From an optimization exercise on the open Yosys and OpenROAD flow, aimed at small area, a short achievable clock period and few clock cycles per item; shortcuts taken in it are not production practice. Only simulation tests tie the RTL to the original design; equivalence was not proved. The series may have gaps, and a smaller design here may also do less where the tests do not look.

run_1/pdn.png
Pins as bars on the die edge. Tap cells in grey.
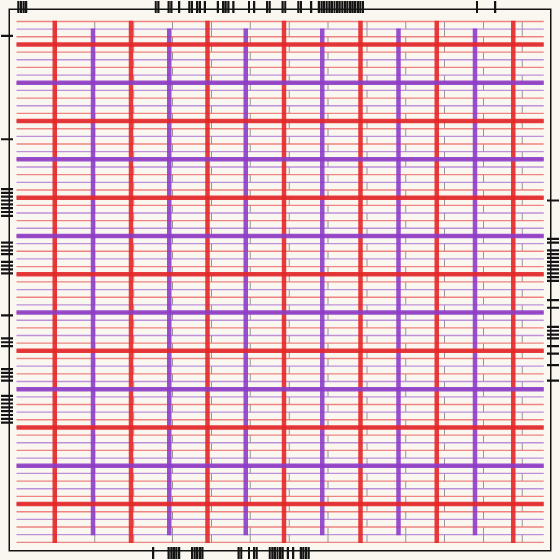
run_1/cell_classes.png
Fill, decap, tap and diode cells in grey.
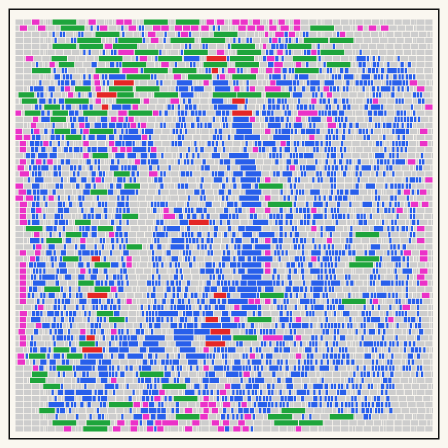
run_1/clock_map.png
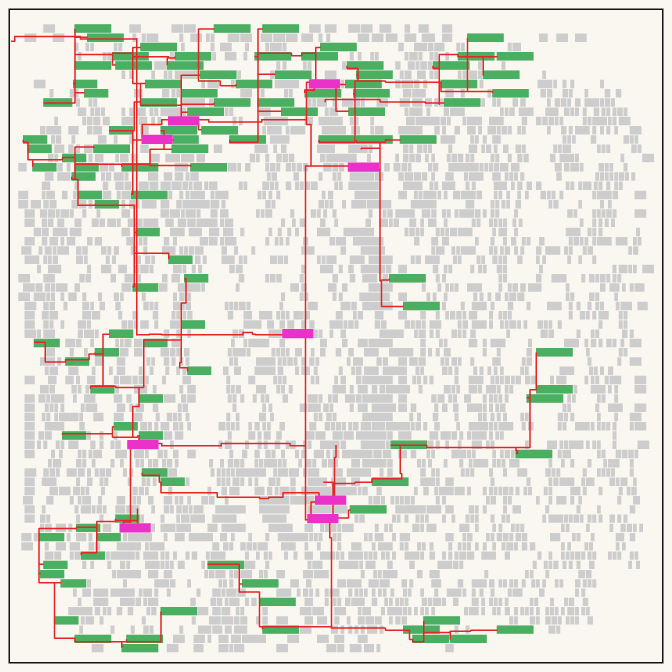
<file path="design/flow/run.sh">
#!/bin/bash
# synth_recipe.tcl (not shown) runs the flow's synth.tcl, then flattens the netlist and writes it again
# the make line also repeats each setting of config.mk as NAME=value (left out here)
make -C /OpenROAD-flow-scripts/flow DESIGN_CONFIG=/design/flow/config.mk WORK_HOME=/design/flow/orfs CLKGATE_MAP_FILE= SYNTH_SCRIPT=/design/flow/synth_recipe.tcl finish
</file>
<file path="design/flow/config.mk">
export PLATFORM = sky130hd
export DESIGN_NAME = iterativeDivision
export DESIGN_NICKNAME = iterativeDivision
export VERILOG_FILES = /design/flow/design.v
export SDC_FILE = /design/flow/constraint.sdc
export NUM_CORES = 4
export LEC_CHECK = 0
export ABC_AREA = 1
export CAP_MARGIN = 20
export CORE_MARGIN = 2
export CORE_UTILIZATION = 40
export SETUP_SLACK_MARGIN = 4.5
export SLEW_MARGIN = 20
</file>
<file path="design/flow/constraint.sdc">
create_clock -name core_clock -period 8.0 [get_ports {i_clk}]
set_input_delay 1.6000 -clock core_clock [delete_from_list [all_inputs] [get_ports {i_clk}]]
set_output_delay 1.6000 -clock core_clock [all_outputs]
set_load 0.01 [all_outputs]
</file>
<file path="design/flow/design.v">
`default_nettype none
module iterativeDivision
  #(parameter int unsigned DATA_W = 32)
  ( input  var logic i_clk
  , input  var logic i_rst  
  , input  var logic [DATA_W-1:0] i_dividend
  , input  var logic [DATA_W-1:0] i_divisor
  , input  var logic i_start  
  , output var logic [DATA_W-1:0] o_quotient
  , output var logic [DATA_W-1:0] o_remainder
  , output var logic o_finish  
  );
  function automatic logic [5:0] clz32(input logic [31:0] x);
    logic [15:0] z1; logic [15:0] c1;       
    logic [7:0]  z2; logic [15:0] c2;       
    logic [3:0]  z3; logic [11:0] c3;       
    logic [1:0]  z4; logic [7:0]  c4;       
    logic        z5; logic [4:0]  c5;
    for (int i = 0; i < 16; i++) begin
      z1[i] = !(x[2*i+1] || x[2*i]);
      c1[i] = !x[2*i+1];
    end
    for (int i = 0; i < 8; i++) begin
      z2[i]         = z1[2*i+1] && z1[2*i];
      c2[2*i+:2]    = z1[2*i+1] ? {1'b1, c1[2*i]} : {1'b0, c1[2*i+1]};
    end
    for (int i = 0; i < 4; i++) begin
      z3[i]         = z2[2*i+1] && z2[2*i];
      c3[3*i+:3]    = z2[2*i+1] ? {1'b1, c2[4*i+:2]} : {1'b0, c2[4*i+2+:2]};
    end
    for (int i = 0; i < 2; i++) begin
      z4[i]         = z3[2*i+1] && z3[2*i];
      c4[4*i+:4]    = z3[2*i+1] ? {1'b1, c3[6*i+:3]} : {1'b0, c3[6*i+3+:3]};
    end
    z5 = z4[1] && z4[0];
    c5 = z4[1] ? {1'b1, c4[3:0]} : {1'b0, c4[7:4]};
    clz32 = {z5, z5 ? 5'd0 : c5};
  endfunction
  logic divZero_q;
  logic [5:0] zA, zB;
  logic [6:0] shDiff_q;
  always_comb begin
    zA = clz32(i_dividend);
    zB = clz32(i_divisor);
  end
  always_ff @(posedge i_clk)
    if (i_start)
      shDiff_q <= {1'b0, zB} - {1'b0, zA};
  logic [3:0] shAmt;
  logic       quotZero;
  always_comb begin
    shAmt    = shDiff_q[4:1];
    quotZero = shDiff_q[6] || divZero_q;
  end
  logic       busy_q, align_q, step_q;
  logic [3:0] count_q;
  always_ff @(posedge i_clk)
    if (i_rst) begin
      busy_q  <= '0;
      align_q <= '0;
      step_q  <= '0;
    end else if (i_start) begin
      busy_q  <= '1;
      align_q <= '1;
      step_q  <= '0;
    end else if (align_q) begin
      busy_q  <= !quotZero;
      align_q <= '0;
      step_q  <= !quotZero;
    end else begin
      busy_q  <= busy_q && step_q;
      step_q  <= step_q && (count_q != '0);
    end
  always_ff @(posedge i_clk)
    if (align_q)
      count_q <= shAmt;
    else
      count_q <= count_q - 1'b1;
  always_comb
    o_finish = busy_q && (align_q ? quotZero : !step_q);
  logic [DATA_W:0]   div_q;
  logic [DATA_W-1:0] rem_q, quo_q, remNext;
  localparam int unsigned W = DATA_W + 3;
  logic [W-1:0] rX, dX, d2X, s3, c3;
  logic [W:0]   t1, t2, t3;
  logic         ge1, ge2, ge3, q1, q2;
  always_comb begin
    rX  = W'(rem_q);
    d2X = W'(div_q);
    dX  = W'(div_q[DATA_W:1]);
    s3  = rX ^ ~d2X ^ ~dX;
    c3  = {(rX[W-2:0] & ~d2X[W-2:0]) | (rX[W-2:0] & ~dX[W-2:0])
           | (~d2X[W-2:0] & ~dX[W-2:0]), 1'b1};
    t1  = {rX, 1'b1} + {~dX, 1'b1};
    t2  = {rX, 1'b1} + {~d2X, 1'b1};
    t3  = {s3, 1'b1} + {c3, 1'b1};
    ge1 = !t1[W];
    ge2 = !t2[W];
    ge3 = !t3[W];
    q1  = ge2;
    q2  = ge3 || (ge1 && !ge2);
    if (ge3)
      remNext = t3[DATA_W:1];
    else if (ge2)
      remNext = t2[DATA_W:1];
    else if (ge1)
      remNext = t1[DATA_W:1];
    else
      remNext = rem_q;
  end
  always_ff @(posedge i_clk)
    if (i_start)
      divZero_q <= (i_divisor == '0);
  always_ff @(posedge i_clk)
    if (i_start)
      div_q <= {1'b0, i_divisor};
    else if (align_q)
      div_q <= {div_q[DATA_W-1:0], 1'b0} << {shAmt, 1'b0};
    else
      div_q <= div_q >> 2;
  always_ff @(posedge i_clk)
    if (i_start)
      rem_q <= i_dividend;
    else if (step_q)
      rem_q <= remNext;
  always_ff @(posedge i_clk)
    if (i_start)
      quo_q <= {DATA_W{i_divisor == '0}};
    else if (step_q)
      quo_q <= {quo_q[DATA_W-3:0], q1, q2};
  always_comb begin
    o_quotient  = quo_q;
    o_remainder = rem_q;
  end
endmodule
`resetall
</file>
==> results.yml, run 1 <==
outcome:
  status: "complete, no violations"
synthesis:
  ys_warn_count: 1
  post-synth-top-count-cell: "nand2_1"
  syn_inst: 2317
  syn_area_per_cell_sq_um: 6.09
  async_reset_ff_frac: 0
  synthTopCellsByArea: "nand2_1, edfxtp_1, inv_1"
floorplan:
  io_pins: 132
clocking:
  hold_buffers: 0
  cts_sinks: 110
global_routing:
  grt_pass1_wl_microns: 87400
  grt-busiest-layer: "met2"
  met2_usage: 0.533
  grtUsageTotal: 0.319
critical_path:
  worstPathRequired_ns: 8.15
  crit_top_cell: "nand2_1"
  critPathKind: "primary input to flip-flop"
  crit_path_end_kind: "flip-flop"
place:
  io_buffers: 131
  hpwl_microns: 47600
cells_and_area:
  final_cell_count_no_fill: 2991
  syn_to_final_growth_pct: 26.5
  diodes: 0
  nets: 2735
drt:
  routed_via_density: 5.46
  drtIter0Drc: 1415
sta:
  final.setup.tns_ns: 0
Testbench counts for the RTL of run 1, summed over its fixed seeds: cycles 13,991, items 3,200.
Notes on pdn.png above:
legend:
  purple:
    net: VDD
  red:
    net: VSS
tap cells: 455
signal pins: 132
met1 rails: 69

Notes on cell_classes.png above:
legend:
  blue:
    class: all other logic
    cells: 2,159
    share_of_their_area: 68%
  magenta:
    class: other buffers and delay cells
    cells: 251
    share_of_their_area: 13%
  red:
    class: clock drivers and dummy loads
    cells: 16
    share_of_their_area: 1.8%
  green:
    class: flip-flops
    cells: 110
    share_of_their_area: 17%
site row count: 68
core area: 34,600 sq um
sequential cell area share: 0.163
Core Util, Final: 0.515

Notes on clock_map.png above:
legend:
  red:
    item: clock wires
    length: 1,890 microns
  magenta:
    item: cells driving clock nets
    count: 9
  green:
    item: flip-flops
    count: 110
routed clock nets: 10

[run 1: layer usage]
| layer | part of all wire | up-vias |
|---|---|---|
| li1 | - | 7917 |
| met1 | 0.40 | 7606 |
| met2 | 0.47 | 675 |
| met3 | 0.073 | 134 |
| met4 | 0.055 | 0 |
| met5 | 0 | - |
[run 1: registers in the layout, indices dropped and copies added (netlist names)]
| name | count |
|---|---|
| step_q | 1 |
| divZero_q | 1 |
| rem_q | 32 |
| shDiff_q | 5 |
| quo_q | 32 |
| count_q | 4 |
| div_q | 33 |
| busy_q | 1 |
| align_q | 1 |
[run 1: placed cells by master (no fill, tap or decap), types with 6 or more instances in the layout]
| master | count |
|---|---|
| nand2_4 | 7 |
| inv_1 | 312 |
| edfxtp_1 | 70 |
| nand3_1 | 145 |
| o21bai_1 | 11 |
| dlygate4sd2_1 | 48 |
| buf_4 | 109 |
| xnor2_1 | 21 |
| o22ai_1 | 10 |
| nor3_1 | 19 |
| o21ai_2 | 7 |
| ha_4 | 17 |
| ha_1 | 83 |
| nand2_1 | 778 |
| nor2_1 | 188 |
| clkinvlp_4 | 21 |
| o221ai_1 | 15 |
| a22oi_1 | 7 |
| nor2_2 | 21 |
| inv_2 | 18 |
| nand2_2 | 26 |
| o21ai_1 | 12 |
| dfxtp_1 | 33 |
| nand3_2 | 11 |
| fa_1 | 35 |
| or2_2 | 7 |
| xor2_1 | 27 |
| clkdlybuf4s50_1 | 75 |
| a21oi_2 | 10 |
| buf_6 | 7 |
| o21ai_0 | 98 |
| o211ai_1 | 18 |
| nand4_1 | 23 |
| dfxtp_2 | 6 |
| a21oi_1 | 134 |
| clkbuf_16 | 11 |
| nor2_4 | 18 |
[run 1: cell type report]
cell class	count	area [sq um]
repair buffers	251	2250
flip-flops and latches	110	2910
clock buffers	9	225
clock inverters	7	88.8
fillers	3676	16800
well taps	455	569
multi-input cells	1805	10400
inverters	354	1420
[run 1: timing repair]
| action | CTS | global route |
|---|---|---|
| gates cloned | 1 | 6 |
| endpoints found under the setup margin | 100 | 100 |
| resized for setup | 145 | 136 |
| pin swaps | 60 | 32 |
| buffers inserted | 40 | 67 |
[run 1: path summary, 6_finish.rpt]
path,from,cells past startpoint,to
setup / recovery,i_dividend[18],14,shDiff_q[3]$_DFFE_PP_
hold / removal,count_q[0]$_DFF_P_,1,count_q[0]$_DFF_P_
setup reg to reg,div_q[11]$_DFF_P_,15,rem_q[21]$_DFFE_PP_
hold reg to reg,count_q[0]$_DFF_P_,1,count_q[0]$_DFF_P_
[run 1: stage by stage]
step	cell area, sq um	hold slack (ns)
after detailed placement	15800	0.475
after floorplan	14100	0.435
after global placement	15800	0.462
final	17800	0.477
after CTS	16600	0.487
after global routing	17800	0.536
[run 1: worst reg2reg max path, delay by kind of cell (launching register included)]
family	cells	cell delay, ns
buffers and inverters	5	0.86
AO/OA/AOI/OAI	3	0.58
AND/OR/NAND/NOR	5	0.59
flip-flops	1	0.37
adder cells (fa/ha/maj)	2	0.80
[run 1: cells by family after synthesis]
logic type	count (synthesis)	share of synthesized area
xor+xnor	48	0.0298
fa+ha+maj	137	0.141
compound gates	347	0.140
buf+inv	406	0.113
mux	5	0.00355
flops	110	0.206
simple gates	1264	0.368
run_1/final_placement.png
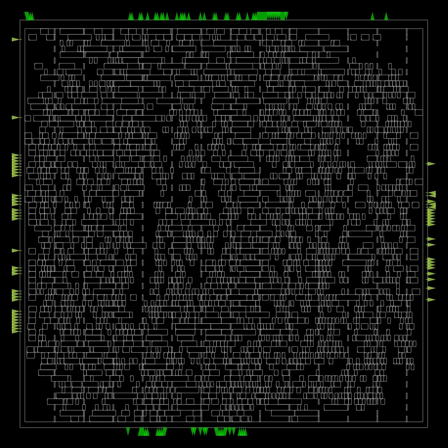

==> run 2, diff against run 1 <==
--- a/design/flow/config.mk
+++ b/design/flow/config.mk
@@ -5,7 +5,6 @@
 export SDC_FILE = /design/flow/constraint.sdc
 export NUM_CORES = 4
 export LEC_CHECK = 0
-export ABC_AREA = 1
 export CAP_MARGIN = 20
 export CORE_MARGIN = 2
 export CORE_UTILIZATION = 40
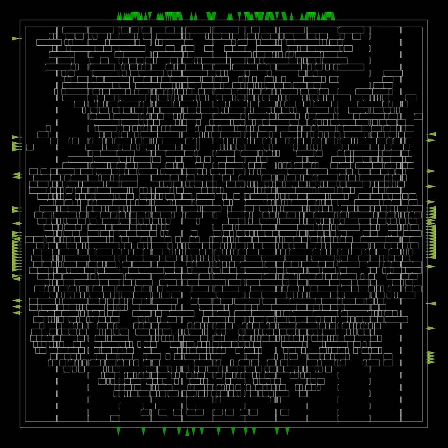
run_2/final_placement.png
# fillers: 2,695
tapcell count: 396
sequential cell area share: 0.173
Core Util, Final: 0.556
site row count: 64

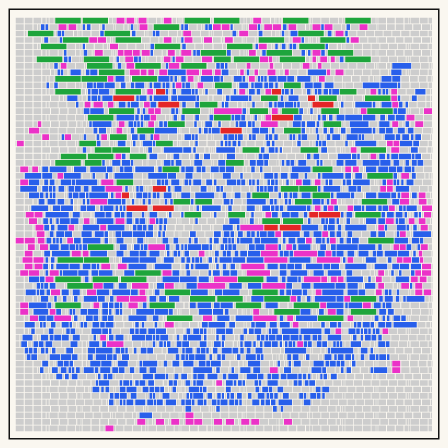
run_2/cell_classes.png
Fill, decap, tap and diode cells in grey.
legend:
  green:
    class: flip-flops
    cells: 110
    share_of_their_area: 18%
  magenta:
    class: other buffers and delay cells
    cells: 270
    share_of_their_area: 17%
  blue:
    class: all other logic
    cells: 1,362
    share_of_their_area: 64%
  red:
    class: clock drivers and dummy loads
    cells: 16
    share_of_their_area: 1.9%

==> run 2 against run 1 <==
Against the previous run:
- first-iteration DRC count fell by 14%
- via count down 20%
- global-route usage decreased by 3.3 points
- maximum frequency down 8.1%
- clock skew shrank 0.0012 ns
- area after synthesis down 12%
- die area shrank 12%
- non-clock buffer count grew 19
- sequential cell count stayed put
- final cell count fell by 28%
- worst hold slack improved by 0.0084 ns
- highest routed layer unchanged
==> results.yml, run 2 <==
critical_path:
  critPathKind: "flip-flop to flip-flop"
  cp_max_fo: 16
  crit_path_end_kind: "flip-flop"
  crit_top_cell: "buf_12"
  worstPathRequired_ns: 8.08
global_routing:
  grtUsageTotal: 0.286
  antenna_found_initial: 1
  grt-ovfl-total: 0
  grt_pass1_wl_microns: 73100
cells_and_area:
  largest_reg_flops: 33
  nets: 1957
  final_cell_mix: "nand2_1, a21oi_1, o21ai_0"
  syn_to_final_growth_pct: 37.0
  final_common_cell: "nand2_1"
  reg_top3: "div_q (33), quo_q (32), rem_q (32)"
  diodes: 0
  top_register: "div_q"
synthesis:
  synth_top_area_frac: 0.170
  syn_area_per_cell_sq_um: 8.05
  ys_warn_count: 1
  async_reset_ff_frac: 0
  syn_inst: 1538
  ys.flop_type: "edfxtp_1"
  synthTopCellsByArea: "edfxtp_1, ha_1, dfxtp_1"
clocking:
  clock-root-buffer: "clkbuf_16"
  cts_buffers: 9
  cts_sinks: 110
drt:
  wl_microns: 48200
  wl_per_cell_microns: 22.4
  drtIter0Drc: 1221
  routed_via_density: 6.07
sta:
  hold_ws_ns: 0.485
  slew_headroom: 0.406
  final.setup.tns_ns: 0
floorplan:
  io_pins: 132
  coreArea_sq_um: 30500
place:
  gp_congestion: 0.962
  io_buffers: 131
  hpwl_microns: 33600
outcome:
  status: "complete, no violations"
flow_run:
  cap_viol_max_count: 0
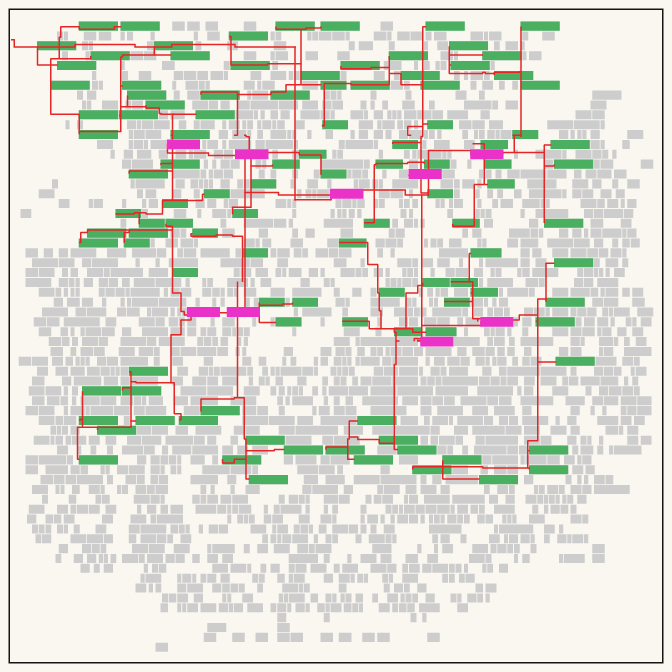
run_2/clock_map.png
legend:
  green:
    item: flip-flops
    count: 110
  red:
    item: clock wires
    length: 1,740 microns
  magenta:
    item: cells driving clock nets
    count: 9
routed clock nets: 10
flops lie: spread over the die
clk_skew: 0.0132 ns
worst-skew pair later-pin latency: 0.37 ns

==> run 2: stage by stage <==
stage / instances / area [sq um] / worst slack, ns
CTS: 2129 / 16500 / 4.19
global placement: 2009 / 14200 / 3.02
finish: 2154 / 17000 / 4.11
floorplan: 1538 / 12600 / 4.17
detailed placement: 2009 / 14200 / 2.98
global route: 2154 / 17000 / 4.00
==> run 2: layer usage <==
layer	global-route usage	routed length (microns)	vias to the layer above
met3	0.0454	3290	109
met4	0.104	1840	0
met1	0.382	20600	6314
met2	0.469	22500	572
li1	-	-	6071
met5	0	0	-
==> run 2: path summary, 6_finish.rpt <==
| path | startpoint | endpoint | slack (ns) | cells past startpoint |
|---|---|---|---|---|
| worst min register to register | count_q[0]$_DFF_P_ | count_q[0]$_DFF_P_ | 0.49 | 1 |
| worst max-delay path | div_q[9]$_DFF_P_ | rem_q[20]$_DFFE_PP_ | 4.11 | 15 |
| worst min-delay path | count_q[0]$_DFF_P_ | count_q[0]$_DFF_P_ | 0.49 | 1 |
| worst max register to register | div_q[9]$_DFF_P_ | rem_q[20]$_DFFE_PP_ | 4.11 | 15 |
==> run 2: cell families (layout without fill, tap and decap cells) <==
logic type,Yosys count,in the layout,synth area share
flops,110,110,0.235
simple gates,428,428,0.160
xor+xnor,81,81,0.0573
compound gates,535,536,0.273
buf+inv,195,414,0.0616
fa+ha+maj,137,137,0.160
mux,52,52,0.0531
==> run 2: repair_timing <==
| item | CTS | global route |
|---|---|---|
| pin swaps | 81 | 52 |
| endpoints found under the setup margin | 106 | 79 |
| cloned | 12 | 0 |
| gates resized for setup | 299 | 110 |
| setup buffers | 92 | 25 |
| hold buffers | 0 | 0 |
==> run 2: final cells by class <==
type | count | area (sq um)
clock buffers | 9 | 225
multi-input cells | 1234 | 9980
well taps | 396 | 495
flip-flops and latches | 110 | 2930
clock inverters | 7 | 83.8
repair buffers | 270 | 2740
fillers | 2695 | 13600
inverters | 128 | 509
==> run 2: critical path, delay by kind of cell, from the launching register on <==
family	cells	cell delay (ns)
simple gates	2	0.34
compound gates	7	1.48
flops	1	0.39
buf+inv	4	0.52
fa+ha+maj	2	0.84
run_2/metal_stack.png
The bar under the picture is 50 microns long.
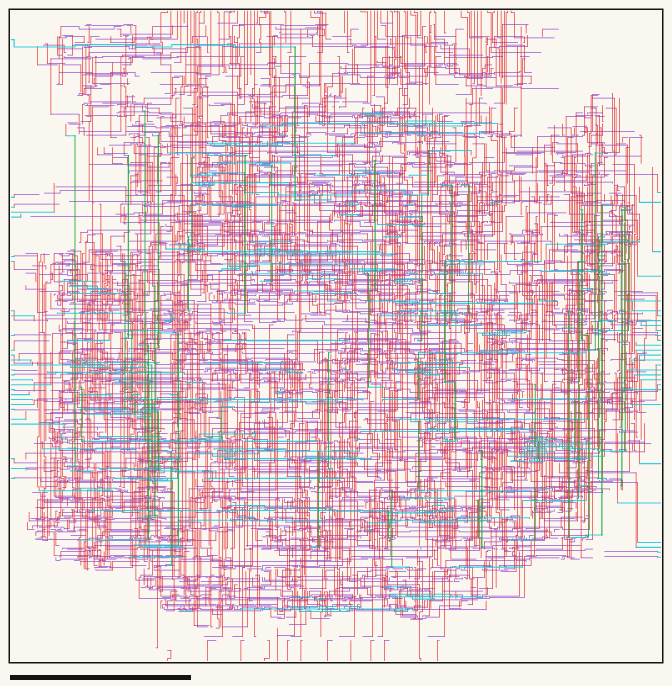

==> run 3, diff against run 2 <==
--- a/design/flow/config.mk
+++ b/design/flow/config.mk
@@ -8,5 +8,5 @@
 export CAP_MARGIN = 20
 export CORE_MARGIN = 2
 export CORE_UTILIZATION = 40
-export SETUP_SLACK_MARGIN = 4.5
+export SETUP_SLACK_MARGIN = 3.0
 export SLEW_MARGIN = 20
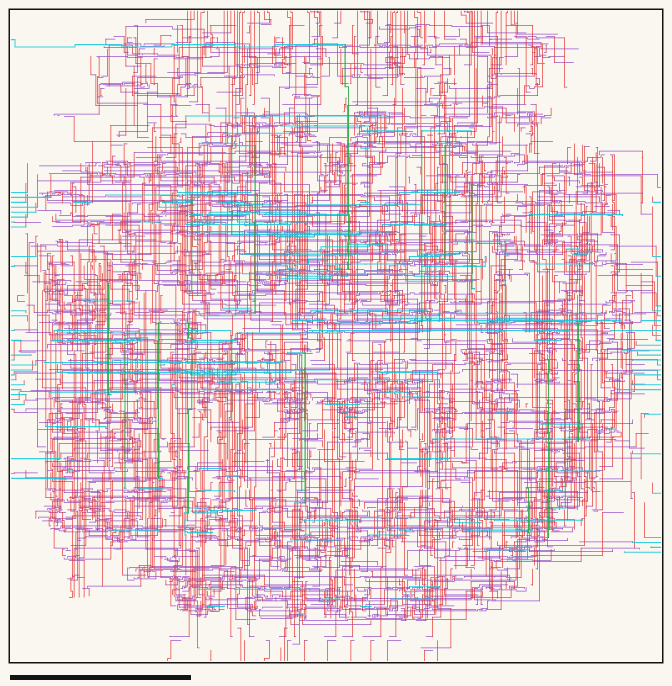
run_3/metal_stack.png
The bar under the picture is 50 microns long.
legend:
  green:
    layer: met4
    wire_length: 693 microns
  purple:
    layer: met1
    wire_length: 18,800 microns
  cyan:
    layer: met3
    wire_length: 2,920 microns
  red:
    layer: met2
    wire_length: 20.2 mm

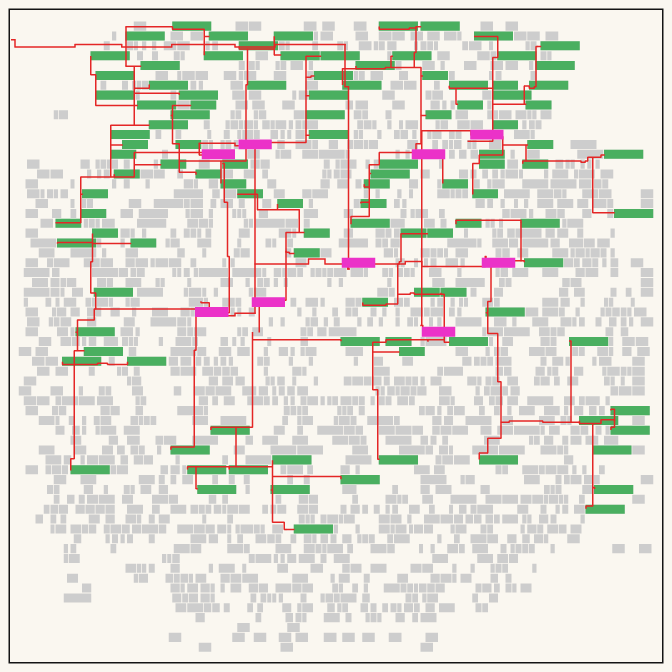
run_3/clock_map.png
legend:
  green:
    item: flip-flops
    count: 110
  magenta:
    item: cells driving clock nets
    count: 9
  red:
    item: clock wires
    length: 1,860 microns
routed clock nets: 10
flops lie: spread over the die

==> run 3 against run 2 <==
Against the previous run:
- routed wire length down 12%
- critical endpoint is now shDiff_q[6]$_DFFE_PP_
- critical path type is now primary input to flip-flop
- worst hold slack got worse by 0.0066 ns
- utilization fell by 8.7 points
- clock-buffer cell count did not move
- clock skew up 0.0051 ns
- largest cell class unchanged
- die area unchanged
- worst setup slack lost 0.85 ns
- non-clock buffer count is 129 lower
- still clean on timing, DRC and antenna
==> results.yml, run 3 <==
clocking:
  clock-root-buffer: "clkbuf_16"
  cts_sinks: 110
  postCtsSetupRepairBufs: 0
critical_path:
  critPathKind: "primary input to flip-flop"
  crit_family: "simple AND/OR/NAND/NOR gates"
  crit_path_end_kind: "flip-flop"
  cp_max_fo: 5
  worstPathRequired_ns: 8.12
synthesis:
  ys.flop_type: "edfxtp_1"
  synthTopCellsByArea: "edfxtp_1, ha_1, dfxtp_1"
  ys_warn_count: 1
  async_reset_ff_frac: 0
  synth_top_area_frac: 0.170
drt:
  drtIter0Drc: 1073
  wl_microns: 42600
  routed_via_density: 5.98
  wl_met1_microns: 18800
  wl_met2_microns: 20200
  top_layer_used: "met4"
sta:
  final.setup.tns_ns: 0
  skew_ns: 0.0183
cells_and_area:
  num-fill-cells: 3109
  top_register: "div_q"
  diodes: 0
  postLayoutCellArea_sq_um: 14300
place:
  dp_cells: 2008
  gp_congestion: 0.962
  io_buffers: 131
outcome:
  status: "complete, no violations"
global_routing:
  grtUsageTotal: 0.258
  grt_pass1_wl_microns: 66400
  antenna_found_initial: 0
worst_hold_path:
  whs_path_depth: 1
floorplan:
  row_count: 64
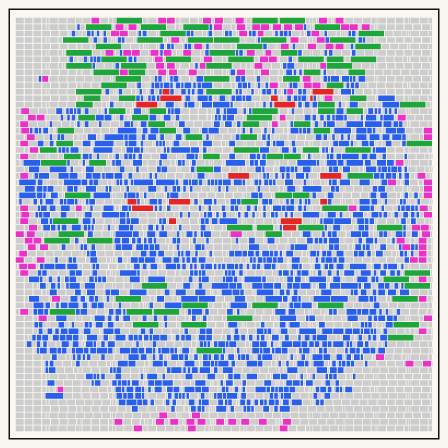
run_3/cell_classes.png
Fill, decap, tap and diode cells in grey.
legend:
  red:
    class: clock drivers and dummy loads
    cells: 16
    share_of_their_area: 2.1%
  blue:
    class: all other logic
    cells: 1,361
    share_of_their_area: 67%
  green:
    class: flip-flops
    cells: 110
    share_of_their_area: 21%
  magenta:
    class: other buffers and delay cells
    cells: 141
    share_of_their_area: 10%

run 3: cell counts after synthesis:
Identical to the previous run, type by type.
run 3: worst max-delay path by stage:
stage | slack (ns) | end | depth (start not counted) | start
floorplan | 3.53 | rem_q[0]$_DFFE_PP_ | 14 | rem_q[2]$_DFFE_PP_
global placement | 3.05 | shDiff_q[6]$_DFFE_PP_ | 13 | i_dividend[14]
detailed placement | 2.97 | shDiff_q[6]$_DFFE_PP_ | 13 | i_dividend[14]
CTS | 3.12 | rem_q[10]$_DFFE_PP_ | 14 | rem_q[1]$_DFFE_PP_
global route | 3.01 | rem_q[10]$_DFFE_PP_ | 14 | rem_q[1]$_DFFE_PP_
finish | 3.26 | shDiff_q[6]$_DFFE_PP_ | 13 | i_dividend[14]
run 3: through the flow:
| stage | setup slack (ns) | util | hold slack [ns] |
|---|---|---|---|
| after floorplan | 3.53 | - | 0.439 |
| after global placement | 3.05 | 0.458 | 0.464 |
| final | 3.26 | 0.468 | 0.479 |
| after CTS | 3.12 | 0.468 | 0.481 |
| after detailed placement | 2.97 | 0.458 | 0.469 |
| after global routing | 3.01 | 0.468 | 0.509 |
run 3: timing repair:
item,CTS,global route
hold endpoints to repair,0,0
setup endpoints to repair,2,33
cloned,0,0
gates resized for setup,1,3
run 3: layer usage:
layer | global-route usage | vias to the layer above
li1 | - | 5788
met1 | 0.352 | 5797
met2 | 0.430 | 463
met3 | 0.0432 | 50
met4 | 0.0556 | 0
met5 | 0 | -
run 3: kinds of logic (layout without fill, tap and decap cells):
group / Yosys count / in the layout / share of synthesized area
xor+xnor: 81 / 81 / 0.0573
flops: 110 / 110 / 0.235
buf+inv: 195 / 285 / 0.0616
compound gates: 535 / 535 / 0.273
fa+ha+maj: 137 / 137 / 0.160
mux: 52 / 52 / 0.0531
simple gates: 428 / 428 / 0.160
run 3: layout make-up:
| cell class | instances | area (sq um) | area share |
|---|---|---|---|
| sequential | 110 | 2900 | 0.203 |
| clock buffer | 9 | 225 | 0.0158 |
| tap | 396 | 495 | 0.0347 |
| timing repair buffer | 141 | 1390 | 0.0973 |
| clock inverter | 7 | 66.3 | 0.00464 |
| inverter | 128 | 480 | 0.0336 |
| multi-input combinational | 1233 | 8730 | 0.611 |
run_3/final_placement.png
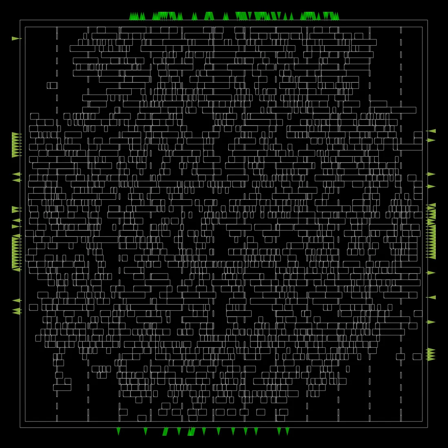

==> run 4, diff against run 3 <==
--- a/design/flow/design.v
+++ b/design/flow/design.v
@@ -47,10 +47,11 @@
     if (i_start)
       shDiff_q <= {1'b0, zB} - {1'b0, zA};
   logic [3:0] shAmt;
-  logic       quotZero;
+  logic       quotZero, alignDone;
   always_comb begin
     shAmt    = shDiff_q[4:1];
     quotZero = shDiff_q[6] || divZero_q;
+    alignDone = (shDiff_q[5:1] == '0);
   end
   logic       busy_q, align_q, step_q;
   logic [3:0] count_q;
@@ -66,7 +67,7 @@
     end else if (align_q) begin
       busy_q  <= !quotZero;
       align_q <= '0;
-      step_q  <= !quotZero;
+      step_q  <= !quotZero && !alignDone;
     end else begin
       busy_q  <= busy_q && step_q;
       step_q  <= step_q && (count_q != '0);
@@ -80,6 +81,9 @@
     o_finish = busy_q && (align_q ? quotZero : !step_q);
   logic [DATA_W:0]   div_q;
   logic [DATA_W-1:0] rem_q, quo_q, remNext;
+  logic              doStep;
+  always_comb
+    doStep = step_q || (align_q && alignDone && !quotZero);
   localparam int unsigned W = DATA_W + 3;
   logic [W-1:0] rX, dX, d2X, s3, c3;
   logic [W:0]   t1, t2, t3;
@@ -113,20 +117,20 @@
       divZero_q <= (i_divisor == '0);
   always_ff @(posedge i_clk)
     if (i_start)
-      div_q <= {1'b0, i_divisor};
+      div_q <= {i_divisor, 1'b0};
     else if (align_q)
-      div_q <= {div_q[DATA_W-1:0], 1'b0} << {shAmt, 1'b0};
+      div_q <= div_q << {shAmt, 1'b0};
     else
       div_q <= div_q >> 2;
   always_ff @(posedge i_clk)
     if (i_start)
       rem_q <= i_dividend;
-    else if (step_q)
+    else if (doStep)
       rem_q <= remNext;
   always_ff @(posedge i_clk)
     if (i_start)
       quo_q <= {DATA_W{i_divisor == '0}};
-    else if (step_q)
+    else if (doStep)
       quo_q <= {quo_q[DATA_W-3:0], q1, q2};
   always_comb begin
     o_quotient  = quo_q;
--- a/design/flow/config.mk
+++ b/design/flow/config.mk
@@ -5,8 +5,9 @@
 export SDC_FILE = /design/flow/constraint.sdc
 export NUM_CORES = 4
 export LEC_CHECK = 0
+export ABC_AREA = 1
 export CAP_MARGIN = 20
 export CORE_MARGIN = 2
 export CORE_UTILIZATION = 40
-export SETUP_SLACK_MARGIN = 3.0
+export SETUP_SLACK_MARGIN = 5.0
 export SLEW_MARGIN = 20
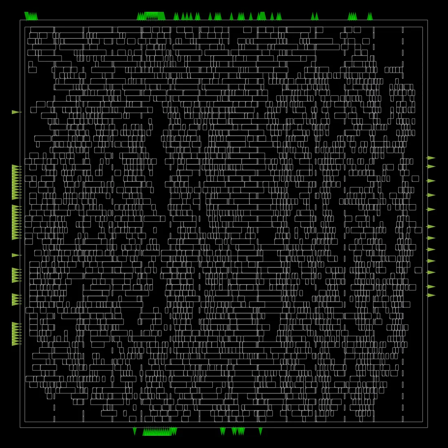
run_4/final_placement.png
site row count: 69
final non-filler cell total: 3,095
num sequential: 111
Core Util, Final: 0.543

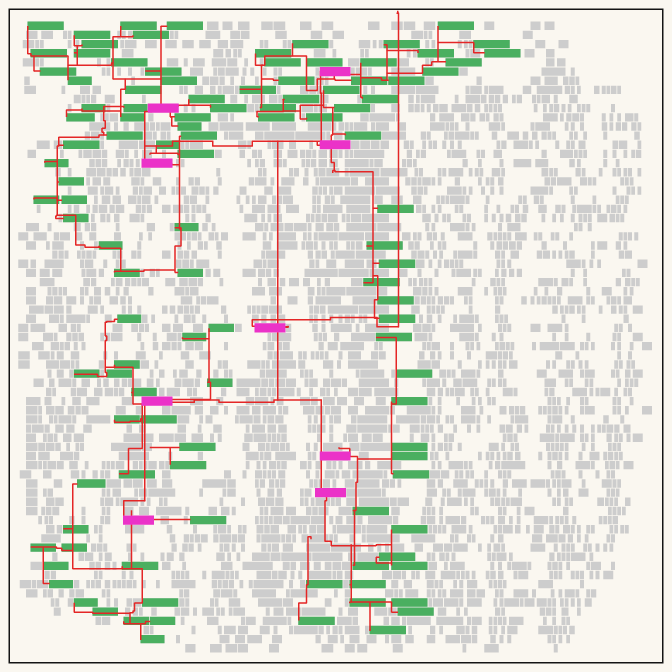
run_4/clock_map.png
legend:
  green:
    item: flip-flops
    count: 111
  red:
    item: clock wires
    length: 1,690 microns
  magenta:
    item: cells driving clock nets
    count: 9
routed clock nets: 10

==> run 4 against run 3 <==
Against the previous run:
- via count is 41% higher
- clock-buffer cell count unchanged
- still clean
- utilization is 7.4 points higher
==> results.yml, run 4 <==
synthesis:
  synth_top_area_frac: 0.213
  ys.flop_type: "edfxtp_1"
  synthTopCellsByArea: "nand2_1, edfxtp_1, inv_1"
  synth.distinct_cells: 59
  async_reset_ff_frac: 0
  syn_area_per_cell_sq_um: 6.09
  synth-edff-count: 75
  ys_warn_count: 1
  syn_inst: 2364
  post-synth-top-count-cell: "nand2_1"
  ys_ff_latch: 111
global_routing:
  antenna_found_initial: 0
  grtUsageTotal: 0.328
  grt-ovfl-total: 0
  grt_pass1_wl_microns: 94900
floorplan:
  die_area_sq_um: 37500
  io_pins: 132
  chipHeight_microns: 194
place:
  io_buffers: 131
  hpwl_microns: 47600
  preCtsSetupSlack_ns: 3.53
  gp_congestion: 1.00
cells_and_area:
  final_common_cell: "nand2_1"
  diodes: 0
  reg_top3: "div_q (33), quo_q (32), rem_q (32)"
  num-fill-cells: 3550
  top_register: "div_q"
  final_cell_mix: "nand2_1, inv_1, nor2_1"
  largest_reg_flops: 33
  nets: 2833
  syn_to_final_growth_pct: 33.8
critical_path:
  crit_family: "simple AND/OR/NAND/NOR gates"
  crit_top_cell: "nor2_1"
  crit_path_end_kind: "flip-flop"
  critPathKind: "primary input to flip-flop"
  critPathBufInv: 3
  cp_max_fo: 4
  worstPathRequired_ns: 8.15
clocking:
  clock-root-buffer: "clkbuf_16"
  cts_buffers: 9
  cts_sinks: 111
  cts_tree: "yes"
  insertion_delay_ns: 0.38
drt:
  drtIter0Drc: 1669
  wl_per_cell_microns: 20.5
  routed_via_density: 5.52
  drtAntennaViolNets: 0
  wl_microns: 63500
sta:
  skew_ns: 0.0169
  slew_headroom: 0.444
  final.setup.tns_ns: 0
  fin_ws_ns: 4.41
  setup_viol: 0
outcome:
  status: "complete, no violations"
flow_run:
  cap_viol_max_count: 0
Testbench counts for the RTL of run 4, summed over its fixed seeds: cycles 13,806, items 3,200.
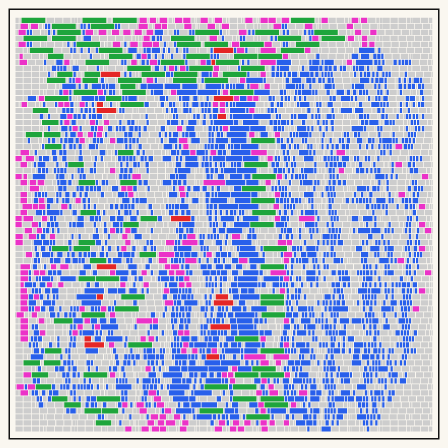
run_4/cell_classes.png
Fill, decap, tap and diode cells in grey.
legend:
  magenta:
    class: other buffers and delay cells
    cells: 299
    share_of_their_area: 15%
  blue:
    class: all other logic
    cells: 2,208
    share_of_their_area: 68%
  red:
    class: clock drivers and dummy loads
    cells: 16
    share_of_their_area: 1.6%
  green:
    class: flip-flops
    cells: 111
    share_of_their_area: 16%
core area: 35,500 sq um
sequential cell area share: 0.156
post-route cell area: 19,300 sq um

## run 4: cell type report
cell class	instances	area (sq um)	area share
repair buffers	299	2730	0.142
flip-flops and latches	111	3010	0.156
multi-input cells	1838	11200	0.580
clock inverters	7	75.1	0.00390
inverters	368	1460	0.0755
repair inverters	2	17.5	0.000909
well taps	461	577	0.0299
clock buffers	9	225	0.0117
## run 4: timing repair
action                     4_1_cts  5_1_grt
setup buffers                  128       29
pin swaps                       86       77
hold buffers                     0        0
cloned                           9        4
setup endpoints to repair      166      103
resized for setup              339      126
## run 4: cells by family after synthesis
group	count (synthesis)	synth area share
simple gates	1277	0.367
buf+inv	424	0.116
compound gates	359	0.138
fa+ha+maj	137	0.138
flops	111	0.206
xor+xnor	50	0.0304
mux	6	0.00417
## run 4: final timing paths
path | startpoint | to | slack [ns] | depth (start not counted)
setup / recovery | i_divisor[19] | shDiff_q[6]$_DFFE_PP_ | 4.41 | 14
hold / removal | count_q[0]$_DFF_P_ | count_q[0]$_DFF_P_ | 0.45 | 1
setup reg to reg | div_q[26]$_DFF_P_ | rem_q[28]$_DFFE_PP_ | 4.78 | 16
hold reg to reg | count_q[0]$_DFF_P_ | count_q[0]$_DFF_P_ | 0.45 | 1
## run 4: routing by layer
metal,share of wire,track usage
met5,0,0
met3,0.062,0.0376
met1,0.41,0.413
met2,0.48,0.553
met4,0.051,0.168
## run 4: per-stage QoR
step | util | cells | hold WS, ns | cell area (sq um)
after global routing | 0.543 | 3095 | 0.455 | 19300
after detailed placement | 0.454 | 2909 | 0.431 | 16100
after floorplan | - | 2364 | 0.411 | 14500
final | 0.543 | 3095 | 0.449 | 19300
after CTS | 0.522 | 3062 | 0.447 | 18500
after global placement | 0.454 | 2909 | 0.430 | 16100
run_4/pdn.png
Pins as bars on the die edge. Tap cells in grey.
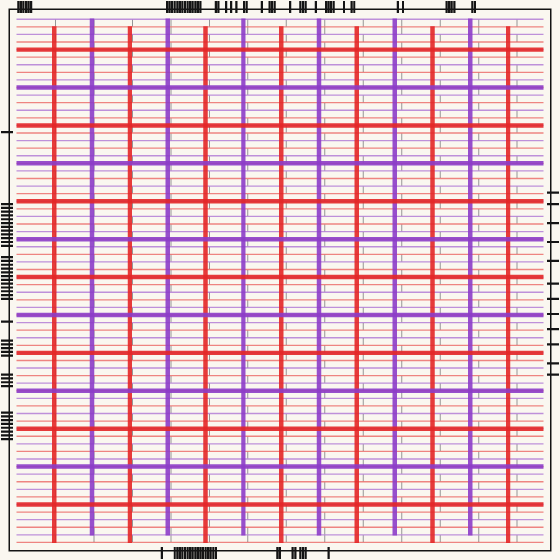

==> run 5, diff against run 4 <==
--- a/design/flow/config.mk
+++ b/design/flow/config.mk
@@ -9,5 +9,5 @@
 export CAP_MARGIN = 20
 export CORE_MARGIN = 2
 export CORE_UTILIZATION = 40
-export SETUP_SLACK_MARGIN = 5.0
+export SETUP_SLACK_MARGIN = 4.5
 export SLEW_MARGIN = 20
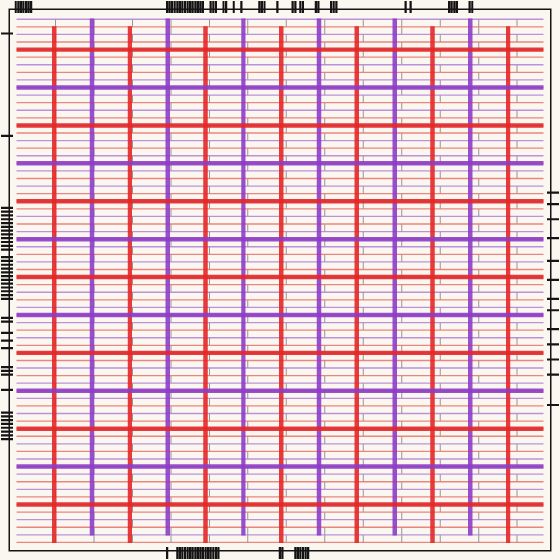
run_5/pdn.png
Pins as bars on the die edge. Tap cells in grey.
legend:
  red:
    net: VSS
  purple:
    net: VDD
met1 rails: 70
signal pins: 132
die height: 194 microns
Die Wd: 194 microns

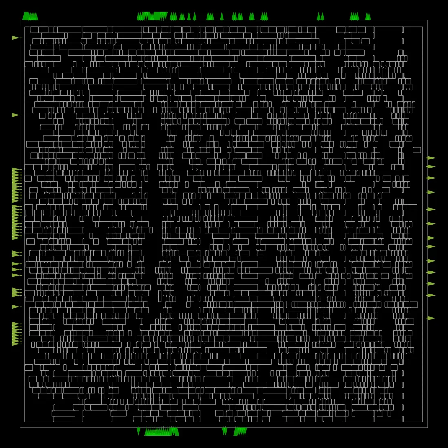
run_5/final_placement.png
Core Util, Final: 0.490
tapcell count: 461
# fillers: 3,749
final non-filler cell total: 2,989
sequential cell area share: 0.171

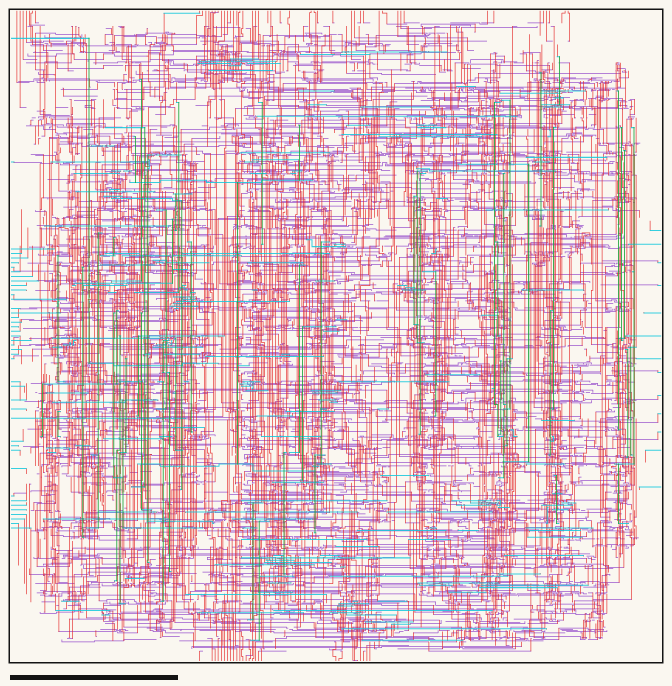
run_5/metal_stack.png
The bar under the picture is 50 microns long.
legend:
  purple:
    layer: met1
    wire_length: 25.8 mm
  cyan:
    layer: met3
    wire_length: 3,270 microns
  red:
    layer: met2
    wire_length: 27.3 mm
  green:
    layer: met4
    wire_length: 3,120 microns

==> run 5 against run 4 <==
Against the previous run:
- via count fell by 5.0%
- clock-buffer cell count did not move
- utilization fell by 5.2 points
- critical endpoint is now shDiff_q[2]$_DFFE_PP_
- highest routed layer unchanged
==> results.yml, run 5 <==
synthesis:
  syn_area_per_cell_sq_um: 6.09
  synthTopCellsByArea: "nand2_1, edfxtp_1, inv_1"
  post-synth-top-count-cell: "nand2_1"
  synth-edff-count: 75
clocking:
  hold_buffers: 0
  insertion_delay_ns: 0.38
  cts_tree: "yes"
  cts_sinks: 111
drt:
  routed_via_density: 5.43
  wl_microns: 59600
critical_path:
  crit_path_end_kind: "flip-flop"
  crit_top_cell: "buf_6"
  worstPathRequired_ns: 8.13
floorplan:
  coreArea_sq_um: 35500
  die_area_sq_um: 37500
sta:
  final.setup.tns_ns: 0
  setup_viol: 0
  slew_headroom: 0.391
  skew_ns: 0.0127
place:
  gp_congestion: 1.03
  hpwl_microns: 48400
  io_buffers: 131
cells_and_area:
  nets: 2726
  top_register: "div_q"
  final_cell_mix: "nand2_1, inv_1, nor2_1"
  syn_to_final_growth_pct: 20.9
outcome:
  status: "complete, no violations"
flow_run:
  cap_viol_max_count: 0
global_routing:
  grt_pass1_wl_microns: 89400
  grt-ovfl-total: 0
run 5: metrics by stage:
stage                     utilization  instances  worst slack, ns  hold slack [ns]
after CTS                       0.477       2965             4.30            0.455
after detailed placement        0.455       2911             3.50            0.440
final                           0.490       2989             4.35            0.452
after global placement          0.454       2910             3.58            0.428
after floorplan                     -       2364             4.30            0.411
after global routing            0.490       2988             4.22            0.516
run 5: routing by layer:
layer | vias to the layer above | wire length [microns] | global-route usage
met2 | 587 | 27300 | 0.516
met3 | 133 | 3270 | 0.0344
met1 | 7592 | 25800 | 0.402
met4 | 0 | 3120 | 0.151
met5 | - | 0 | 0
li1 | 7925 | - | -
run 5: final timing paths:
kind,slack (ns),start,to,cells past startpoint
worst max-delay path,4.35,i_dividend[28],shDiff_q[2]$_DFFE_PP_,13
worst min-delay path,0.45,count_q[0]$_DFF_P_,count_q[0]$_DFF_P_,1
worst max register to register,4.56,div_q[32]$_DFFE_PP_,rem_q[12]$_DFFE_PP_,13
worst min register to register,0.45,count_q[0]$_DFF_P_,count_q[0]$_DFF_P_,1
run 5: cells by family (layout without fill, tap and decap cells):
logic type | Yosys count | count (layout) | share of synthesized area
AND/OR/NAND/NOR | 1277 | 1278 | 0.367
adder cells (fa/ha/maj) | 137 | 137 | 0.138
flip-flops | 111 | 111 | 0.206
XOR/XNOR | 50 | 50 | 0.0304
AO/OA/AOI/OAI | 359 | 360 | 0.138
other | 0 | 1 | 0
multiplexers | 6 | 6 | 0.00417
buffers and inverters | 424 | 585 | 0.116
run 5: cell type report:
| class | instances | area (sq um) | area share |
|---|---|---|---|
| timing repair buffer | 201 | 1930 | 0.111 |
| tap | 461 | 577 | 0.0331 |
| clock buffer | 9 | 225 | 0.0129 |
| clock inverter | 7 | 72.6 | 0.00417 |
| inverter | 368 | 1420 | 0.0818 |
| multi-input combinational | 1831 | 10200 | 0.586 |
| sequential | 111 | 2980 | 0.171 |
| antenna | 1 | 2.50 | 0.000144 |
run 5: repair_timing:
action | CTS | global route
gates resized for setup | 89 | 107
buffers inserted | 36 | 23
cloned | 2 | 0
pin swaps | 33 | 40
hold endpoints to repair | 0 | 0
setup endpoints to repair | 101 | 87
run 5: critical path, delay by kind of cell:
family	cells	cell delay (ns)
XOR/XNOR	1	0.13
adder cells (fa/ha/maj)	1	0.35
AND/OR/NAND/NOR	4	0.51
AO/OA/AOI/OAI	2	0.32
buffers and inverters	5	0.86
run_5/clock_map.png
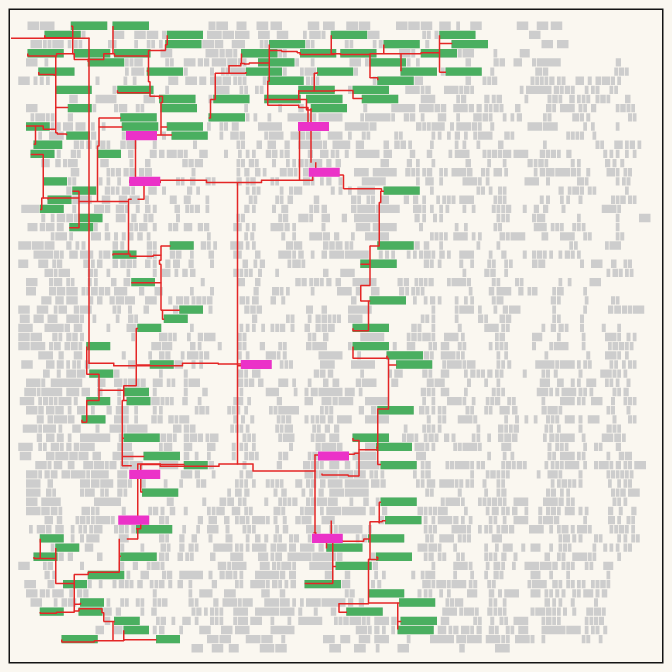

==> run 6, diff against run 5 <==
--- a/design/flow/config.mk
+++ b/design/flow/config.mk
@@ -8,6 +8,6 @@
 export ABC_AREA = 1
 export CAP_MARGIN = 20
 export CORE_MARGIN = 2
-export CORE_UTILIZATION = 40
+export CORE_UTILIZATION = 55
 export SETUP_SLACK_MARGIN = 4.5
 export SLEW_MARGIN = 20
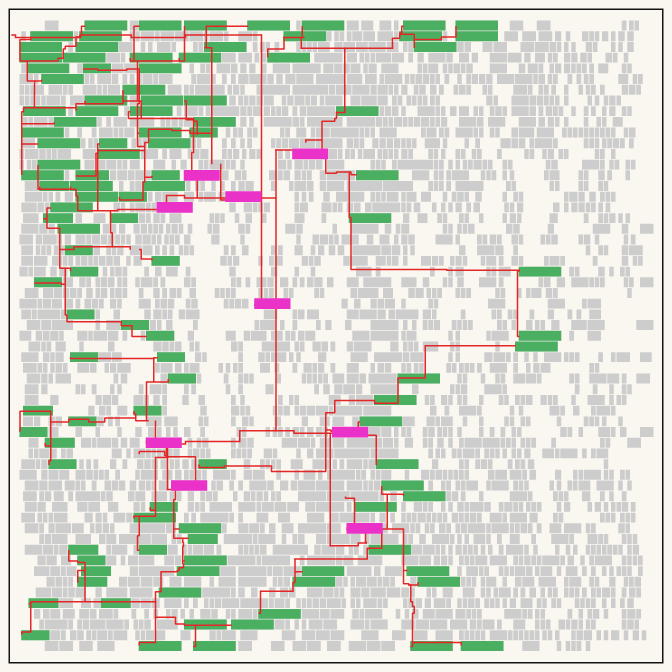
run_6/clock_map.png
legend:
  red:
    item: clock wires
    length: 1,770 microns
  magenta:
    item: cells driving clock nets
    count: 9
  green:
    item: flip-flops
    count: 111
routed clock nets: 10
worst-skew pair later-pin latency: 0.38 ns
clk_skew: 0.0115 ns

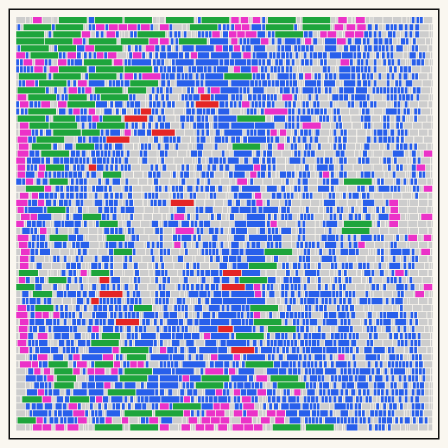
run_6/cell_classes.png
Fill, decap, tap and diode cells in grey.
legend:
  magenta:
    class: other buffers and delay cells
    cells: 219
    share_of_their_area: 12%
  green:
    class: flip-flops
    cells: 111
    share_of_their_area: 17%
  blue:
    class: all other logic
    cells: 2,198
    share_of_their_area: 69%
  red:
    class: clock drivers and dummy loads
    cells: 16
    share_of_their_area: 1.8%

==> run 6 against run 5 <==
Against the previous run:
- worst hold slack better by 0.028 ns
- global-route usage increased by 9.3 points
- via count increased by 4.9%
- die area decreased by 27%
- routed wire length down 1.5%
- synthesized cell count stayed put
- highest routed layer unchanged
==> results.yml, run 6 <==
sta:
  hold_ws_ns: 0.480
  slew_headroom: 0.351
  setup_viol: 0
place:
  io_buffers: 131
  gp_congestion: 1.05
  hpwl_microns: 45100
synthesis:
  post-synth-top-count-cell: "nand2_1"
  syn_inst: 2364
  muxShareOfSynthArea: 0.00417
  synthXorXnorAreaFrac: 0.0304
  synthTopCellsByArea: "nand2_1, edfxtp_1, inv_1"
  synth_top_family_by_area: "simple AND/OR/NAND/NOR gates"
  synth_top_area_frac: 0.213
  synthAdderAreaFrac: 0.138
  ys_warn_count: 1
  async_reset_ff_frac: 0
  synth_compound_area_frac: 0.138
cells_and_area:
  num-fill-cells: 2250
  postLayoutCellArea_sq_um: 17600
  final_cell_count_no_fill: 2880
  nets: 2743
outcome:
  status: "complete, no violations"
critical_path:
  r2r_end: "quo_q[0]$_DFFE_PP_"
  endpoint: "shDiff_q[6]$_DFFE_PP_"
  crit_path_end_kind: "flip-flop"
  setup.worst_path.start: "i_dividend[12]"
  worstPathRequired_ns: 8.14
  worstReg2RegStart: "div_q[19]$_DFF_P_"
  reg2reg_depth: 13
global_routing:
  antenna_found_initial: 1
  grtUsageTotal: 0.404
  grt-ovfl-total: 0
  grt_pass1_wl_microns: 86700
floorplan:
  row_count: 59
  coreArea_sq_um: 25900
  die_x_microns: 166
  die_area_sq_um: 27500
clocking:
  cts_sinks: 111
drt:
  routed_via_density: 5.91
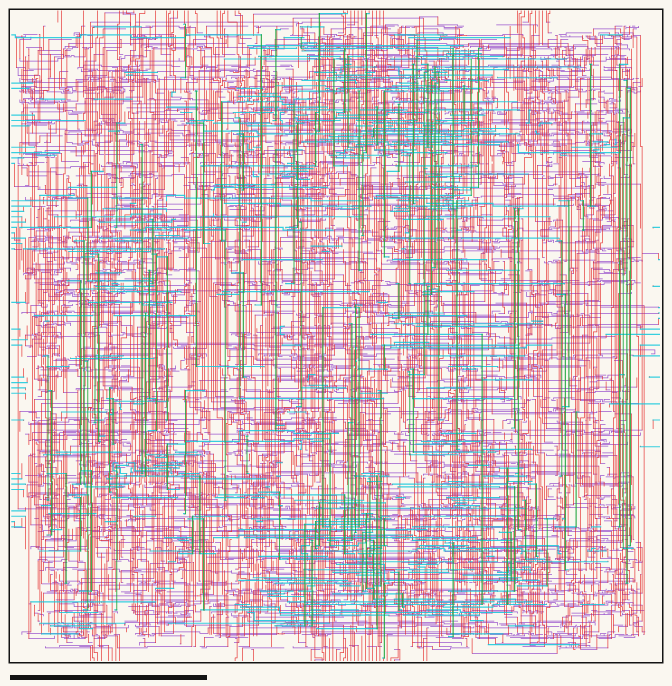
run_6/metal_stack.png
The bar under the picture is 50 microns long.
legend:
  red:
    layer: met2
    wire_length: 27.8 mm
  purple:
    layer: met1
    wire_length: 21.3 mm
  cyan:
    layer: met3
    wire_length: 5,510 microns
  green:
    layer: met4
    wire_length: 4,090 microns
final WL: 58,700 microns
via count: 17,025

-- run 6: cell counts after synthesis --
Identical to the previous run, type by type.
-- run 6: cells by family (layout without fill, tap and decap cells) --
group                      Yosys count  in the layout
and+or+nand+nor                   1277           1278
buffers and inverters              424            603
AOI/OAI and AO/OA                  359            359
adders and majority gates          137            137
DFF                                111            111
xor gates and xnor gates            50             50
muxes                                6              6
other                                0              1
-- run 6: timing repair --
| action | CTS | global route |
|---|---|---|
| cloned | 1 | 2 |
| setup endpoints to repair | 95 | 67 |
| gates resized for setup | 102 | 147 |
| hold endpoints to repair | 0 | 0 |
| setup buffers | 37 | 40 |
| pin swaps | 45 | 44 |
-- run 6: how the worst min path moves through the flow --
stage / startpoint / end / slack [ns] / cells past startpoint
floorplan: count_q[0]$_DFF_P_ / count_q[0]$_DFF_P_ / 0.41 / 1
global placement: count_q[0]$_DFF_P_ / count_q[0]$_DFF_P_ / 0.43 / 1
detailed placement: count_q[0]$_DFF_P_ / count_q[0]$_DFF_P_ / 0.46 / 1
CTS: count_q[0]$_DFF_P_ / count_q[0]$_DFF_P_ / 0.48 / 1
global route: count_q[0]$_DFF_P_ / count_q[0]$_DFF_P_ / 0.51 / 1
finish: count_q[0]$_DFF_P_ / count_q[0]$_DFF_P_ / 0.48 / 1
-- run 6: critical path: stages --
cell	delay [ns]
clkdlybuf4s50_1	0.46
nor2_1	0.20
nand2_2	0.10
inv_2	0.09
nand3_4	0.10
inv_4	0.09
o21ai_0	0.08
o211ai_1	0.10
nand2_1	0.10
nand3_2	0.12
inv_1	0.08
fa_2	0.37
o21ai_2	0.16
a21oi_1	0.10
nor2_1	0.12
nor2_1	0.06
-- run 6: metal layers --
layer / vias to the layer above / part of all wire / GRT usage / routed length (microns)
li1: 7970 / - / - / -
met1: 7788 / 0.36 / 0.479 / 21300
met2: 1008 / 0.47 / 0.700 / 27800
met3: 259 / 0.094 / 0.0596 / 5510
met4: 0 / 0.070 / 0.230 / 4090
met5: - / 0 / 0 / 0
-- run 6: cell type report --
cell class | count | area (sq um) | area share
Tap cell | 335 | 419 | 0.0238
Antenna cell | 1 | 2.50 | 0.000142
Clock buffer | 9 | 225 | 0.0128
Multi-Input combinational cell | 1830 | 10300 | 0.588
Inverter | 368 | 1440 | 0.0818
Timing Repair Buffer | 219 | 2090 | 0.119
Clock inverter | 7 | 87.6 | 0.00498
Sequential cell | 111 | 2990 | 0.170
-- run 6: per-stage QoR --
step            util  worst slack, ns
2_1_floorplan      -             4.30
3_3_place_gp   0.616             3.50
3_5_place_dp   0.616             3.46
4_1_cts        0.648             4.27
5_1_grt        0.679             4.19
6_report       0.679             4.21
run_6/pdn.png
Pins as bars on the die edge. Tap cells in grey.
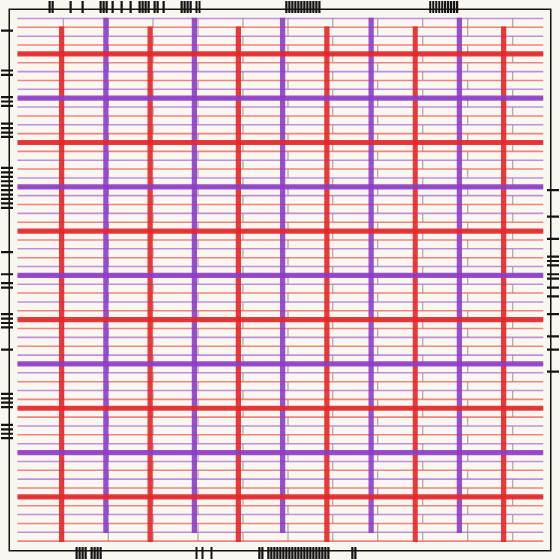

==> run 7, diff against run 6 <==
--- a/design/flow/config.mk
+++ b/design/flow/config.mk
@@ -9,5 +9,6 @@
 export CAP_MARGIN = 20
 export CORE_MARGIN = 2
 export CORE_UTILIZATION = 55
+export PLACE_DENSITY = 0.7
 export SETUP_SLACK_MARGIN = 4.5
 export SLEW_MARGIN = 20
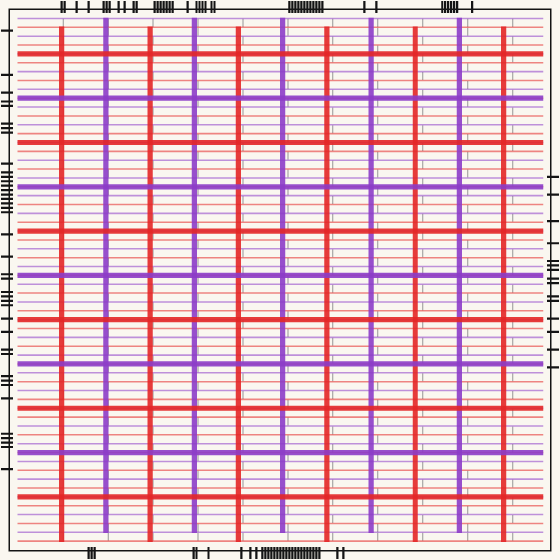
run_7/pdn.png
Pins as bars on the die edge. Tap cells in grey.
legend:
  red:
    net: VSS
  purple:
    net: VDD
met5 straps: 11
signal pins: 132

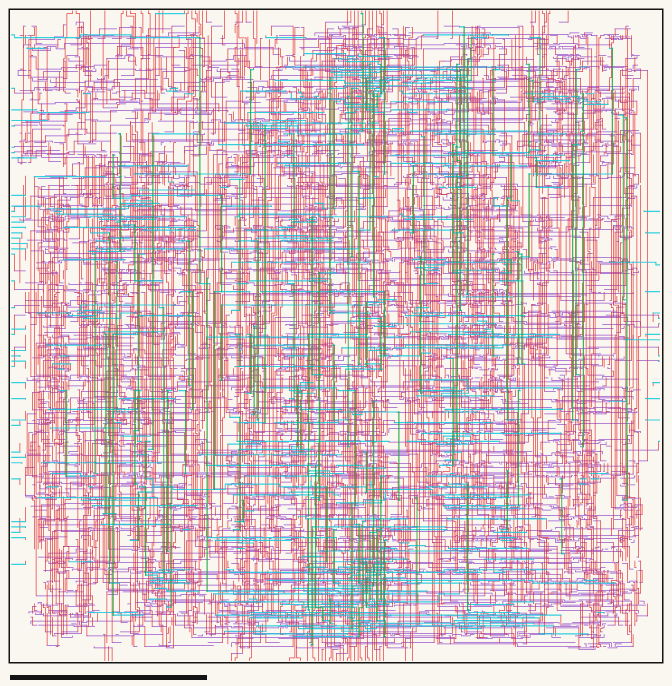
run_7/metal_stack.png
The bar under the picture is 50 microns long.
legend:
  purple:
    layer: met1
    wire_length: 21.1 mm
  cyan:
    layer: met3
    wire_length: 4,840 microns
  green:
    layer: met4
    wire_length: 3,680 microns
  red:
    layer: met2
    wire_length: 26.2 mm
wire length per cell: 19.4 microns
final WL: 55,800 microns

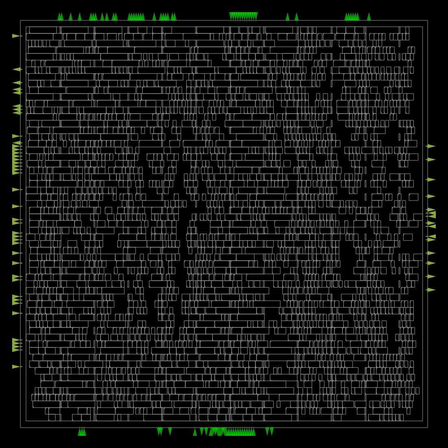
run_7/final_placement.png
final non-filler cell total: 2,880
tapcell count: 335
core area: 25,900 sq um

==> run 7 against run 6 <==
Against the previous run:
- largest cell class unchanged
- highest routed layer unchanged
- utilization is 0.45 points lower
- global-route usage down 0.93 points
- area after synthesis stayed put
- maximum frequency rose by 5.6%
- critical path depth fell by 1
- clock skew rose by 0.0087 ns
==> results.yml, run 7 <==
outcome:
  status: "complete, no violations"
cells_and_area:
  final_cell_mix: "nand2_1, inv_1, nor2_1"
  reg_top3: "div_q (33), quo_q (32), rem_q (32)"
  nets: 2744
  top_register: "div_q"
global_routing:
  met2_usage: 0.683
  gr-usage-met3: 0.0565
  antenna_found_initial: 0
  grt_use_met1: 0.471
  grtUsageTotal: 0.395
synthesis:
  syn_area_per_cell_sq_um: 6.09
  synthXorXnorAreaFrac: 0.0304
  syn_inst: 2364
  post-synth-top-count-cell: "nand2_1"
  synth.distinct_cells: 59
  synthTopCellsByArea: "nand2_1, edfxtp_1, inv_1"
  synthAdderAreaFrac: 0.138
  ys_ff_latch: 111
  ys_warn_count: 1
  synth_simple_gate_area_share: 0.367
  muxShareOfSynthArea: 0.00417
floorplan:
  io_pins: 132
  die_x_microns: 166
  chipHeight_microns: 166
worst_hold_path:
  hp-start: "count_q[0]$_DFF_P_"
sta:
  skew_ns: 0.0202
  final.setup.tns_ns: 0
clocking:
  hold_buffers: 0
  cts_buffers: 9
critical_path:
  reg2reg_depth: 13
  r2r_end: "rem_q[25]$_DFFE_PP_"
  slowest_stage: "ha_2"
  worstReg2RegStart: "rem_q[17]$_DFFE_PP_"
  worstPathRequired_ns: 8.14
  crit_path_end_kind: "flip-flop"
place:
  io_buffers: 131
  hpwl_microns: 43200
drt:
  vias: 16842
  drtIter0Drc: 1746
flow_run:
  cap_viol_max_count: 0
[run 7: worst max path at each step]
| stage | startpoint | endpoint | slack, ns | depth (start not counted) |
|---|---|---|---|---|
| 2_1_floorplan | i_divisor[27] | shDiff_q[6]$_DFFE_PP_ | 4.30 | 16 |
| 3_3_place_gp | i_dividend[31] | shDiff_q[5]$_DFFE_PP_ | 3.42 | 15 |
| 3_5_place_dp | i_dividend[31] | shDiff_q[6]$_DFFE_PP_ | 3.38 | 14 |
| 4_1_cts | align_q$_SDFF_PP0_ | o_finish | 4.30 | 6 |
| 5_1_grt | i_divisor[25] | shDiff_q[6]$_DFFE_PP_ | 4.28 | 16 |
| 6_report | i_dividend[27] | shDiff_q[5]$_DFFE_PP_ | 4.41 | 15 |
[run 7: per-stage QoR]
stage               setup WS, ns   util  hold slack [ns]  cells
floorplan                   4.30      -            0.411   2364
global placement            3.42  0.616            0.430   2782
detailed placement          3.38  0.616            0.439   2782
CTS                         4.30  0.657            0.452   2855
global route                4.28  0.674            0.468   2880
finish                      4.41  0.674            0.460   2880
[run 7: worst reg2reg max path, delay by kind of cell (launching register included)]
family	cells	cell delay (ns)
AO/OA/AOI/OAI	3	0.66
adder cells (fa/ha/maj)	2	0.89
buffers and inverters	1	0.20
flip-flops	1	0.53
AND/OR/NAND/NOR	7	0.89
[run 7: layer usage]
| layer | up-vias | routed length (microns) |
|---|---|---|
| met5 | - | 0 |
| met4 | 0 | 3680 |
| met3 | 237 | 4840 |
| met2 | 921 | 26200 |
| met1 | 7715 | 21100 |
| li1 | 7969 | - |
[run 7: cells by family after synthesis]
group | count (synthesis)
AOI/OAI and AO/OA | 359
xor gates and xnor gates | 50
adders and majority gates | 137
buffers and inverters | 424
DFF | 111
muxes | 6
and+or+nand+nor | 1277
[run 7: what timing repair did]
item	CTS	global route
pin swaps	58	33
resized for setup	119	89
cloned	3	0
setup buffers	54	25
setup endpoints to repair	102	72
[run 7: area by class of cell]
class | instances | area, sq um
Inverter | 368 | 1420
Clock inverter | 7 | 88.8
Timing Repair Buffer | 218 | 2060
Sequential cell | 111 | 2980
Multi-Input combinational cell | 1832 | 10300
Tap cell | 335 | 419
Fill cell | 2421 | 8450
Clock buffer | 9 | 225
run_7/cell_classes.png
Fill, decap, tap and diode cells in grey.
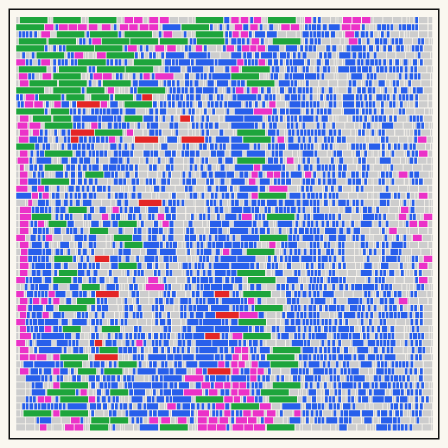

==> run 8, diff against run 7 <==
--- a/design/flow/config.mk
+++ b/design/flow/config.mk
@@ -8,7 +8,6 @@
 export ABC_AREA = 1
 export CAP_MARGIN = 20
 export CORE_MARGIN = 2
-export CORE_UTILIZATION = 55
-export PLACE_DENSITY = 0.7
-export SETUP_SLACK_MARGIN = 4.5
+export CORE_UTILIZATION = 40
+export SETUP_SLACK_MARGIN = 4.0
 export SLEW_MARGIN = 20
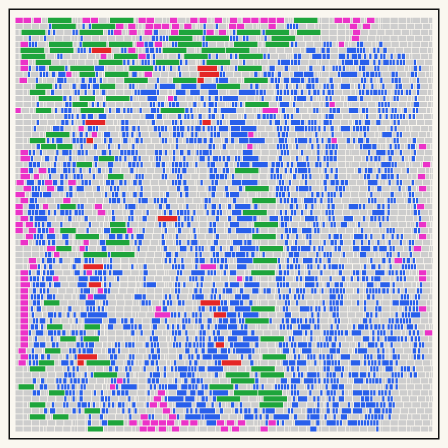
run_8/cell_classes.png
Fill, decap, tap and diode cells in grey.
legend:
  blue:
    class: all other logic
    cells: 2,200
    share_of_their_area: 70%
  magenta:
    class: other buffers and delay cells
    cells: 160
    share_of_their_area: 9.7%
  red:
    class: clock drivers and dummy loads
    cells: 16
    share_of_their_area: 1.9%
  green:
    class: flip-flops
    cells: 111
    share_of_their_area: 18%
core area: 35,500 sq um
post-route cell area: 16,800 sq um
sequential cell area share: 0.177
Core Util, Final: 0.473

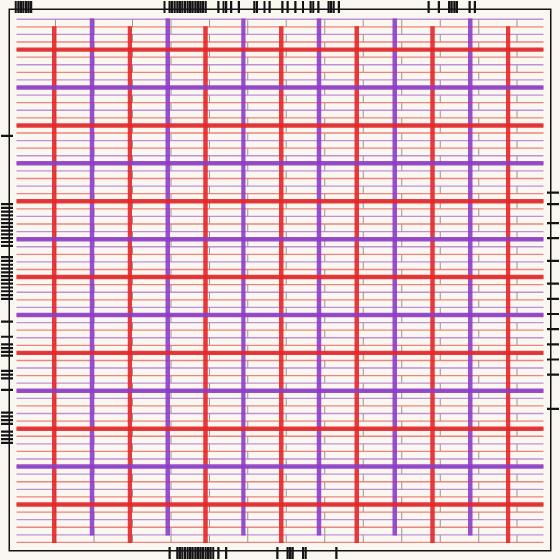
run_8/pdn.png
Pins as bars on the die edge. Tap cells in grey.
legend:
  red:
    net: VSS
  purple:
    net: VDD
met1 rails: 70
met4 straps: 13
rows: 69
met5 straps: 13
tap cells: 461

==> run 8 against run 7 <==
Against the previous run:
- die area grew 37%
- maximum frequency decreased by 7.5%
- utilization down 20 points
- register-to-register slack lost 0.48 ns
- synthesized cell count unchanged
- non-clock buffer count fell by 58
- routed wire length up 5.6%
==> results.yml, run 8 <==
outcome:
  status: "complete, no violations"
clocking:
  hold_buffers: 0
  cts_buffers: 9
  insertion_delay_ns: 0.39
  clock-root-buffer: "clkbuf_16"
  cts_tree: "yes"
cells_and_area:
  syn_to_final_growth_pct: 16.4
  final_cell_mix: "nand2_1, inv_1, nor2_1"
  seq_area_sq_um: 2970
  top_register: "div_q"
  diodes: 0
  final_common_cell: "nand2_1"
  nets: 2686
  largest_reg_flops: 33
synthesis:
  ys_ff_latch: 111
  async_reset_ff_frac: 0
  post-synth-top-count-cell: "nand2_1"
  synth_top_area_frac: 0.213
  ys_warn_count: 1
  synthTopCellsByArea: "nand2_1, edfxtp_1, inv_1"
  syn_area_per_cell_sq_um: 6.09
  syn_inst: 2364
critical_path:
  critPathBufInv: 3
  cp_max_fo: 16
  r2r_end: "rem_q[18]$_DFFE_PP_"
  r2r_slack_ns: 4.12
  crit_family: "simple AND/OR/NAND/NOR gates"
  worstPathRequired_ns: 8.13
  crit_path_end_kind: "flip-flop"
  critPathKind: "flip-flop to flip-flop"
  slowest_stage: "fa_1"
  crit_top_cell: "nand2_1"
  crit_path_cell_trace: "inv_1 -> fa_1 -> ha_1 -> a21oi_1 -> o21ai_1 -> a21oi_2 -> nor2_1 -> nor2_2 -> nand3_4 -> nand2_1 -> inv_1 -> nand2_1 -> nand2_1 -> inv_1 -> nand2_1"
  worstReg2RegStart: "div_q[22]$_DFF_P_"
floorplan:
  io_pins: 132
  die_area_sq_um: 37500
  chipHeight_microns: 194
  die_x_microns: 194
flow_run:
  cap_viol_max_count: 0
sta:
  setup_viol: 0
  slew_headroom: 0.405
global_routing:
  grt-ovfl-total: 0
  grt_pass1_wl_microns: 88300
drt:
  routed_via_density: 5.42
  drtIter0Drc: 1314
worst_hold_path:
  worstHoldEndpoint: "count_q[0]$_DFF_P_"
  whs_path_depth: 1
place:
  gp_congestion: 1.02
  dpl-instance-area_sq_um: 16100
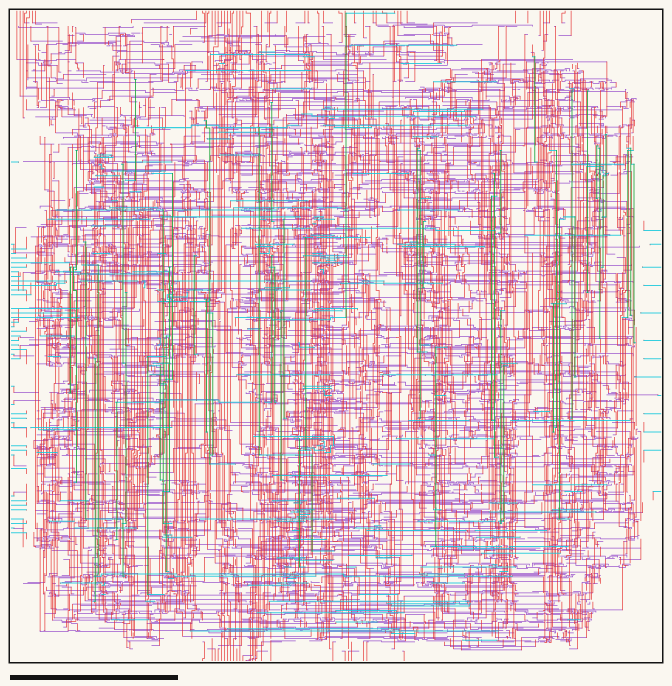
run_8/metal_stack.png
The bar under the picture is 50 microns long.
legend:
  cyan:
    layer: met3
    wire_length: 3,170 microns
  green:
    layer: met4
    wire_length: 2,980 microns
  purple:
    layer: met1
    wire_length: 25.1 mm
  red:
    layer: met2
    wire_length: 27.7 mm
gr usage total: 0.309
via count: 15,969
wire length per cell: 20.0 microns

run 8: cell types whose count changed in the layout (fill, tap and decap cells not counted), sizes merged:
cell	before	now
inv	363	369
clkdlybuf4s50	86	126
clkinvlp	6	0
dlymetal6s2s	13	4
dlygate4sd2	25	0
buf	90	30
clkdlybuf4s15	2	0
clkbuf	11	9
run 8: metrics by stage:
stage | std cells | util | worst slack [ns] | hold WS, ns
2_1_floorplan | 2364 | - | 4.10 | 0.411
3_3_place_gp | 2909 | 0.453 | 3.28 | 0.430
3_5_place_dp | 2909 | 0.453 | 3.22 | 0.436
4_1_cts | 2939 | 0.466 | 3.93 | 0.451
5_1_grt | 2948 | 0.473 | 3.96 | 0.499
6_report | 2948 | 0.473 | 4.12 | 0.451
run 8: how the worst max path moves through the flow:
| stage | from | endpoint | slack (ns) | cells after the start |
|---|---|---|---|---|
| floorplan | i_divisor[27] | shDiff_q[6]$_DFFE_PP_ | 4.10 | 16 |
| global placement | i_divisor[27] | shDiff_q[6]$_DFFE_PP_ | 3.28 | 17 |
| detailed placement | i_divisor[27] | shDiff_q[6]$_DFFE_PP_ | 3.22 | 17 |
| CTS | i_divisor[27] | shDiff_q[6]$_DFFE_PP_ | 3.93 | 17 |
| global route | i_dividend[14] | shDiff_q[6]$_DFFE_PP_ | 3.96 | 16 |
| finish | div_q[22]$_DFF_P_ | rem_q[18]$_DFFE_PP_ | 4.12 | 15 |
run 8: layer usage:
layer	vias up	track usage	part of all wire
li1	7849	-	-
met1	7433	0.393	0.43
met2	571	0.529	0.47
met3	116	0.0244	0.054
met4	0	0.150	0.051
met5	-	0	0
run 8: layout make-up:
type	instances	share of cell area
Timing Repair Buffer	160	0.0941
Inverter	368	0.0825
Multi-Input combinational cell	1832	0.593
Sequential cell	111	0.177
Tap cell	461	0.0344
Clock buffer	9	0.0134
Clock inverter	7	0.00485
run 8: kinds of logic (layout without fill, tap and decap cells):
| kind of cell | Yosys count | after routing | synth area share |
|---|---|---|---|
| buffers and inverters | 424 | 544 | 0.116 |
| flip-flops | 111 | 111 | 0.206 |
| XOR/XNOR | 50 | 50 | 0.0304 |
| multiplexers | 6 | 6 | 0.00417 |
| AND/OR/NAND/NOR | 1277 | 1279 | 0.367 |
| adder cells (fa/ha/maj) | 137 | 137 | 0.138 |
| AO/OA/AOI/OAI | 359 | 360 | 0.138 |
run 8: timing repair:
action | in CTS | in global routing
buffers inserted | 12 | 8
pin swaps | 5 | 17
endpoints found under the setup margin | 42 | 80
gates cloned | 2 | 1
resized for setup | 8 | 38
run_8/final_placement.png
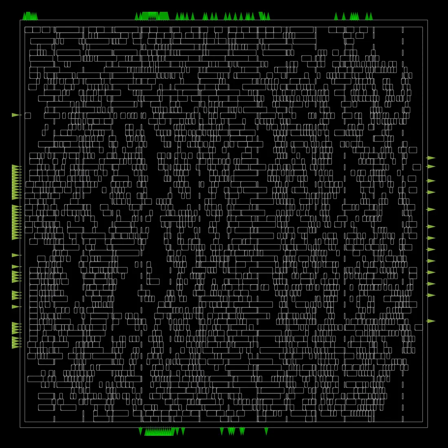

==> run 9, diff against run 8 <==
==> design/flow/flow/run.sh (new file) <==
#!/bin/bash
# Standard layout, with the port buffers made from the smallest buffer cell
# (repair may still resize them). make's output goes to flow_make.log; each
# ORFS step writes its own log under orfs/logs/.
set -euo pipefail
export BUFFER_PORTS_ARGS="-buffer_cell sky130_fd_sc_hd__buf_1"
bash standard.sh finish > flow_make.log 2>&1
==> design/flow/standard.sh (new file) <==
#!/bin/bash
# synth_recipe.tcl (not shown) runs the flow's synth.tcl, then flattens the netlist and writes it again
# the make line also repeats each setting of config.mk as NAME=value (left out here)
make -C /OpenROAD-flow-scripts/flow DESIGN_CONFIG=/design/flow/config.mk WORK_HOME=/design/flow/orfs CLKGATE_MAP_FILE= SYNTH_SCRIPT=/design/flow/synth_recipe.tcl "${@:-finish}"
removed: design/flow/run.sh
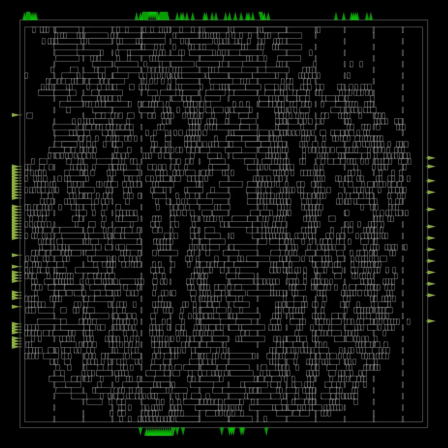
run_9/final_placement.png
# fillers: 3,846
Core Util, Final: 0.442
final non-filler cell total: 2,929
tapcell count: 461
sequential cell area share: 0.190

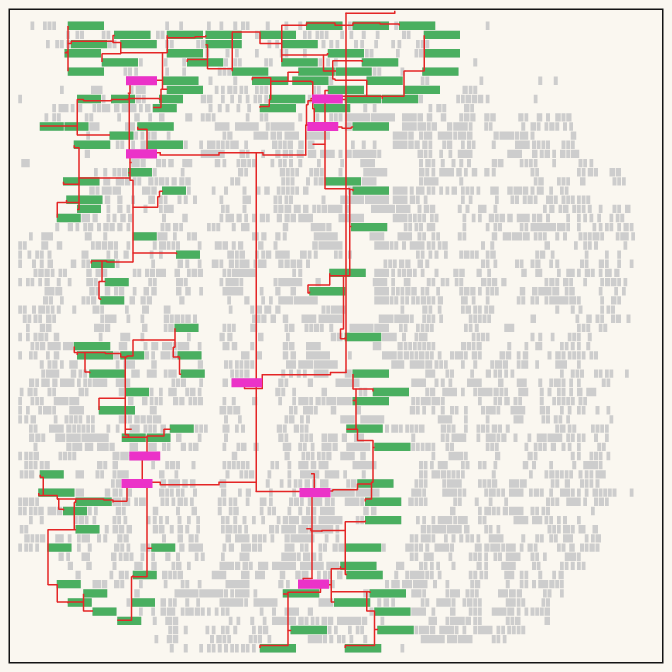
run_9/clock_map.png
legend:
  magenta:
    item: cells driving clock nets
    count: 9
  red:
    item: clock wires
    length: 1,660 microns
  green:
    item: flip-flops
    count: 111
routed clock nets: 10

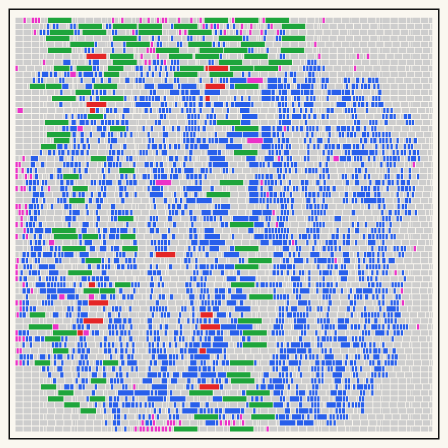
run_9/cell_classes.png
Fill, decap, tap and diode cells in grey.
legend:
  green:
    class: flip-flops
    cells: 111
    share_of_their_area: 20%
  magenta:
    class: other buffers and delay cells
    cells: 142
    share_of_their_area: 4.1%
  red:
    class: clock drivers and dummy loads
    cells: 16
    share_of_their_area: 1.9%
  blue:
    class: all other logic
    cells: 2,199
    share_of_their_area: 74%
post-route cell area: 15,700 sq um

==> run 9 against run 8 <==
Against the previous run:
- global-route usage is 0.67 points lower
- via count rose by 0.24%
- sequential cell count stayed put
==> results.yml, run 9 <==
clocking:
  hold_buffers: 0
  cts_sinks: 111
sta:
  fin_ws_ns: 4.16
  slew_headroom: 0.345
  final.setup.tns_ns: 0
  setup_viol: 0
floorplan:
  row_count: 69
  chipHeight_microns: 194
cells_and_area:
  syn_to_final_growth_pct: 8.86
  final_cell_mix: "nand2_1, inv_1, nor2_1"
  nets: 2667
  diodes: 0
  top_register: "div_q"
synthesis:
  ys_ff_latch: 111
  ys.flop_type: "edfxtp_1"
  synth-edff-count: 75
drt:
  wl_per_cell_microns: 19.5
  drtAntennaViolNets: 0
  vias: 16007
  drtIter0Drc: 1467
  wl_microns: 57100
critical_path:
  crit_family: "simple AND/OR/NAND/NOR gates"
  slowest_stage: "nor3_1"
  crit_path_cell_trace: "buf_1 -> inv_1 -> nand2_1 -> nor3_1 -> nand2_1 -> nor2_1 -> nand2_1 -> inv_2 -> a21oi_1 -> ha_1 -> a21oi_2 -> nor2_1 -> a211oi_2 -> nand2_1 -> nand2_1 -> nand2_1"
  critPathKind: "primary input to flip-flop"
outcome:
  status: "complete, no violations"
global_routing:
  grt-ovfl-total: 0
flow_run:
  cap_viol_max_count: 0
run 9: changes by cell type in the layout (fill, tap and decap cells not counted), moves of 3 or more:
cell | previous run | this run
buf_1 | 0 | 130
buf_4 | 26 | 8
clkdlybuf4s50_1 | 126 | 0
dlymetal6s2s_1 | 4 | 0
nand2_1 | 815 | 818
nand2_2 | 11 | 8
nand3_2 | 5 | 2
nor2_1 | 196 | 202
nor2_2 | 14 | 9
nor3_1 | 20 | 24
nor3_2 | 5 | 2
run 9: timing repair:
item                       in CTS  in global routing
resized for setup               3                 10
pin swaps                       1                  5
buffers inserted                0                  4
setup endpoints to repair      34                 46
cloned                          2                  0
run 9: worst paths after layout:
kind | startpoint | end | slack (ns) | depth (start not counted)
worst min-delay path | count_q[0]$_DFF_P_ | count_q[0]$_DFF_P_ | 0.48 | 1
worst max-delay path | i_divisor[7] | shDiff_q[5]$_DFFE_PP_ | 4.16 | 16
worst max register to register | rem_q[1]$_DFFE_PP_ | rem_q[31]$_DFFE_PP_ | 4.35 | 17
worst min register to register | count_q[0]$_DFF_P_ | count_q[0]$_DFF_P_ | 0.48 | 1
run 9: logic make-up after synthesis:
kind of cell,share of synthesized area
AO/OA/AOI/OAI,0.138
adder cells (fa/ha/maj),0.138
flip-flops,0.206
XOR/XNOR,0.0304
multiplexers,0.00417
buffers and inverters,0.116
AND/OR/NAND/NOR,0.367
run 9: area by class of cell:
cell class / instances / area [sq um] / area share
Clock buffer: 10 / 229 / 0.0146
Inverter: 368 / 1380 / 0.0882
Tap cell: 461 / 577 / 0.0368
Sequential cell: 111 / 2970 / 0.190
Timing Repair Buffer: 142 / 616 / 0.0393
Multi-Input combinational cell: 1831 / 9840 / 0.628
Clock inverter: 6 / 55.1 / 0.00351
run 9: per-stage QoR:
step / cell area, sq um / hold WS, ns / std cells
finish: 15700 / 0.478 / 2929
global route: 15700 / 0.496 / 2929
CTS: 15600 / 0.473 / 2925
detailed placement: 15300 / 0.461 / 2907
global placement: 15300 / 0.433 / 2907
floorplan: 14400 / 0.411 / 2364
run 9: worst reg2reg max path: stages (launching register included):
cell and delay, ns:
edfxtp_1 0.48, inv_1 0.15, fa_1 0.50, ha_1 0.25, fa_1 0.41, nand3b_1 0.18, nand2_1 0.15, nand2_1 0.07
nand2_1 0.17, inv_1 0.06, o21ai_1 0.39, nand2_1 0.18, nand2_1 0.09, nand2_1 0.05, nand3_1 0.08, nand2_1 0.08
nand2_1 0.06, nand2_1 0.07
run 9: metal layers:
layer | vias up | routed length, microns | global-route usage
met3 | 144 | 4170 | 0.0357
met4 | 0 | 3110 | 0.156
li1 | 7809 | - | -
met1 | 7374 | 24300 | 0.395
met5 | - | 0 | 0
met2 | 680 | 25500 | 0.492
run_9/metal_stack.png
The bar under the picture is 50 microns long.
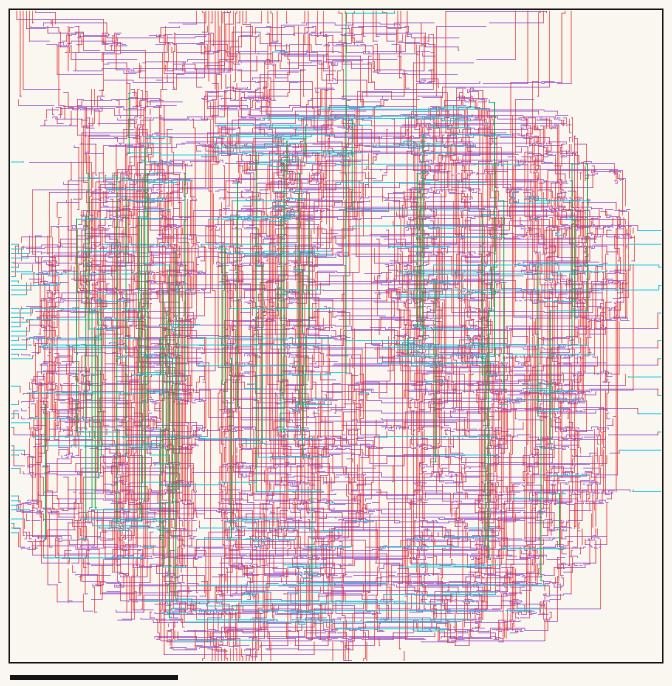

==> run 10, diff against run 9 <==
--- a/design/flow/config.mk
+++ b/design/flow/config.mk
@@ -9,5 +9,5 @@
 export CAP_MARGIN = 20
 export CORE_MARGIN = 2
 export CORE_UTILIZATION = 40
-export SETUP_SLACK_MARGIN = 4.0
+export SETUP_SLACK_MARGIN = 5.0
 export SLEW_MARGIN = 20
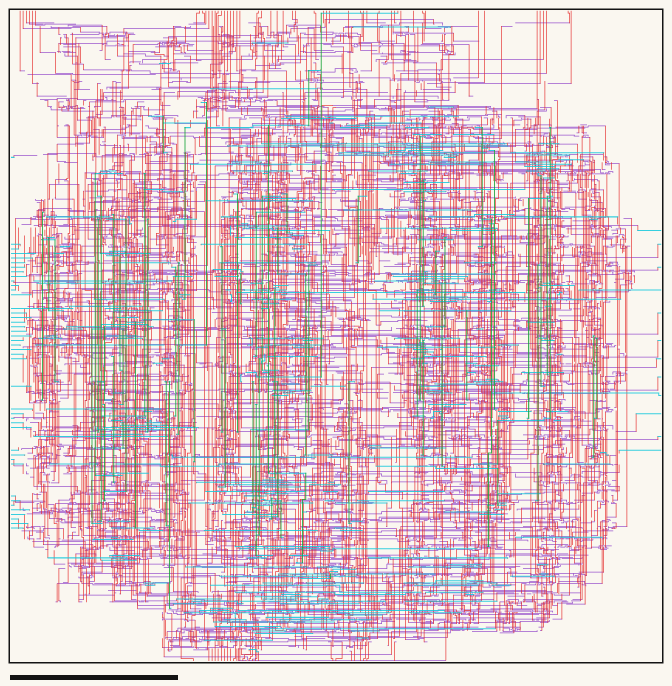
run_10/metal_stack.png
The bar under the picture is 50 microns long.
legend:
  cyan:
    layer: met3
    wire_length: 4,920 microns
  red:
    layer: met2
    wire_length: 28.2 mm
  purple:
    layer: met1
    wire_length: 25.2 mm
  green:
    layer: met4
    wire_length: 3,180 microns
via count: 16,838
final WL: 61,500 microns
gr usage total: 0.315
wire length per cell: 20.2 microns

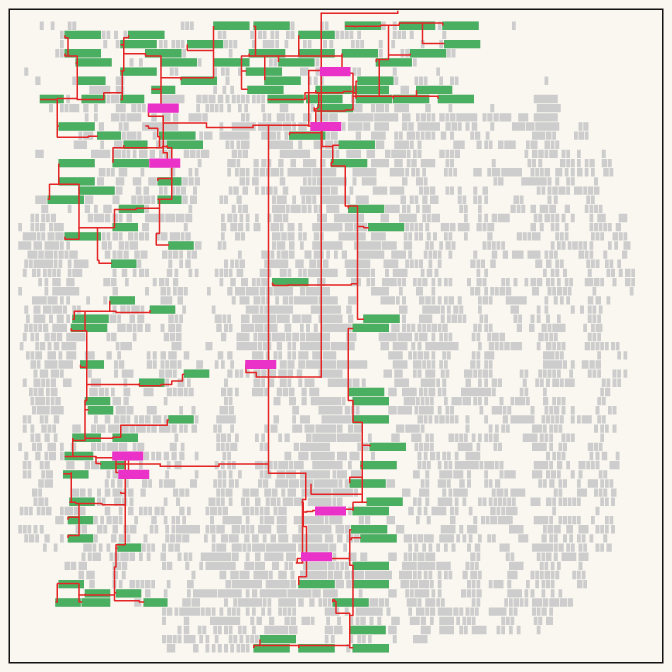
run_10/clock_map.png
legend:
  red:
    item: clock wires
    length: 1,690 microns
  green:
    item: flip-flops
    count: 111
  magenta:
    item: cells driving clock nets
    count: 9
routed clock nets: 10

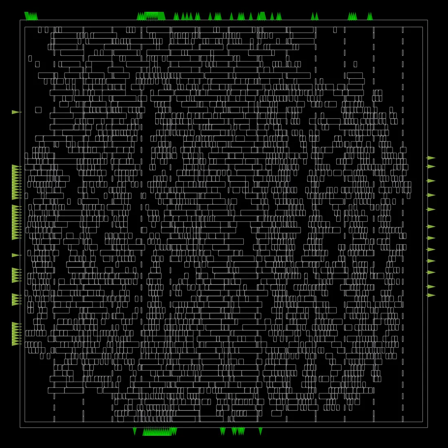
run_10/final_placement.png
# fillers: 3,537
sequential cell area share: 0.169
final non-filler cell total: 3,041

==> run 10 against run 9 <==
Against the previous run:
- worst hold slack lost 0.0042 ns
- clock-buffer cell count stayed put
- maximum frequency grew 3.4%
- area after synthesis unchanged
- synthesized cell count unchanged
- critical path depth decreased by 1
- highest routed layer unchanged
==> results.yml, run 10 <==
cells_and_area:
  syn_to_final_growth_pct: 23.6
  final_common_cell: "nand2_1"
  nets: 2779
  postLayoutCellArea_sq_um: 17800
  diodes: 0
  top_register: "div_q"
  reg_top3: "div_q (33), quo_q (32), rem_q (32)"
  largest_reg_flops: 33
  final_cell_mix: "nand2_1, inv_1, nor2_1"
sta:
  final.setup.tns_ns: 0
  setup_viol: 0
  slew_headroom: 0.423
  skew_ns: 0.0155
synthesis:
  synth-edff-count: 75
  ys.flop_type: "edfxtp_1"
  syn_inst: 2364
  post-synth-top-count-cell: "nand2_1"
  synth_top_area_frac: 0.213
  synthTopCellsByArea: "nand2_1, edfxtp_1, inv_1"
  async_reset_ff_frac: 0
  syn_area_per_cell_sq_um: 6.09
  ys_ff_latch: 111
critical_path:
  worstPathRequired_ns: 8.14
  crit_path_end_kind: "flip-flop"
  critPathKind: "primary input to flip-flop"
  cp_max_fo: 4
global_routing:
  grt_pass1_wl_microns: 91000
  grt-ovfl-total: 0
clocking:
  cts_buffers: 9
  cts_tree: "yes"
  hold_buffers: 0
  clock-root-buffer: "clkbuf_16"
drt:
  routed_via_density: 5.54
  drtIter0Drc: 1772
outcome:
  status: "complete, no violations"
floorplan:
  die_area_sq_um: 37500
  chipHeight_microns: 194
  io_pins: 132
  die_x_microns: 194
  row_count: 69
place:
  hpwl_microns: 46700
  io_buffers: 131
  dpl-instance-area_sq_um: 15300
## run 10: cell count changes in the layout (fill, tap and decap cells not counted), sizes merged
| cell | previous run | this run |
|---|---|---|
| buf | 141 | 244 |
| clkbuf | 11 | 14 |
| clkinvlp | 2 | 4 |
| nand3 | 158 | 161 |
| nor2 | 216 | 215 |
| inv | 368 | 366 |
| bufinv | 0 | 1 |
| nand2 | 828 | 831 |
## run 10: cells by family (layout without fill, tap and decap cells)
group,Yosys count,after routing,synth area share
xor gates and xnor gates,50,50,0.0304
adders and majority gates,137,137,0.138
buffers and inverters,424,633,0.116
and+or+nand+nor,1277,1283,0.367
DFF,111,111,0.206
muxes,6,6,0.00417
AOI/OAI and AO/OA,359,360,0.138
## run 10: through the flow
stage,hold slack (ns),std cells,utilization,worst slack (ns)
after detailed placement,0.437,2907,0.431,3.65
after CTS,0.470,3007,0.480,4.20
final,0.474,3041,0.502,4.28
after global routing,0.495,3041,0.502,4.11
after global placement,0.429,2907,0.431,3.74
after floorplan,0.411,2364,-,4.30
## run 10: path summary, 6_finish.rpt
| kind | startpoint | end | slack [ns] | cells past startpoint |
|---|---|---|---|---|
| worst min-delay path | count_q[0]$_DFF_P_ | count_q[0]$_DFF_P_ | 0.47 | 1 |
| worst max-delay path | i_divisor[23] | shDiff_q[5]$_DFFE_PP_ | 4.28 | 15 |
| worst max register to register | div_q[10]$_DFF_P_ | rem_q[5]$_DFFE_PP_ | 4.91 | 14 |
| worst min register to register | count_q[0]$_DFF_P_ | count_q[0]$_DFF_P_ | 0.47 | 1 |
## run 10: cell type report
class,instances,area (sq um),share of cell area
Tap cell,461,577,0.0324
Timing Repair inverter,1,8.76,0.000492
Clock buffer,10,229,0.0129
Sequential cell,111,3010,0.169
Timing Repair Buffer,248,1570,0.0884
Clock inverter,6,75.1,0.00422
Multi-Input combinational cell,1836,10900,0.610
Inverter,368,1460,0.0820
## run 10: what timing repair did
item | 4_1_cts | 5_1_grt
endpoints found under the hold margin | 0 | 0
setup endpoints to repair | 103 | 111
resized for setup | 184 | 131
gates cloned | 7 | 4
buffers inserted | 77 | 30
pin swaps | 36 | 67
## run 10: per-layer routing
layer	vias up	track usage	wire [microns]
li1	8036	-	-
met1	7824	0.413	25200
met2	824	0.519	28200
met3	154	0.0381	4920
met4	0	0.145	3180
met5	-	0	0
## run 10: critical path, cell delays in order
cell and delay (ns):
buf_1 0.14, or2_2 0.34, nor3_2 0.18, nand2_2 0.10
nor2_4 0.14, buf_6 0.12, o211ai_1 0.11, a21oi_1 0.18
ha_1 0.30, a21oi_2 0.18, nor2_1 0.06, a211oi_2 0.22
nand2_1 0.07, nand2_1 0.06, nand2_1 0.04
run_10/cell_classes.png
Fill, decap, tap and diode cells in grey.
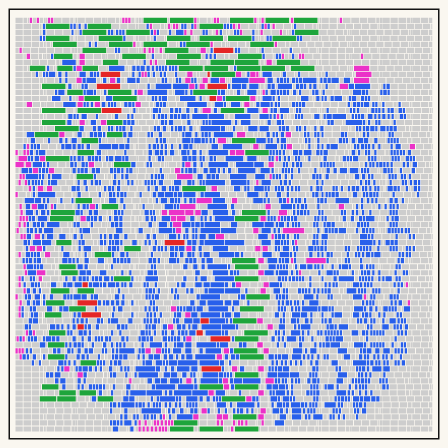

==> run 11, diff against run 10 <==
--- a/design/flow/config.mk
+++ b/design/flow/config.mk
@@ -9,5 +9,5 @@
 export CAP_MARGIN = 20
 export CORE_MARGIN = 2
 export CORE_UTILIZATION = 40
-export SETUP_SLACK_MARGIN = 5.0
+export SETUP_SLACK_MARGIN = 4.5
 export SLEW_MARGIN = 20
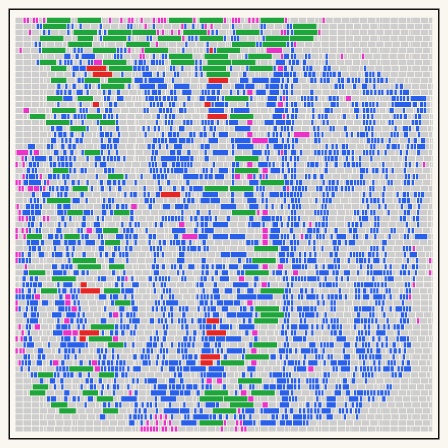
run_11/cell_classes.png
Fill, decap, tap and diode cells in grey.
legend:
  magenta:
    class: other buffers and delay cells
    cells: 184
    share_of_their_area: 6.1%
  red:
    class: clock drivers and dummy loads
    cells: 16
    share_of_their_area: 1.9%
  green:
    class: flip-flops
    cells: 111
    share_of_their_area: 19%
  blue:
    class: all other logic
    cells: 2,200
    share_of_their_area: 73%

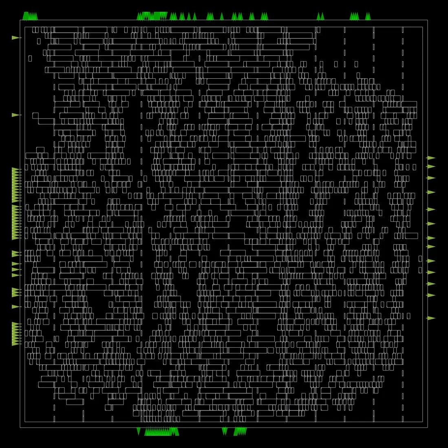
run_11/final_placement.png
final non-filler cell total: 2,973
# fillers: 3,865
Core Util, Final: 0.459
sequential cell area share: 0.183

==> run 11 against run 10 <==
Against the previous run:
- still clean
- non-clock buffer count decreased by 64
- critical path depth decreased by 3
- design area decreased by 8.6%
- worst hold slack got worse by 0.029 ns
- maximum frequency increased by 4.8%
- routed wire length decreased by 4.7%
- via count decreased by 3.9%
==> results.yml, run 11 <==
outcome:
  status: "complete, no violations"
place:
  hpwl_microns: 47600
  io_buffers: 131
critical_path:
  critPathKind: "primary input to flip-flop"
  worstPathRequired_ns: 8.22
  crit_path_end_kind: "flip-flop"
  cp_max_fo: 4
synthesis:
  synthTopCellsByArea: "nand2_1, edfxtp_1, inv_1"
  synth.distinct_cells: 59
  ys.flop_type: "edfxtp_1"
  ys_ff_latch: 111
  syn_area_per_cell_sq_um: 6.09
  synth-edff-count: 75
  synth_top_area_frac: 0.213
  post-synth-top-count-cell: "nand2_1"
  ys_warn_count: 1
cells_and_area:
  largest_reg_flops: 33
  syn_to_final_growth_pct: 13.0
  seq_area_sq_um: 2980
  nets: 2710
  final_common_cell: "nand2_1"
  multi_input_area_sq_um: 10000
floorplan:
  row_count: 69
  chipHeight_microns: 194
  coreArea_sq_um: 35500
  die_x_microns: 194
clocking:
  clock-root-buffer: "clkbuf_16"
  cts_sinks: 111
  cts_buffers: 9
  insertion_delay_ns: 0.38
drt:
  routed_via_density: 5.44
  vias: 16178
  wl_microns: 58600
global_routing:
  grt_pass1_wl_microns: 87600
  grtUsageTotal: 0.306
  antenna_found_initial: 1
sta:
  slew_headroom: 0.340
  setup_viol: 0
  final.setup.tns_ns: 0
flow_run:
  cap_viol_max_count: 0
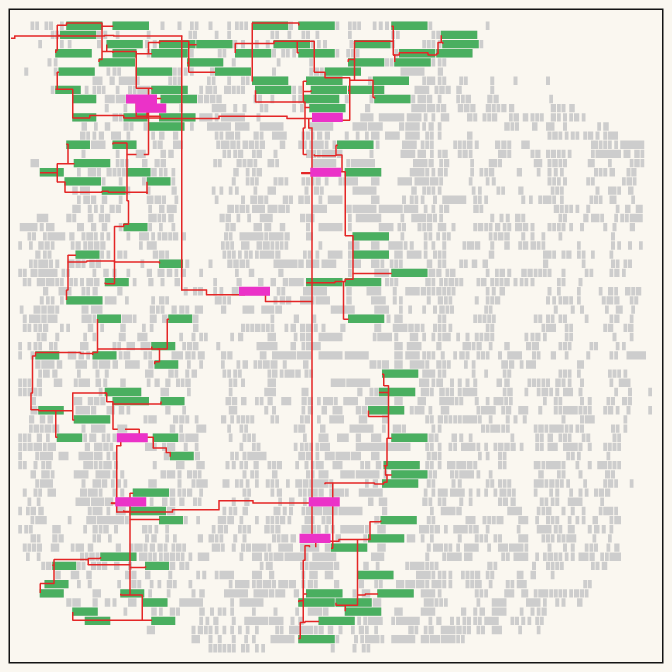
run_11/clock_map.png
legend:
  magenta:
    item: cells driving clock nets
    count: 9
  green:
    item: flip-flops
    count: 111
  red:
    item: clock wires
    length: 1,600 microns
routed clock nets: 10
clk_skew: 0.0195 ns

run 11: logic make-up (layout without fill, tap and decap cells):
group | Yosys count | count (layout) | synth area share
AOI/OAI and AO/OA | 359 | 360 | 0.138
xor gates and xnor gates | 50 | 50 | 0.0304
adders and majority gates | 137 | 137 | 0.138
buffers and inverters | 424 | 568 | 0.116
DFF | 111 | 111 | 0.206
muxes | 6 | 6 | 0.00417
other | 0 | 1 | 0
and+or+nand+nor | 1277 | 1279 | 0.367
run 11: critical path: stages:
cell and delay [ns]:
buf_1 0.13, nor2_1 0.25, nand2_1 0.14, o21ai_0 0.30
o22a_1 0.20, o21ai_1 0.08, nand2_1 0.11, inv_1 0.07
fa_2 0.41, o21ai_2 0.15, buf_4 0.13, xor2_1 0.18
run 11: stage by stage:
stage	cell area (sq um)	utilization	cells	hold slack [ns]	setup slack (ns)
finish	16300	0.459	2973	0.445	4.45
global route	16300	0.459	2972	0.463	4.34
detailed placement	15300	0.431	2907	0.433	3.75
global placement	15300	0.431	2907	0.433	3.79
CTS	15900	0.449	2947	0.447	4.33
floorplan	14500	-	2364	0.411	4.30
run 11: final timing paths:
check	startpoint	endpoint	slack, ns	depth (start not counted)
worst max-delay path	i_dividend[23]	shDiff_q[4]$_DFFE_PP_	4.45	12
worst min-delay path	count_q[0]$_DFF_P_	count_q[0]$_DFF_P_	0.44	1
worst max register to register	rem_q[8]$_DFFE_PP_	rem_q[29]$_DFFE_PP_	4.60	15
worst min register to register	count_q[0]$_DFF_P_	count_q[0]$_DFF_P_	0.44	1
run 11: layer usage:
| metal | track usage | part of all wire | wire, microns | up-vias |
|---|---|---|---|---|
| met1 | 0.400 | 0.43 | 25100 | 7497 |
| met2 | 0.499 | 0.45 | 26600 | 657 |
| met5 | 0 | 0 | 0 | - |
| met3 | 0.0407 | 0.068 | 4010 | 122 |
| met4 | 0.148 | 0.049 | 2880 | 0 |
| li1 | - | - | - | 7902 |
run 11: final cells by class:
cell class	count	share of cell area
Sequential cell	111	0.183
Tap cell	461	0.0354
Clock buffer	9	0.0138
Inverter	368	0.0865
Multi-Input combinational cell	1832	0.617
Clock inverter	7	0.00446
Timing Repair Buffer	184	0.0591
Antenna cell	1	0.000154
run 11: timing repair:
item / 4_1_cts / 5_1_grt
buffers inserted: 21 / 25
pin swaps: 20 / 13
endpoints found under the setup margin: 72 / 71
cloned: 3 / 0
gates resized for setup: 37 / 65
run_11/metal_stack.png
The bar under the picture is 50 microns long.
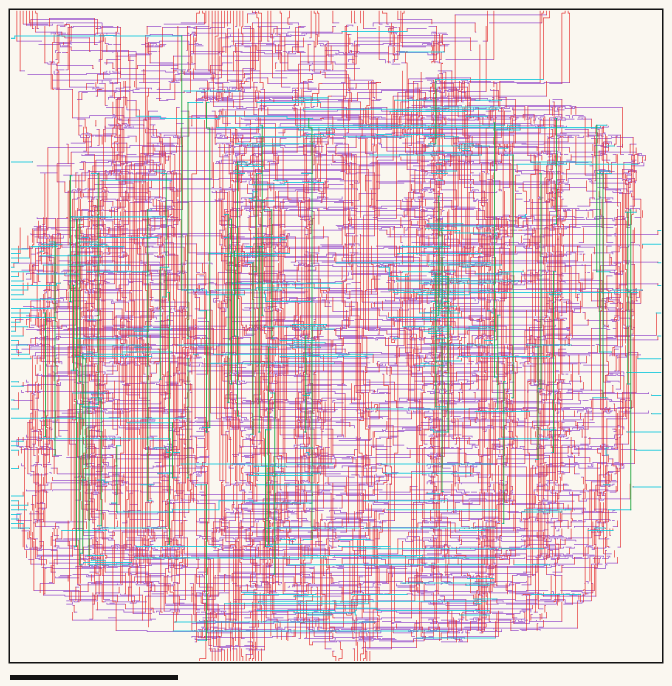

==> run 12, diff against run 11 <==
--- a/design/flow/config.mk
+++ b/design/flow/config.mk
@@ -9,5 +9,6 @@
 export CAP_MARGIN = 20
 export CORE_MARGIN = 2
 export CORE_UTILIZATION = 40
+export GPL_TIMING_DRIVEN = 0
 export SETUP_SLACK_MARGIN = 4.5
 export SLEW_MARGIN = 20
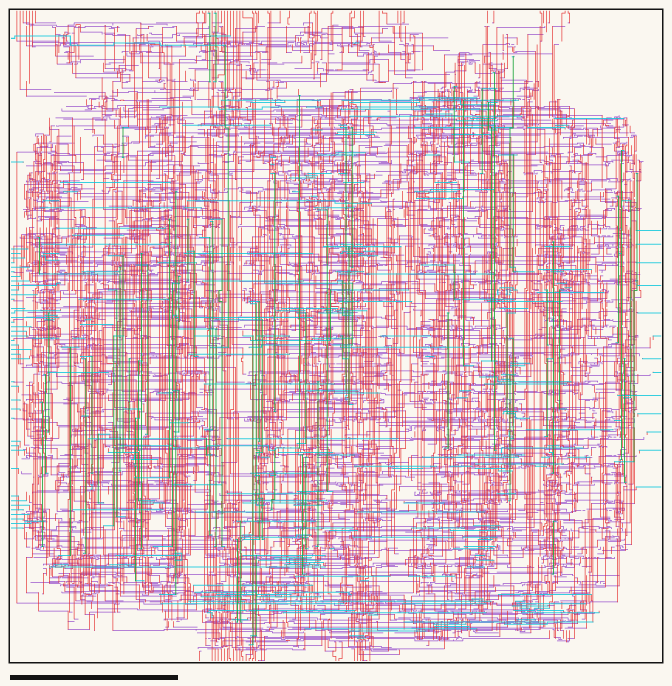
run_12/metal_stack.png
The bar under the picture is 50 microns long.
legend:
  red:
    layer: met2
    wire_length: 29.7 mm
  cyan:
    layer: met3
    wire_length: 4,030 microns
  green:
    layer: met4
    wire_length: 3,610 microns
  purple:
    layer: met1
    wire_length: 26.0 mm
via count: 16,821
gr usage total: 0.326
wire length per cell: 20.7 microns
final WL: 63,300 microns

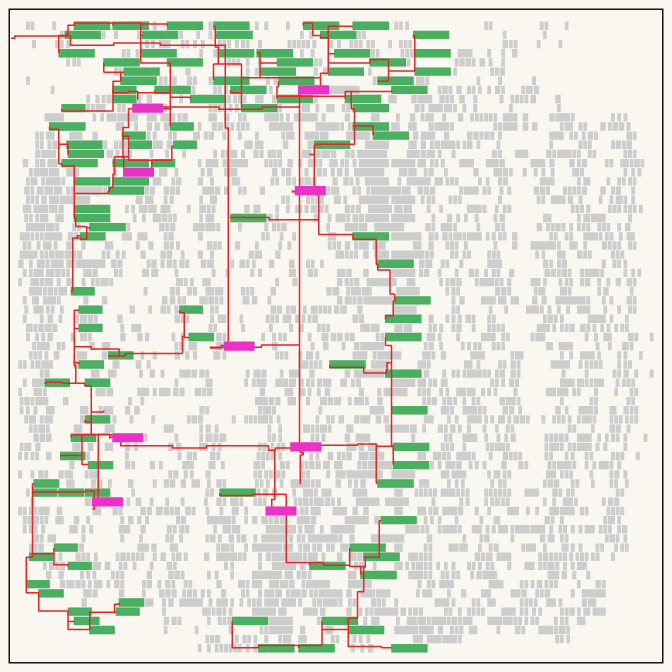
run_12/clock_map.png
legend:
  green:
    item: flip-flops
    count: 111
  magenta:
    item: cells driving clock nets
    count: 9
  red:
    item: clock wires
    length: 1,700 microns
routed clock nets: 10

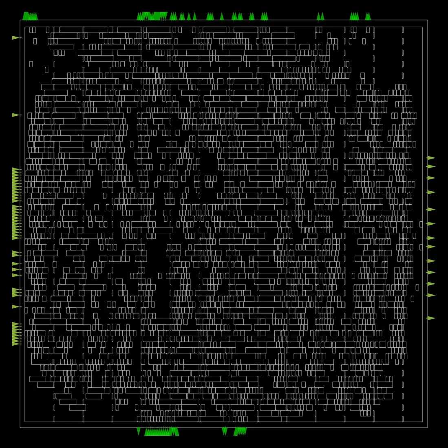
run_12/final_placement.png
sequential cell area share: 0.175
final non-filler cell total: 3,060
Core Util, Final: 0.482
# fillers: 3,812

==> run 12 against run 11 <==
Against the previous run:
- still clean on timing, DRC and antenna
- worst hold slack better by 0.0042 ns
- global-route usage is 2.0 points higher
- synthesized cell count stayed put
- first-iteration DRC count grew 2.5%
- sequential cell count stayed put
- design area increased by 5.2%
- via count increased by 4.0%
- clock-buffer cell count stayed put
- routed wire length rose by 7.9%
- non-clock buffer count grew 90
==> results.yml, run 12 <==
place:
  gp_congestion: 1.03
  io_buffers: 131
  hpwl_microns: 52400
synthesis:
  ys_warn_count: 1
  ys_ff_latch: 111
  synthTopCellsByArea: "nand2_1, edfxtp_1, inv_1"
  syn_inst: 2364
  post-synth-top-count-cell: "nand2_1"
  syn_area_per_cell_sq_um: 6.09
worst_hold_path:
  worstHoldEndpoint: "count_q[0]$_DFF_P_"
sta:
  setup_viol: 0
  final.setup.tns_ns: 0
  fin_ws_ns: 4.28
  skew_ns: 0.0140
drt:
  routed_via_density: 5.50
critical_path:
  r2r_end: "rem_q[12]$_DFFE_PP_"
  crit_top_cell: "nand2_1"
  slowest_stage: "o21ai_1"
global_routing:
  gr-usage-met3: 0.0310
  grt-ovfl-total: 0
  grt_pass1_wl_microns: 92400
floorplan:
  coreArea_sq_um: 35500
  die_x_microns: 194
cells_and_area:
  top_register: "div_q"
clocking:
  insertion_delay_ns: 0.38
  hold_buffers: 0
  cts_tree: "yes"
  clock-root-buffer: "clkbuf_16"
flow_run:
  cap_viol_max_count: 0
outcome:
  status: "complete, no violations"
==> run 12: metal layers <==
| layer | wire length [microns] | vias up |
|---|---|---|
| met2 | 29700 | 702 |
| li1 | - | 8083 |
| met4 | 3610 | 0 |
| met3 | 4030 | 187 |
| met5 | 0 | - |
| met1 | 26000 | 7849 |
==> run 12: layout make-up <==
cell class	count	area, sq um
sequential	111	3000
tap	461	577
clock buffer	9	225
fill	3812	18400
timing repair buffer	218	1240
multi-input combinational	1830	10300
inverter	368	1440
clock inverter	7	57.6
buffer	56	310
==> run 12: worst max path at each step <==
stage	startpoint	endpoint	slack [ns]	cells after the start
floorplan	i_divisor[27]	shDiff_q[6]$_DFFE_PP_	4.30	16
global placement	i_start	rem_q[4]$_DFFE_PP_	3.32	7
detailed placement	i_dividend[15]	shDiff_q[5]$_DFFE_PP_	3.57	15
CTS	i_divisor[26]	shDiff_q[6]$_DFFE_PP_	4.23	17
global route	i_divisor[26]	shDiff_q[5]$_DFFE_PP_	4.17	18
finish	i_dividend[15]	shDiff_q[5]$_DFFE_PP_	4.28	15
==> run 12: cells by family after synthesis <==
kind of cell             after synthesis  synth area share
adder cells (fa/ha/maj)              137             0.138
AO/OA/AOI/OAI                        359             0.138
buffers and inverters                424             0.116
multiplexers                           6           0.00417
flip-flops                           111             0.206
XOR/XNOR                              50            0.0304
AND/OR/NAND/NOR                     1277             0.367
==> run 12: what timing repair did <==
item / 4_1_cts / 5_1_grt
cloned: 2 / 0
gates resized for setup: 60 / 105
setup endpoints to repair: 48 / 53
pin swaps: 20 / 35
setup buffers: 42 / 43
==> run 12: stage by stage <==
stage          hold slack (ns)  area, sq um  instances
2_1_floorplan            0.411        14500       2364
5_1_grt                  0.500        17100       3060
3_5_place_dp             0.432        15500       2957
3_3_place_gp             0.429        15500       2956
6_report                 0.449        17100       3060
4_1_cts                  0.443        16300       3017
run_12/cell_classes.png
Fill, decap, tap and diode cells in grey.
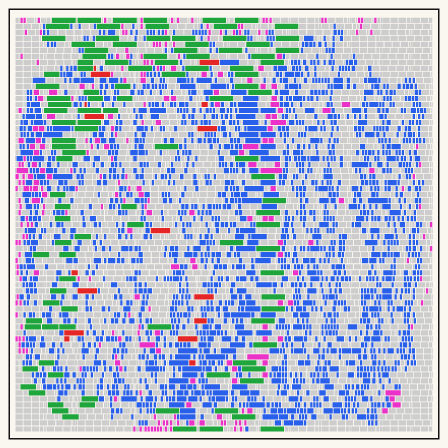

==> run 13, diff against run 12 <==
--- a/design/flow/config.mk
+++ b/design/flow/config.mk
@@ -9,6 +9,6 @@
 export CAP_MARGIN = 20
 export CORE_MARGIN = 2
 export CORE_UTILIZATION = 40
-export GPL_TIMING_DRIVEN = 0
+export GPL_ROUTABILITY_DRIVEN = 0
 export SETUP_SLACK_MARGIN = 4.5
 export SLEW_MARGIN = 20
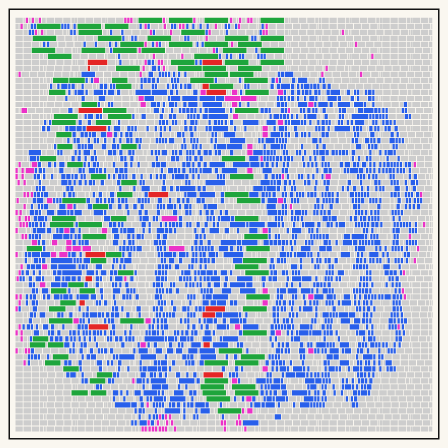
run_13/cell_classes.png
Fill, decap, tap and diode cells in grey.
legend:
  green:
    class: flip-flops
    cells: 111
    share_of_their_area: 19%
  magenta:
    class: other buffers and delay cells
    cells: 182
    share_of_their_area: 6.0%
  blue:
    class: all other logic
    cells: 2,200
    share_of_their_area: 73%
  red:
    class: clock drivers and dummy loads
    cells: 16
    share_of_their_area: 2.0%

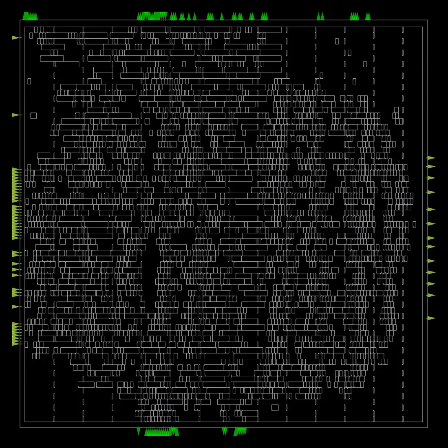
run_13/final_placement.png
Core Util, Final: 0.460
# fillers: 3,720
final non-filler cell total: 2,971
sequential cell area share: 0.183

==> run 13 against run 12 <==
Against the previous run:
- clock skew increased by 0.0018 ns
- routed wire length shrank 11%
- critical path type unchanged
- synthesized cell count unchanged
- clock-buffer cell count did not move
==> results.yml, run 13 <==
floorplan:
  coreArea_sq_um: 35500
  chipHeight_microns: 194
  die_area_sq_um: 37500
  die_x_microns: 194
  row_count: 69
  io_pins: 132
synthesis:
  synth_top_area_frac: 0.213
  synth.distinct_cells: 59
  synth-edff-count: 75
  ys.flop_type: "edfxtp_1"
  synthTopCellsByArea: "nand2_1, edfxtp_1, inv_1"
  async_reset_ff_frac: 0
  post-synth-top-count-cell: "nand2_1"
  ys_warn_count: 1
cells_and_area:
  nets: 2708
  top_register: "div_q"
  syn_to_final_growth_pct: 13.3
  final_cell_mix: "nand2_1, inv_1, nor2_1"
  reg_top3: "div_q (33), quo_q (32), rem_q (32)"
  final_common_cell: "nand2_1"
  largest_reg_flops: 33
  postLayoutCellArea_sq_um: 16300
place:
  hpwl_microns: 45100
  io_buffers: 131
  dpl-instance-area_sq_um: 15300
  dp_cells: 2907
drt:
  vias: 16206
  drtAntennaViolNets: 0
  drtIter0Drc: 1740
  wl_microns: 56300
  routed_via_density: 5.45
global_routing:
  gr-usage-met3: 0.0388
  grt-ovfl-total: 0
  antenna_found_initial: 1
  grt-busiest-layer: "met2"
  met2_usage: 0.476
  grt_use_met1: 0.389
  grt_pass1_wl_microns: 84800
  grtUsageTotal: 0.291
clocking:
  hold_buffers: 0
  cts_tree: "yes"
  cts_buffers: 9
  cts_sinks: 111
critical_path:
  critPathKind: "primary input to flip-flop"
  worstPathRequired_ns: 8.14
  reg2reg_depth: 14
  cp_max_fo: 4
  crit_path_end_kind: "flip-flop"
sta:
  setup_viol: 0
  final.setup.tns_ns: 0
  skew_ns: 0.0157
flow_run:
  cap_viol_max_count: 0
worst_hold_path:
  whs_path_depth: 1
outcome:
  status: "complete, no violations"
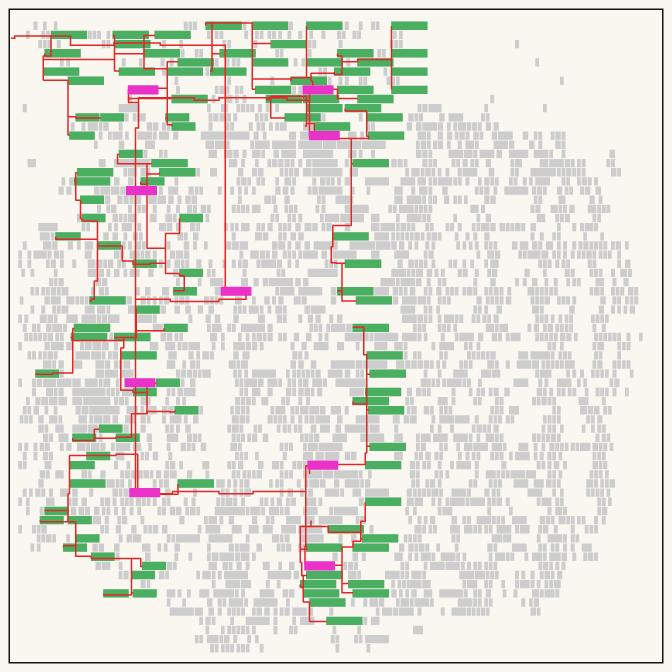
run_13/clock_map.png
legend:
  red:
    item: clock wires
    length: 1,560 microns
  green:
    item: flip-flops
    count: 111
  magenta:
    item: cells driving clock nets
    count: 9
routed clock nets: 10

## run 13: cell counts after synthesis
Identical to the previous run, type by type.
## run 13: routing by layer
metal  routed length [microns]  vias to the layer above
li1                          -                     7889
met1                     23800                     7471
met2                     25600                      733
met3                      4700                      113
met4                      2240                        0
met5                         0                        -
## run 13: final timing paths
| kind | startpoint | endpoint | slack [ns] |
|---|---|---|---|
| hold reg to reg | count_q[0]$_DFF_P_ | count_q[0]$_DFF_P_ | 0.44 |
| setup reg to reg | div_q[7]$_DFF_P_ | rem_q[8]$_DFFE_PP_ | 4.63 |
| setup / recovery | i_divisor[27] | shDiff_q[5]$_DFFE_PP_ | 4.21 |
| hold / removal | count_q[0]$_DFF_P_ | count_q[0]$_DFF_P_ | 0.44 |
## run 13: kinds of logic (layout without fill, tap and decap cells)
group	count (synthesis)	count (layout)	share of synthesized area
buffers and inverters	424	566	0.116
AOI/OAI and AO/OA	359	361	0.138
muxes	6	6	0.00417
other	0	1	0
adders and majority gates	137	137	0.138
xor gates and xnor gates	50	50	0.0304
DFF	111	111	0.206
and+or+nand+nor	1277	1278	0.367
## run 13: layout make-up
cell class	instances	area, sq um
multi-input cells	1832	10100
fillers	3720	19200
clock buffers	9	225
well taps	461	577
diodes	1	2.50
flip-flops and latches	111	2980
clock inverters	7	83.8
repair buffers	182	947
inverters	368	1410
## run 13: worst max-delay path, stage by stage
cell      delay, ns
buf_6          0.09
or2_4          0.25
nor3_4         0.18
inv_1          0.07
nor2_2         0.11
nand2_2        0.08
nor2_4         0.14
o211ai_1       0.13
a21oi_1        0.22
ha_1           0.30
a21oi_2        0.21
nor2_2         0.07
a211oi_2       0.24
nand2_1        0.11
nand2_1        0.09
nand2_1        0.05
## run 13: what timing repair did
action	CTS	global route
pin swaps	14	18
setup buffers	18	26
resized for setup	33	73
endpoints found under the setup margin	63	67
gates cloned	2	1
## run 13: stage by stage
step / hold WS (ns) / utilization / setup WS [ns]
detailed placement: 0.436 / 0.431 / 3.85
finish: 0.444 / 0.460 / 4.21
global route: 0.497 / 0.460 / 4.14
floorplan: 0.411 / - / 4.30
global placement: 0.432 / 0.431 / 3.90
CTS: 0.449 / 0.447 / 4.43

## static timing again, ports no longer ideal
In the flow no input, the clock included, has a driving cell. The finished layouts below were timed again as built, in two steps. Step 1: set_driving_cell puts a clkbuf_16 on i_clk and a buf_2 on each other input, an assumption about the parent block. Step 2 moves the port delays by t, midway between the first and last clock arrival at a register: inputs arrive t later, outputs are due t later. That takes back most of the time a late clock gives input paths. a / b / c = ideal / step 1 / step 2; a / b = the first two.
run	shift t [ns]	setup WS [ns]	clock arrival spread, ns	worst slew at a driven data input, ns	pins driven straight from the clock port
run 1	0.431	4.427 / 4.455 / 4.023	0.015 / 0.015	0.04	1
run 2	0.415	4.112 / 4.112 / 3.753	0.015 / 0.014	0.05	1
run 3	0.418	3.261 / 3.284 / 2.866	0.019 / 0.018	0.05	1
run 4	0.427	4.407 / 4.434 / 4.007	0.017 / 0.017	0.04	1
run 5	0.428	4.348 / 4.379 / 3.951	0.013 / 0.013	0.07	1
run 6	0.421	4.213 / 4.233 / 3.811	0.011 / 0.011	0.06	1
run 7	0.421	4.414 / 4.422 / 4.001	0.020 / 0.020	0.05	1
run 8	0.430	4.125 / 4.125 / 3.724	0.017 / 0.017	0.06	1
run 9	0.426	4.156 / 4.189 / 3.763	0.020 / 0.020	0.04	1
run 10	0.420	4.282 / 4.308 / 3.888	0.016 / 0.016	0.05	1
run 11	0.423	4.453 / 4.465 / 4.042	0.020 / 0.020	0.07	1
run 12	0.427	4.282 / 4.312 / 3.885	0.014 / 0.014	0.05	1
run 13	0.420	4.206 / 4.222 / 3.801	0.016 / 0.015	0.08	1
After both steps setup and hold are still met in every run listed. The setup slack of run 7, which loses most, moves by +0.008 ns with the drivers and by -0.413 ns with both steps.
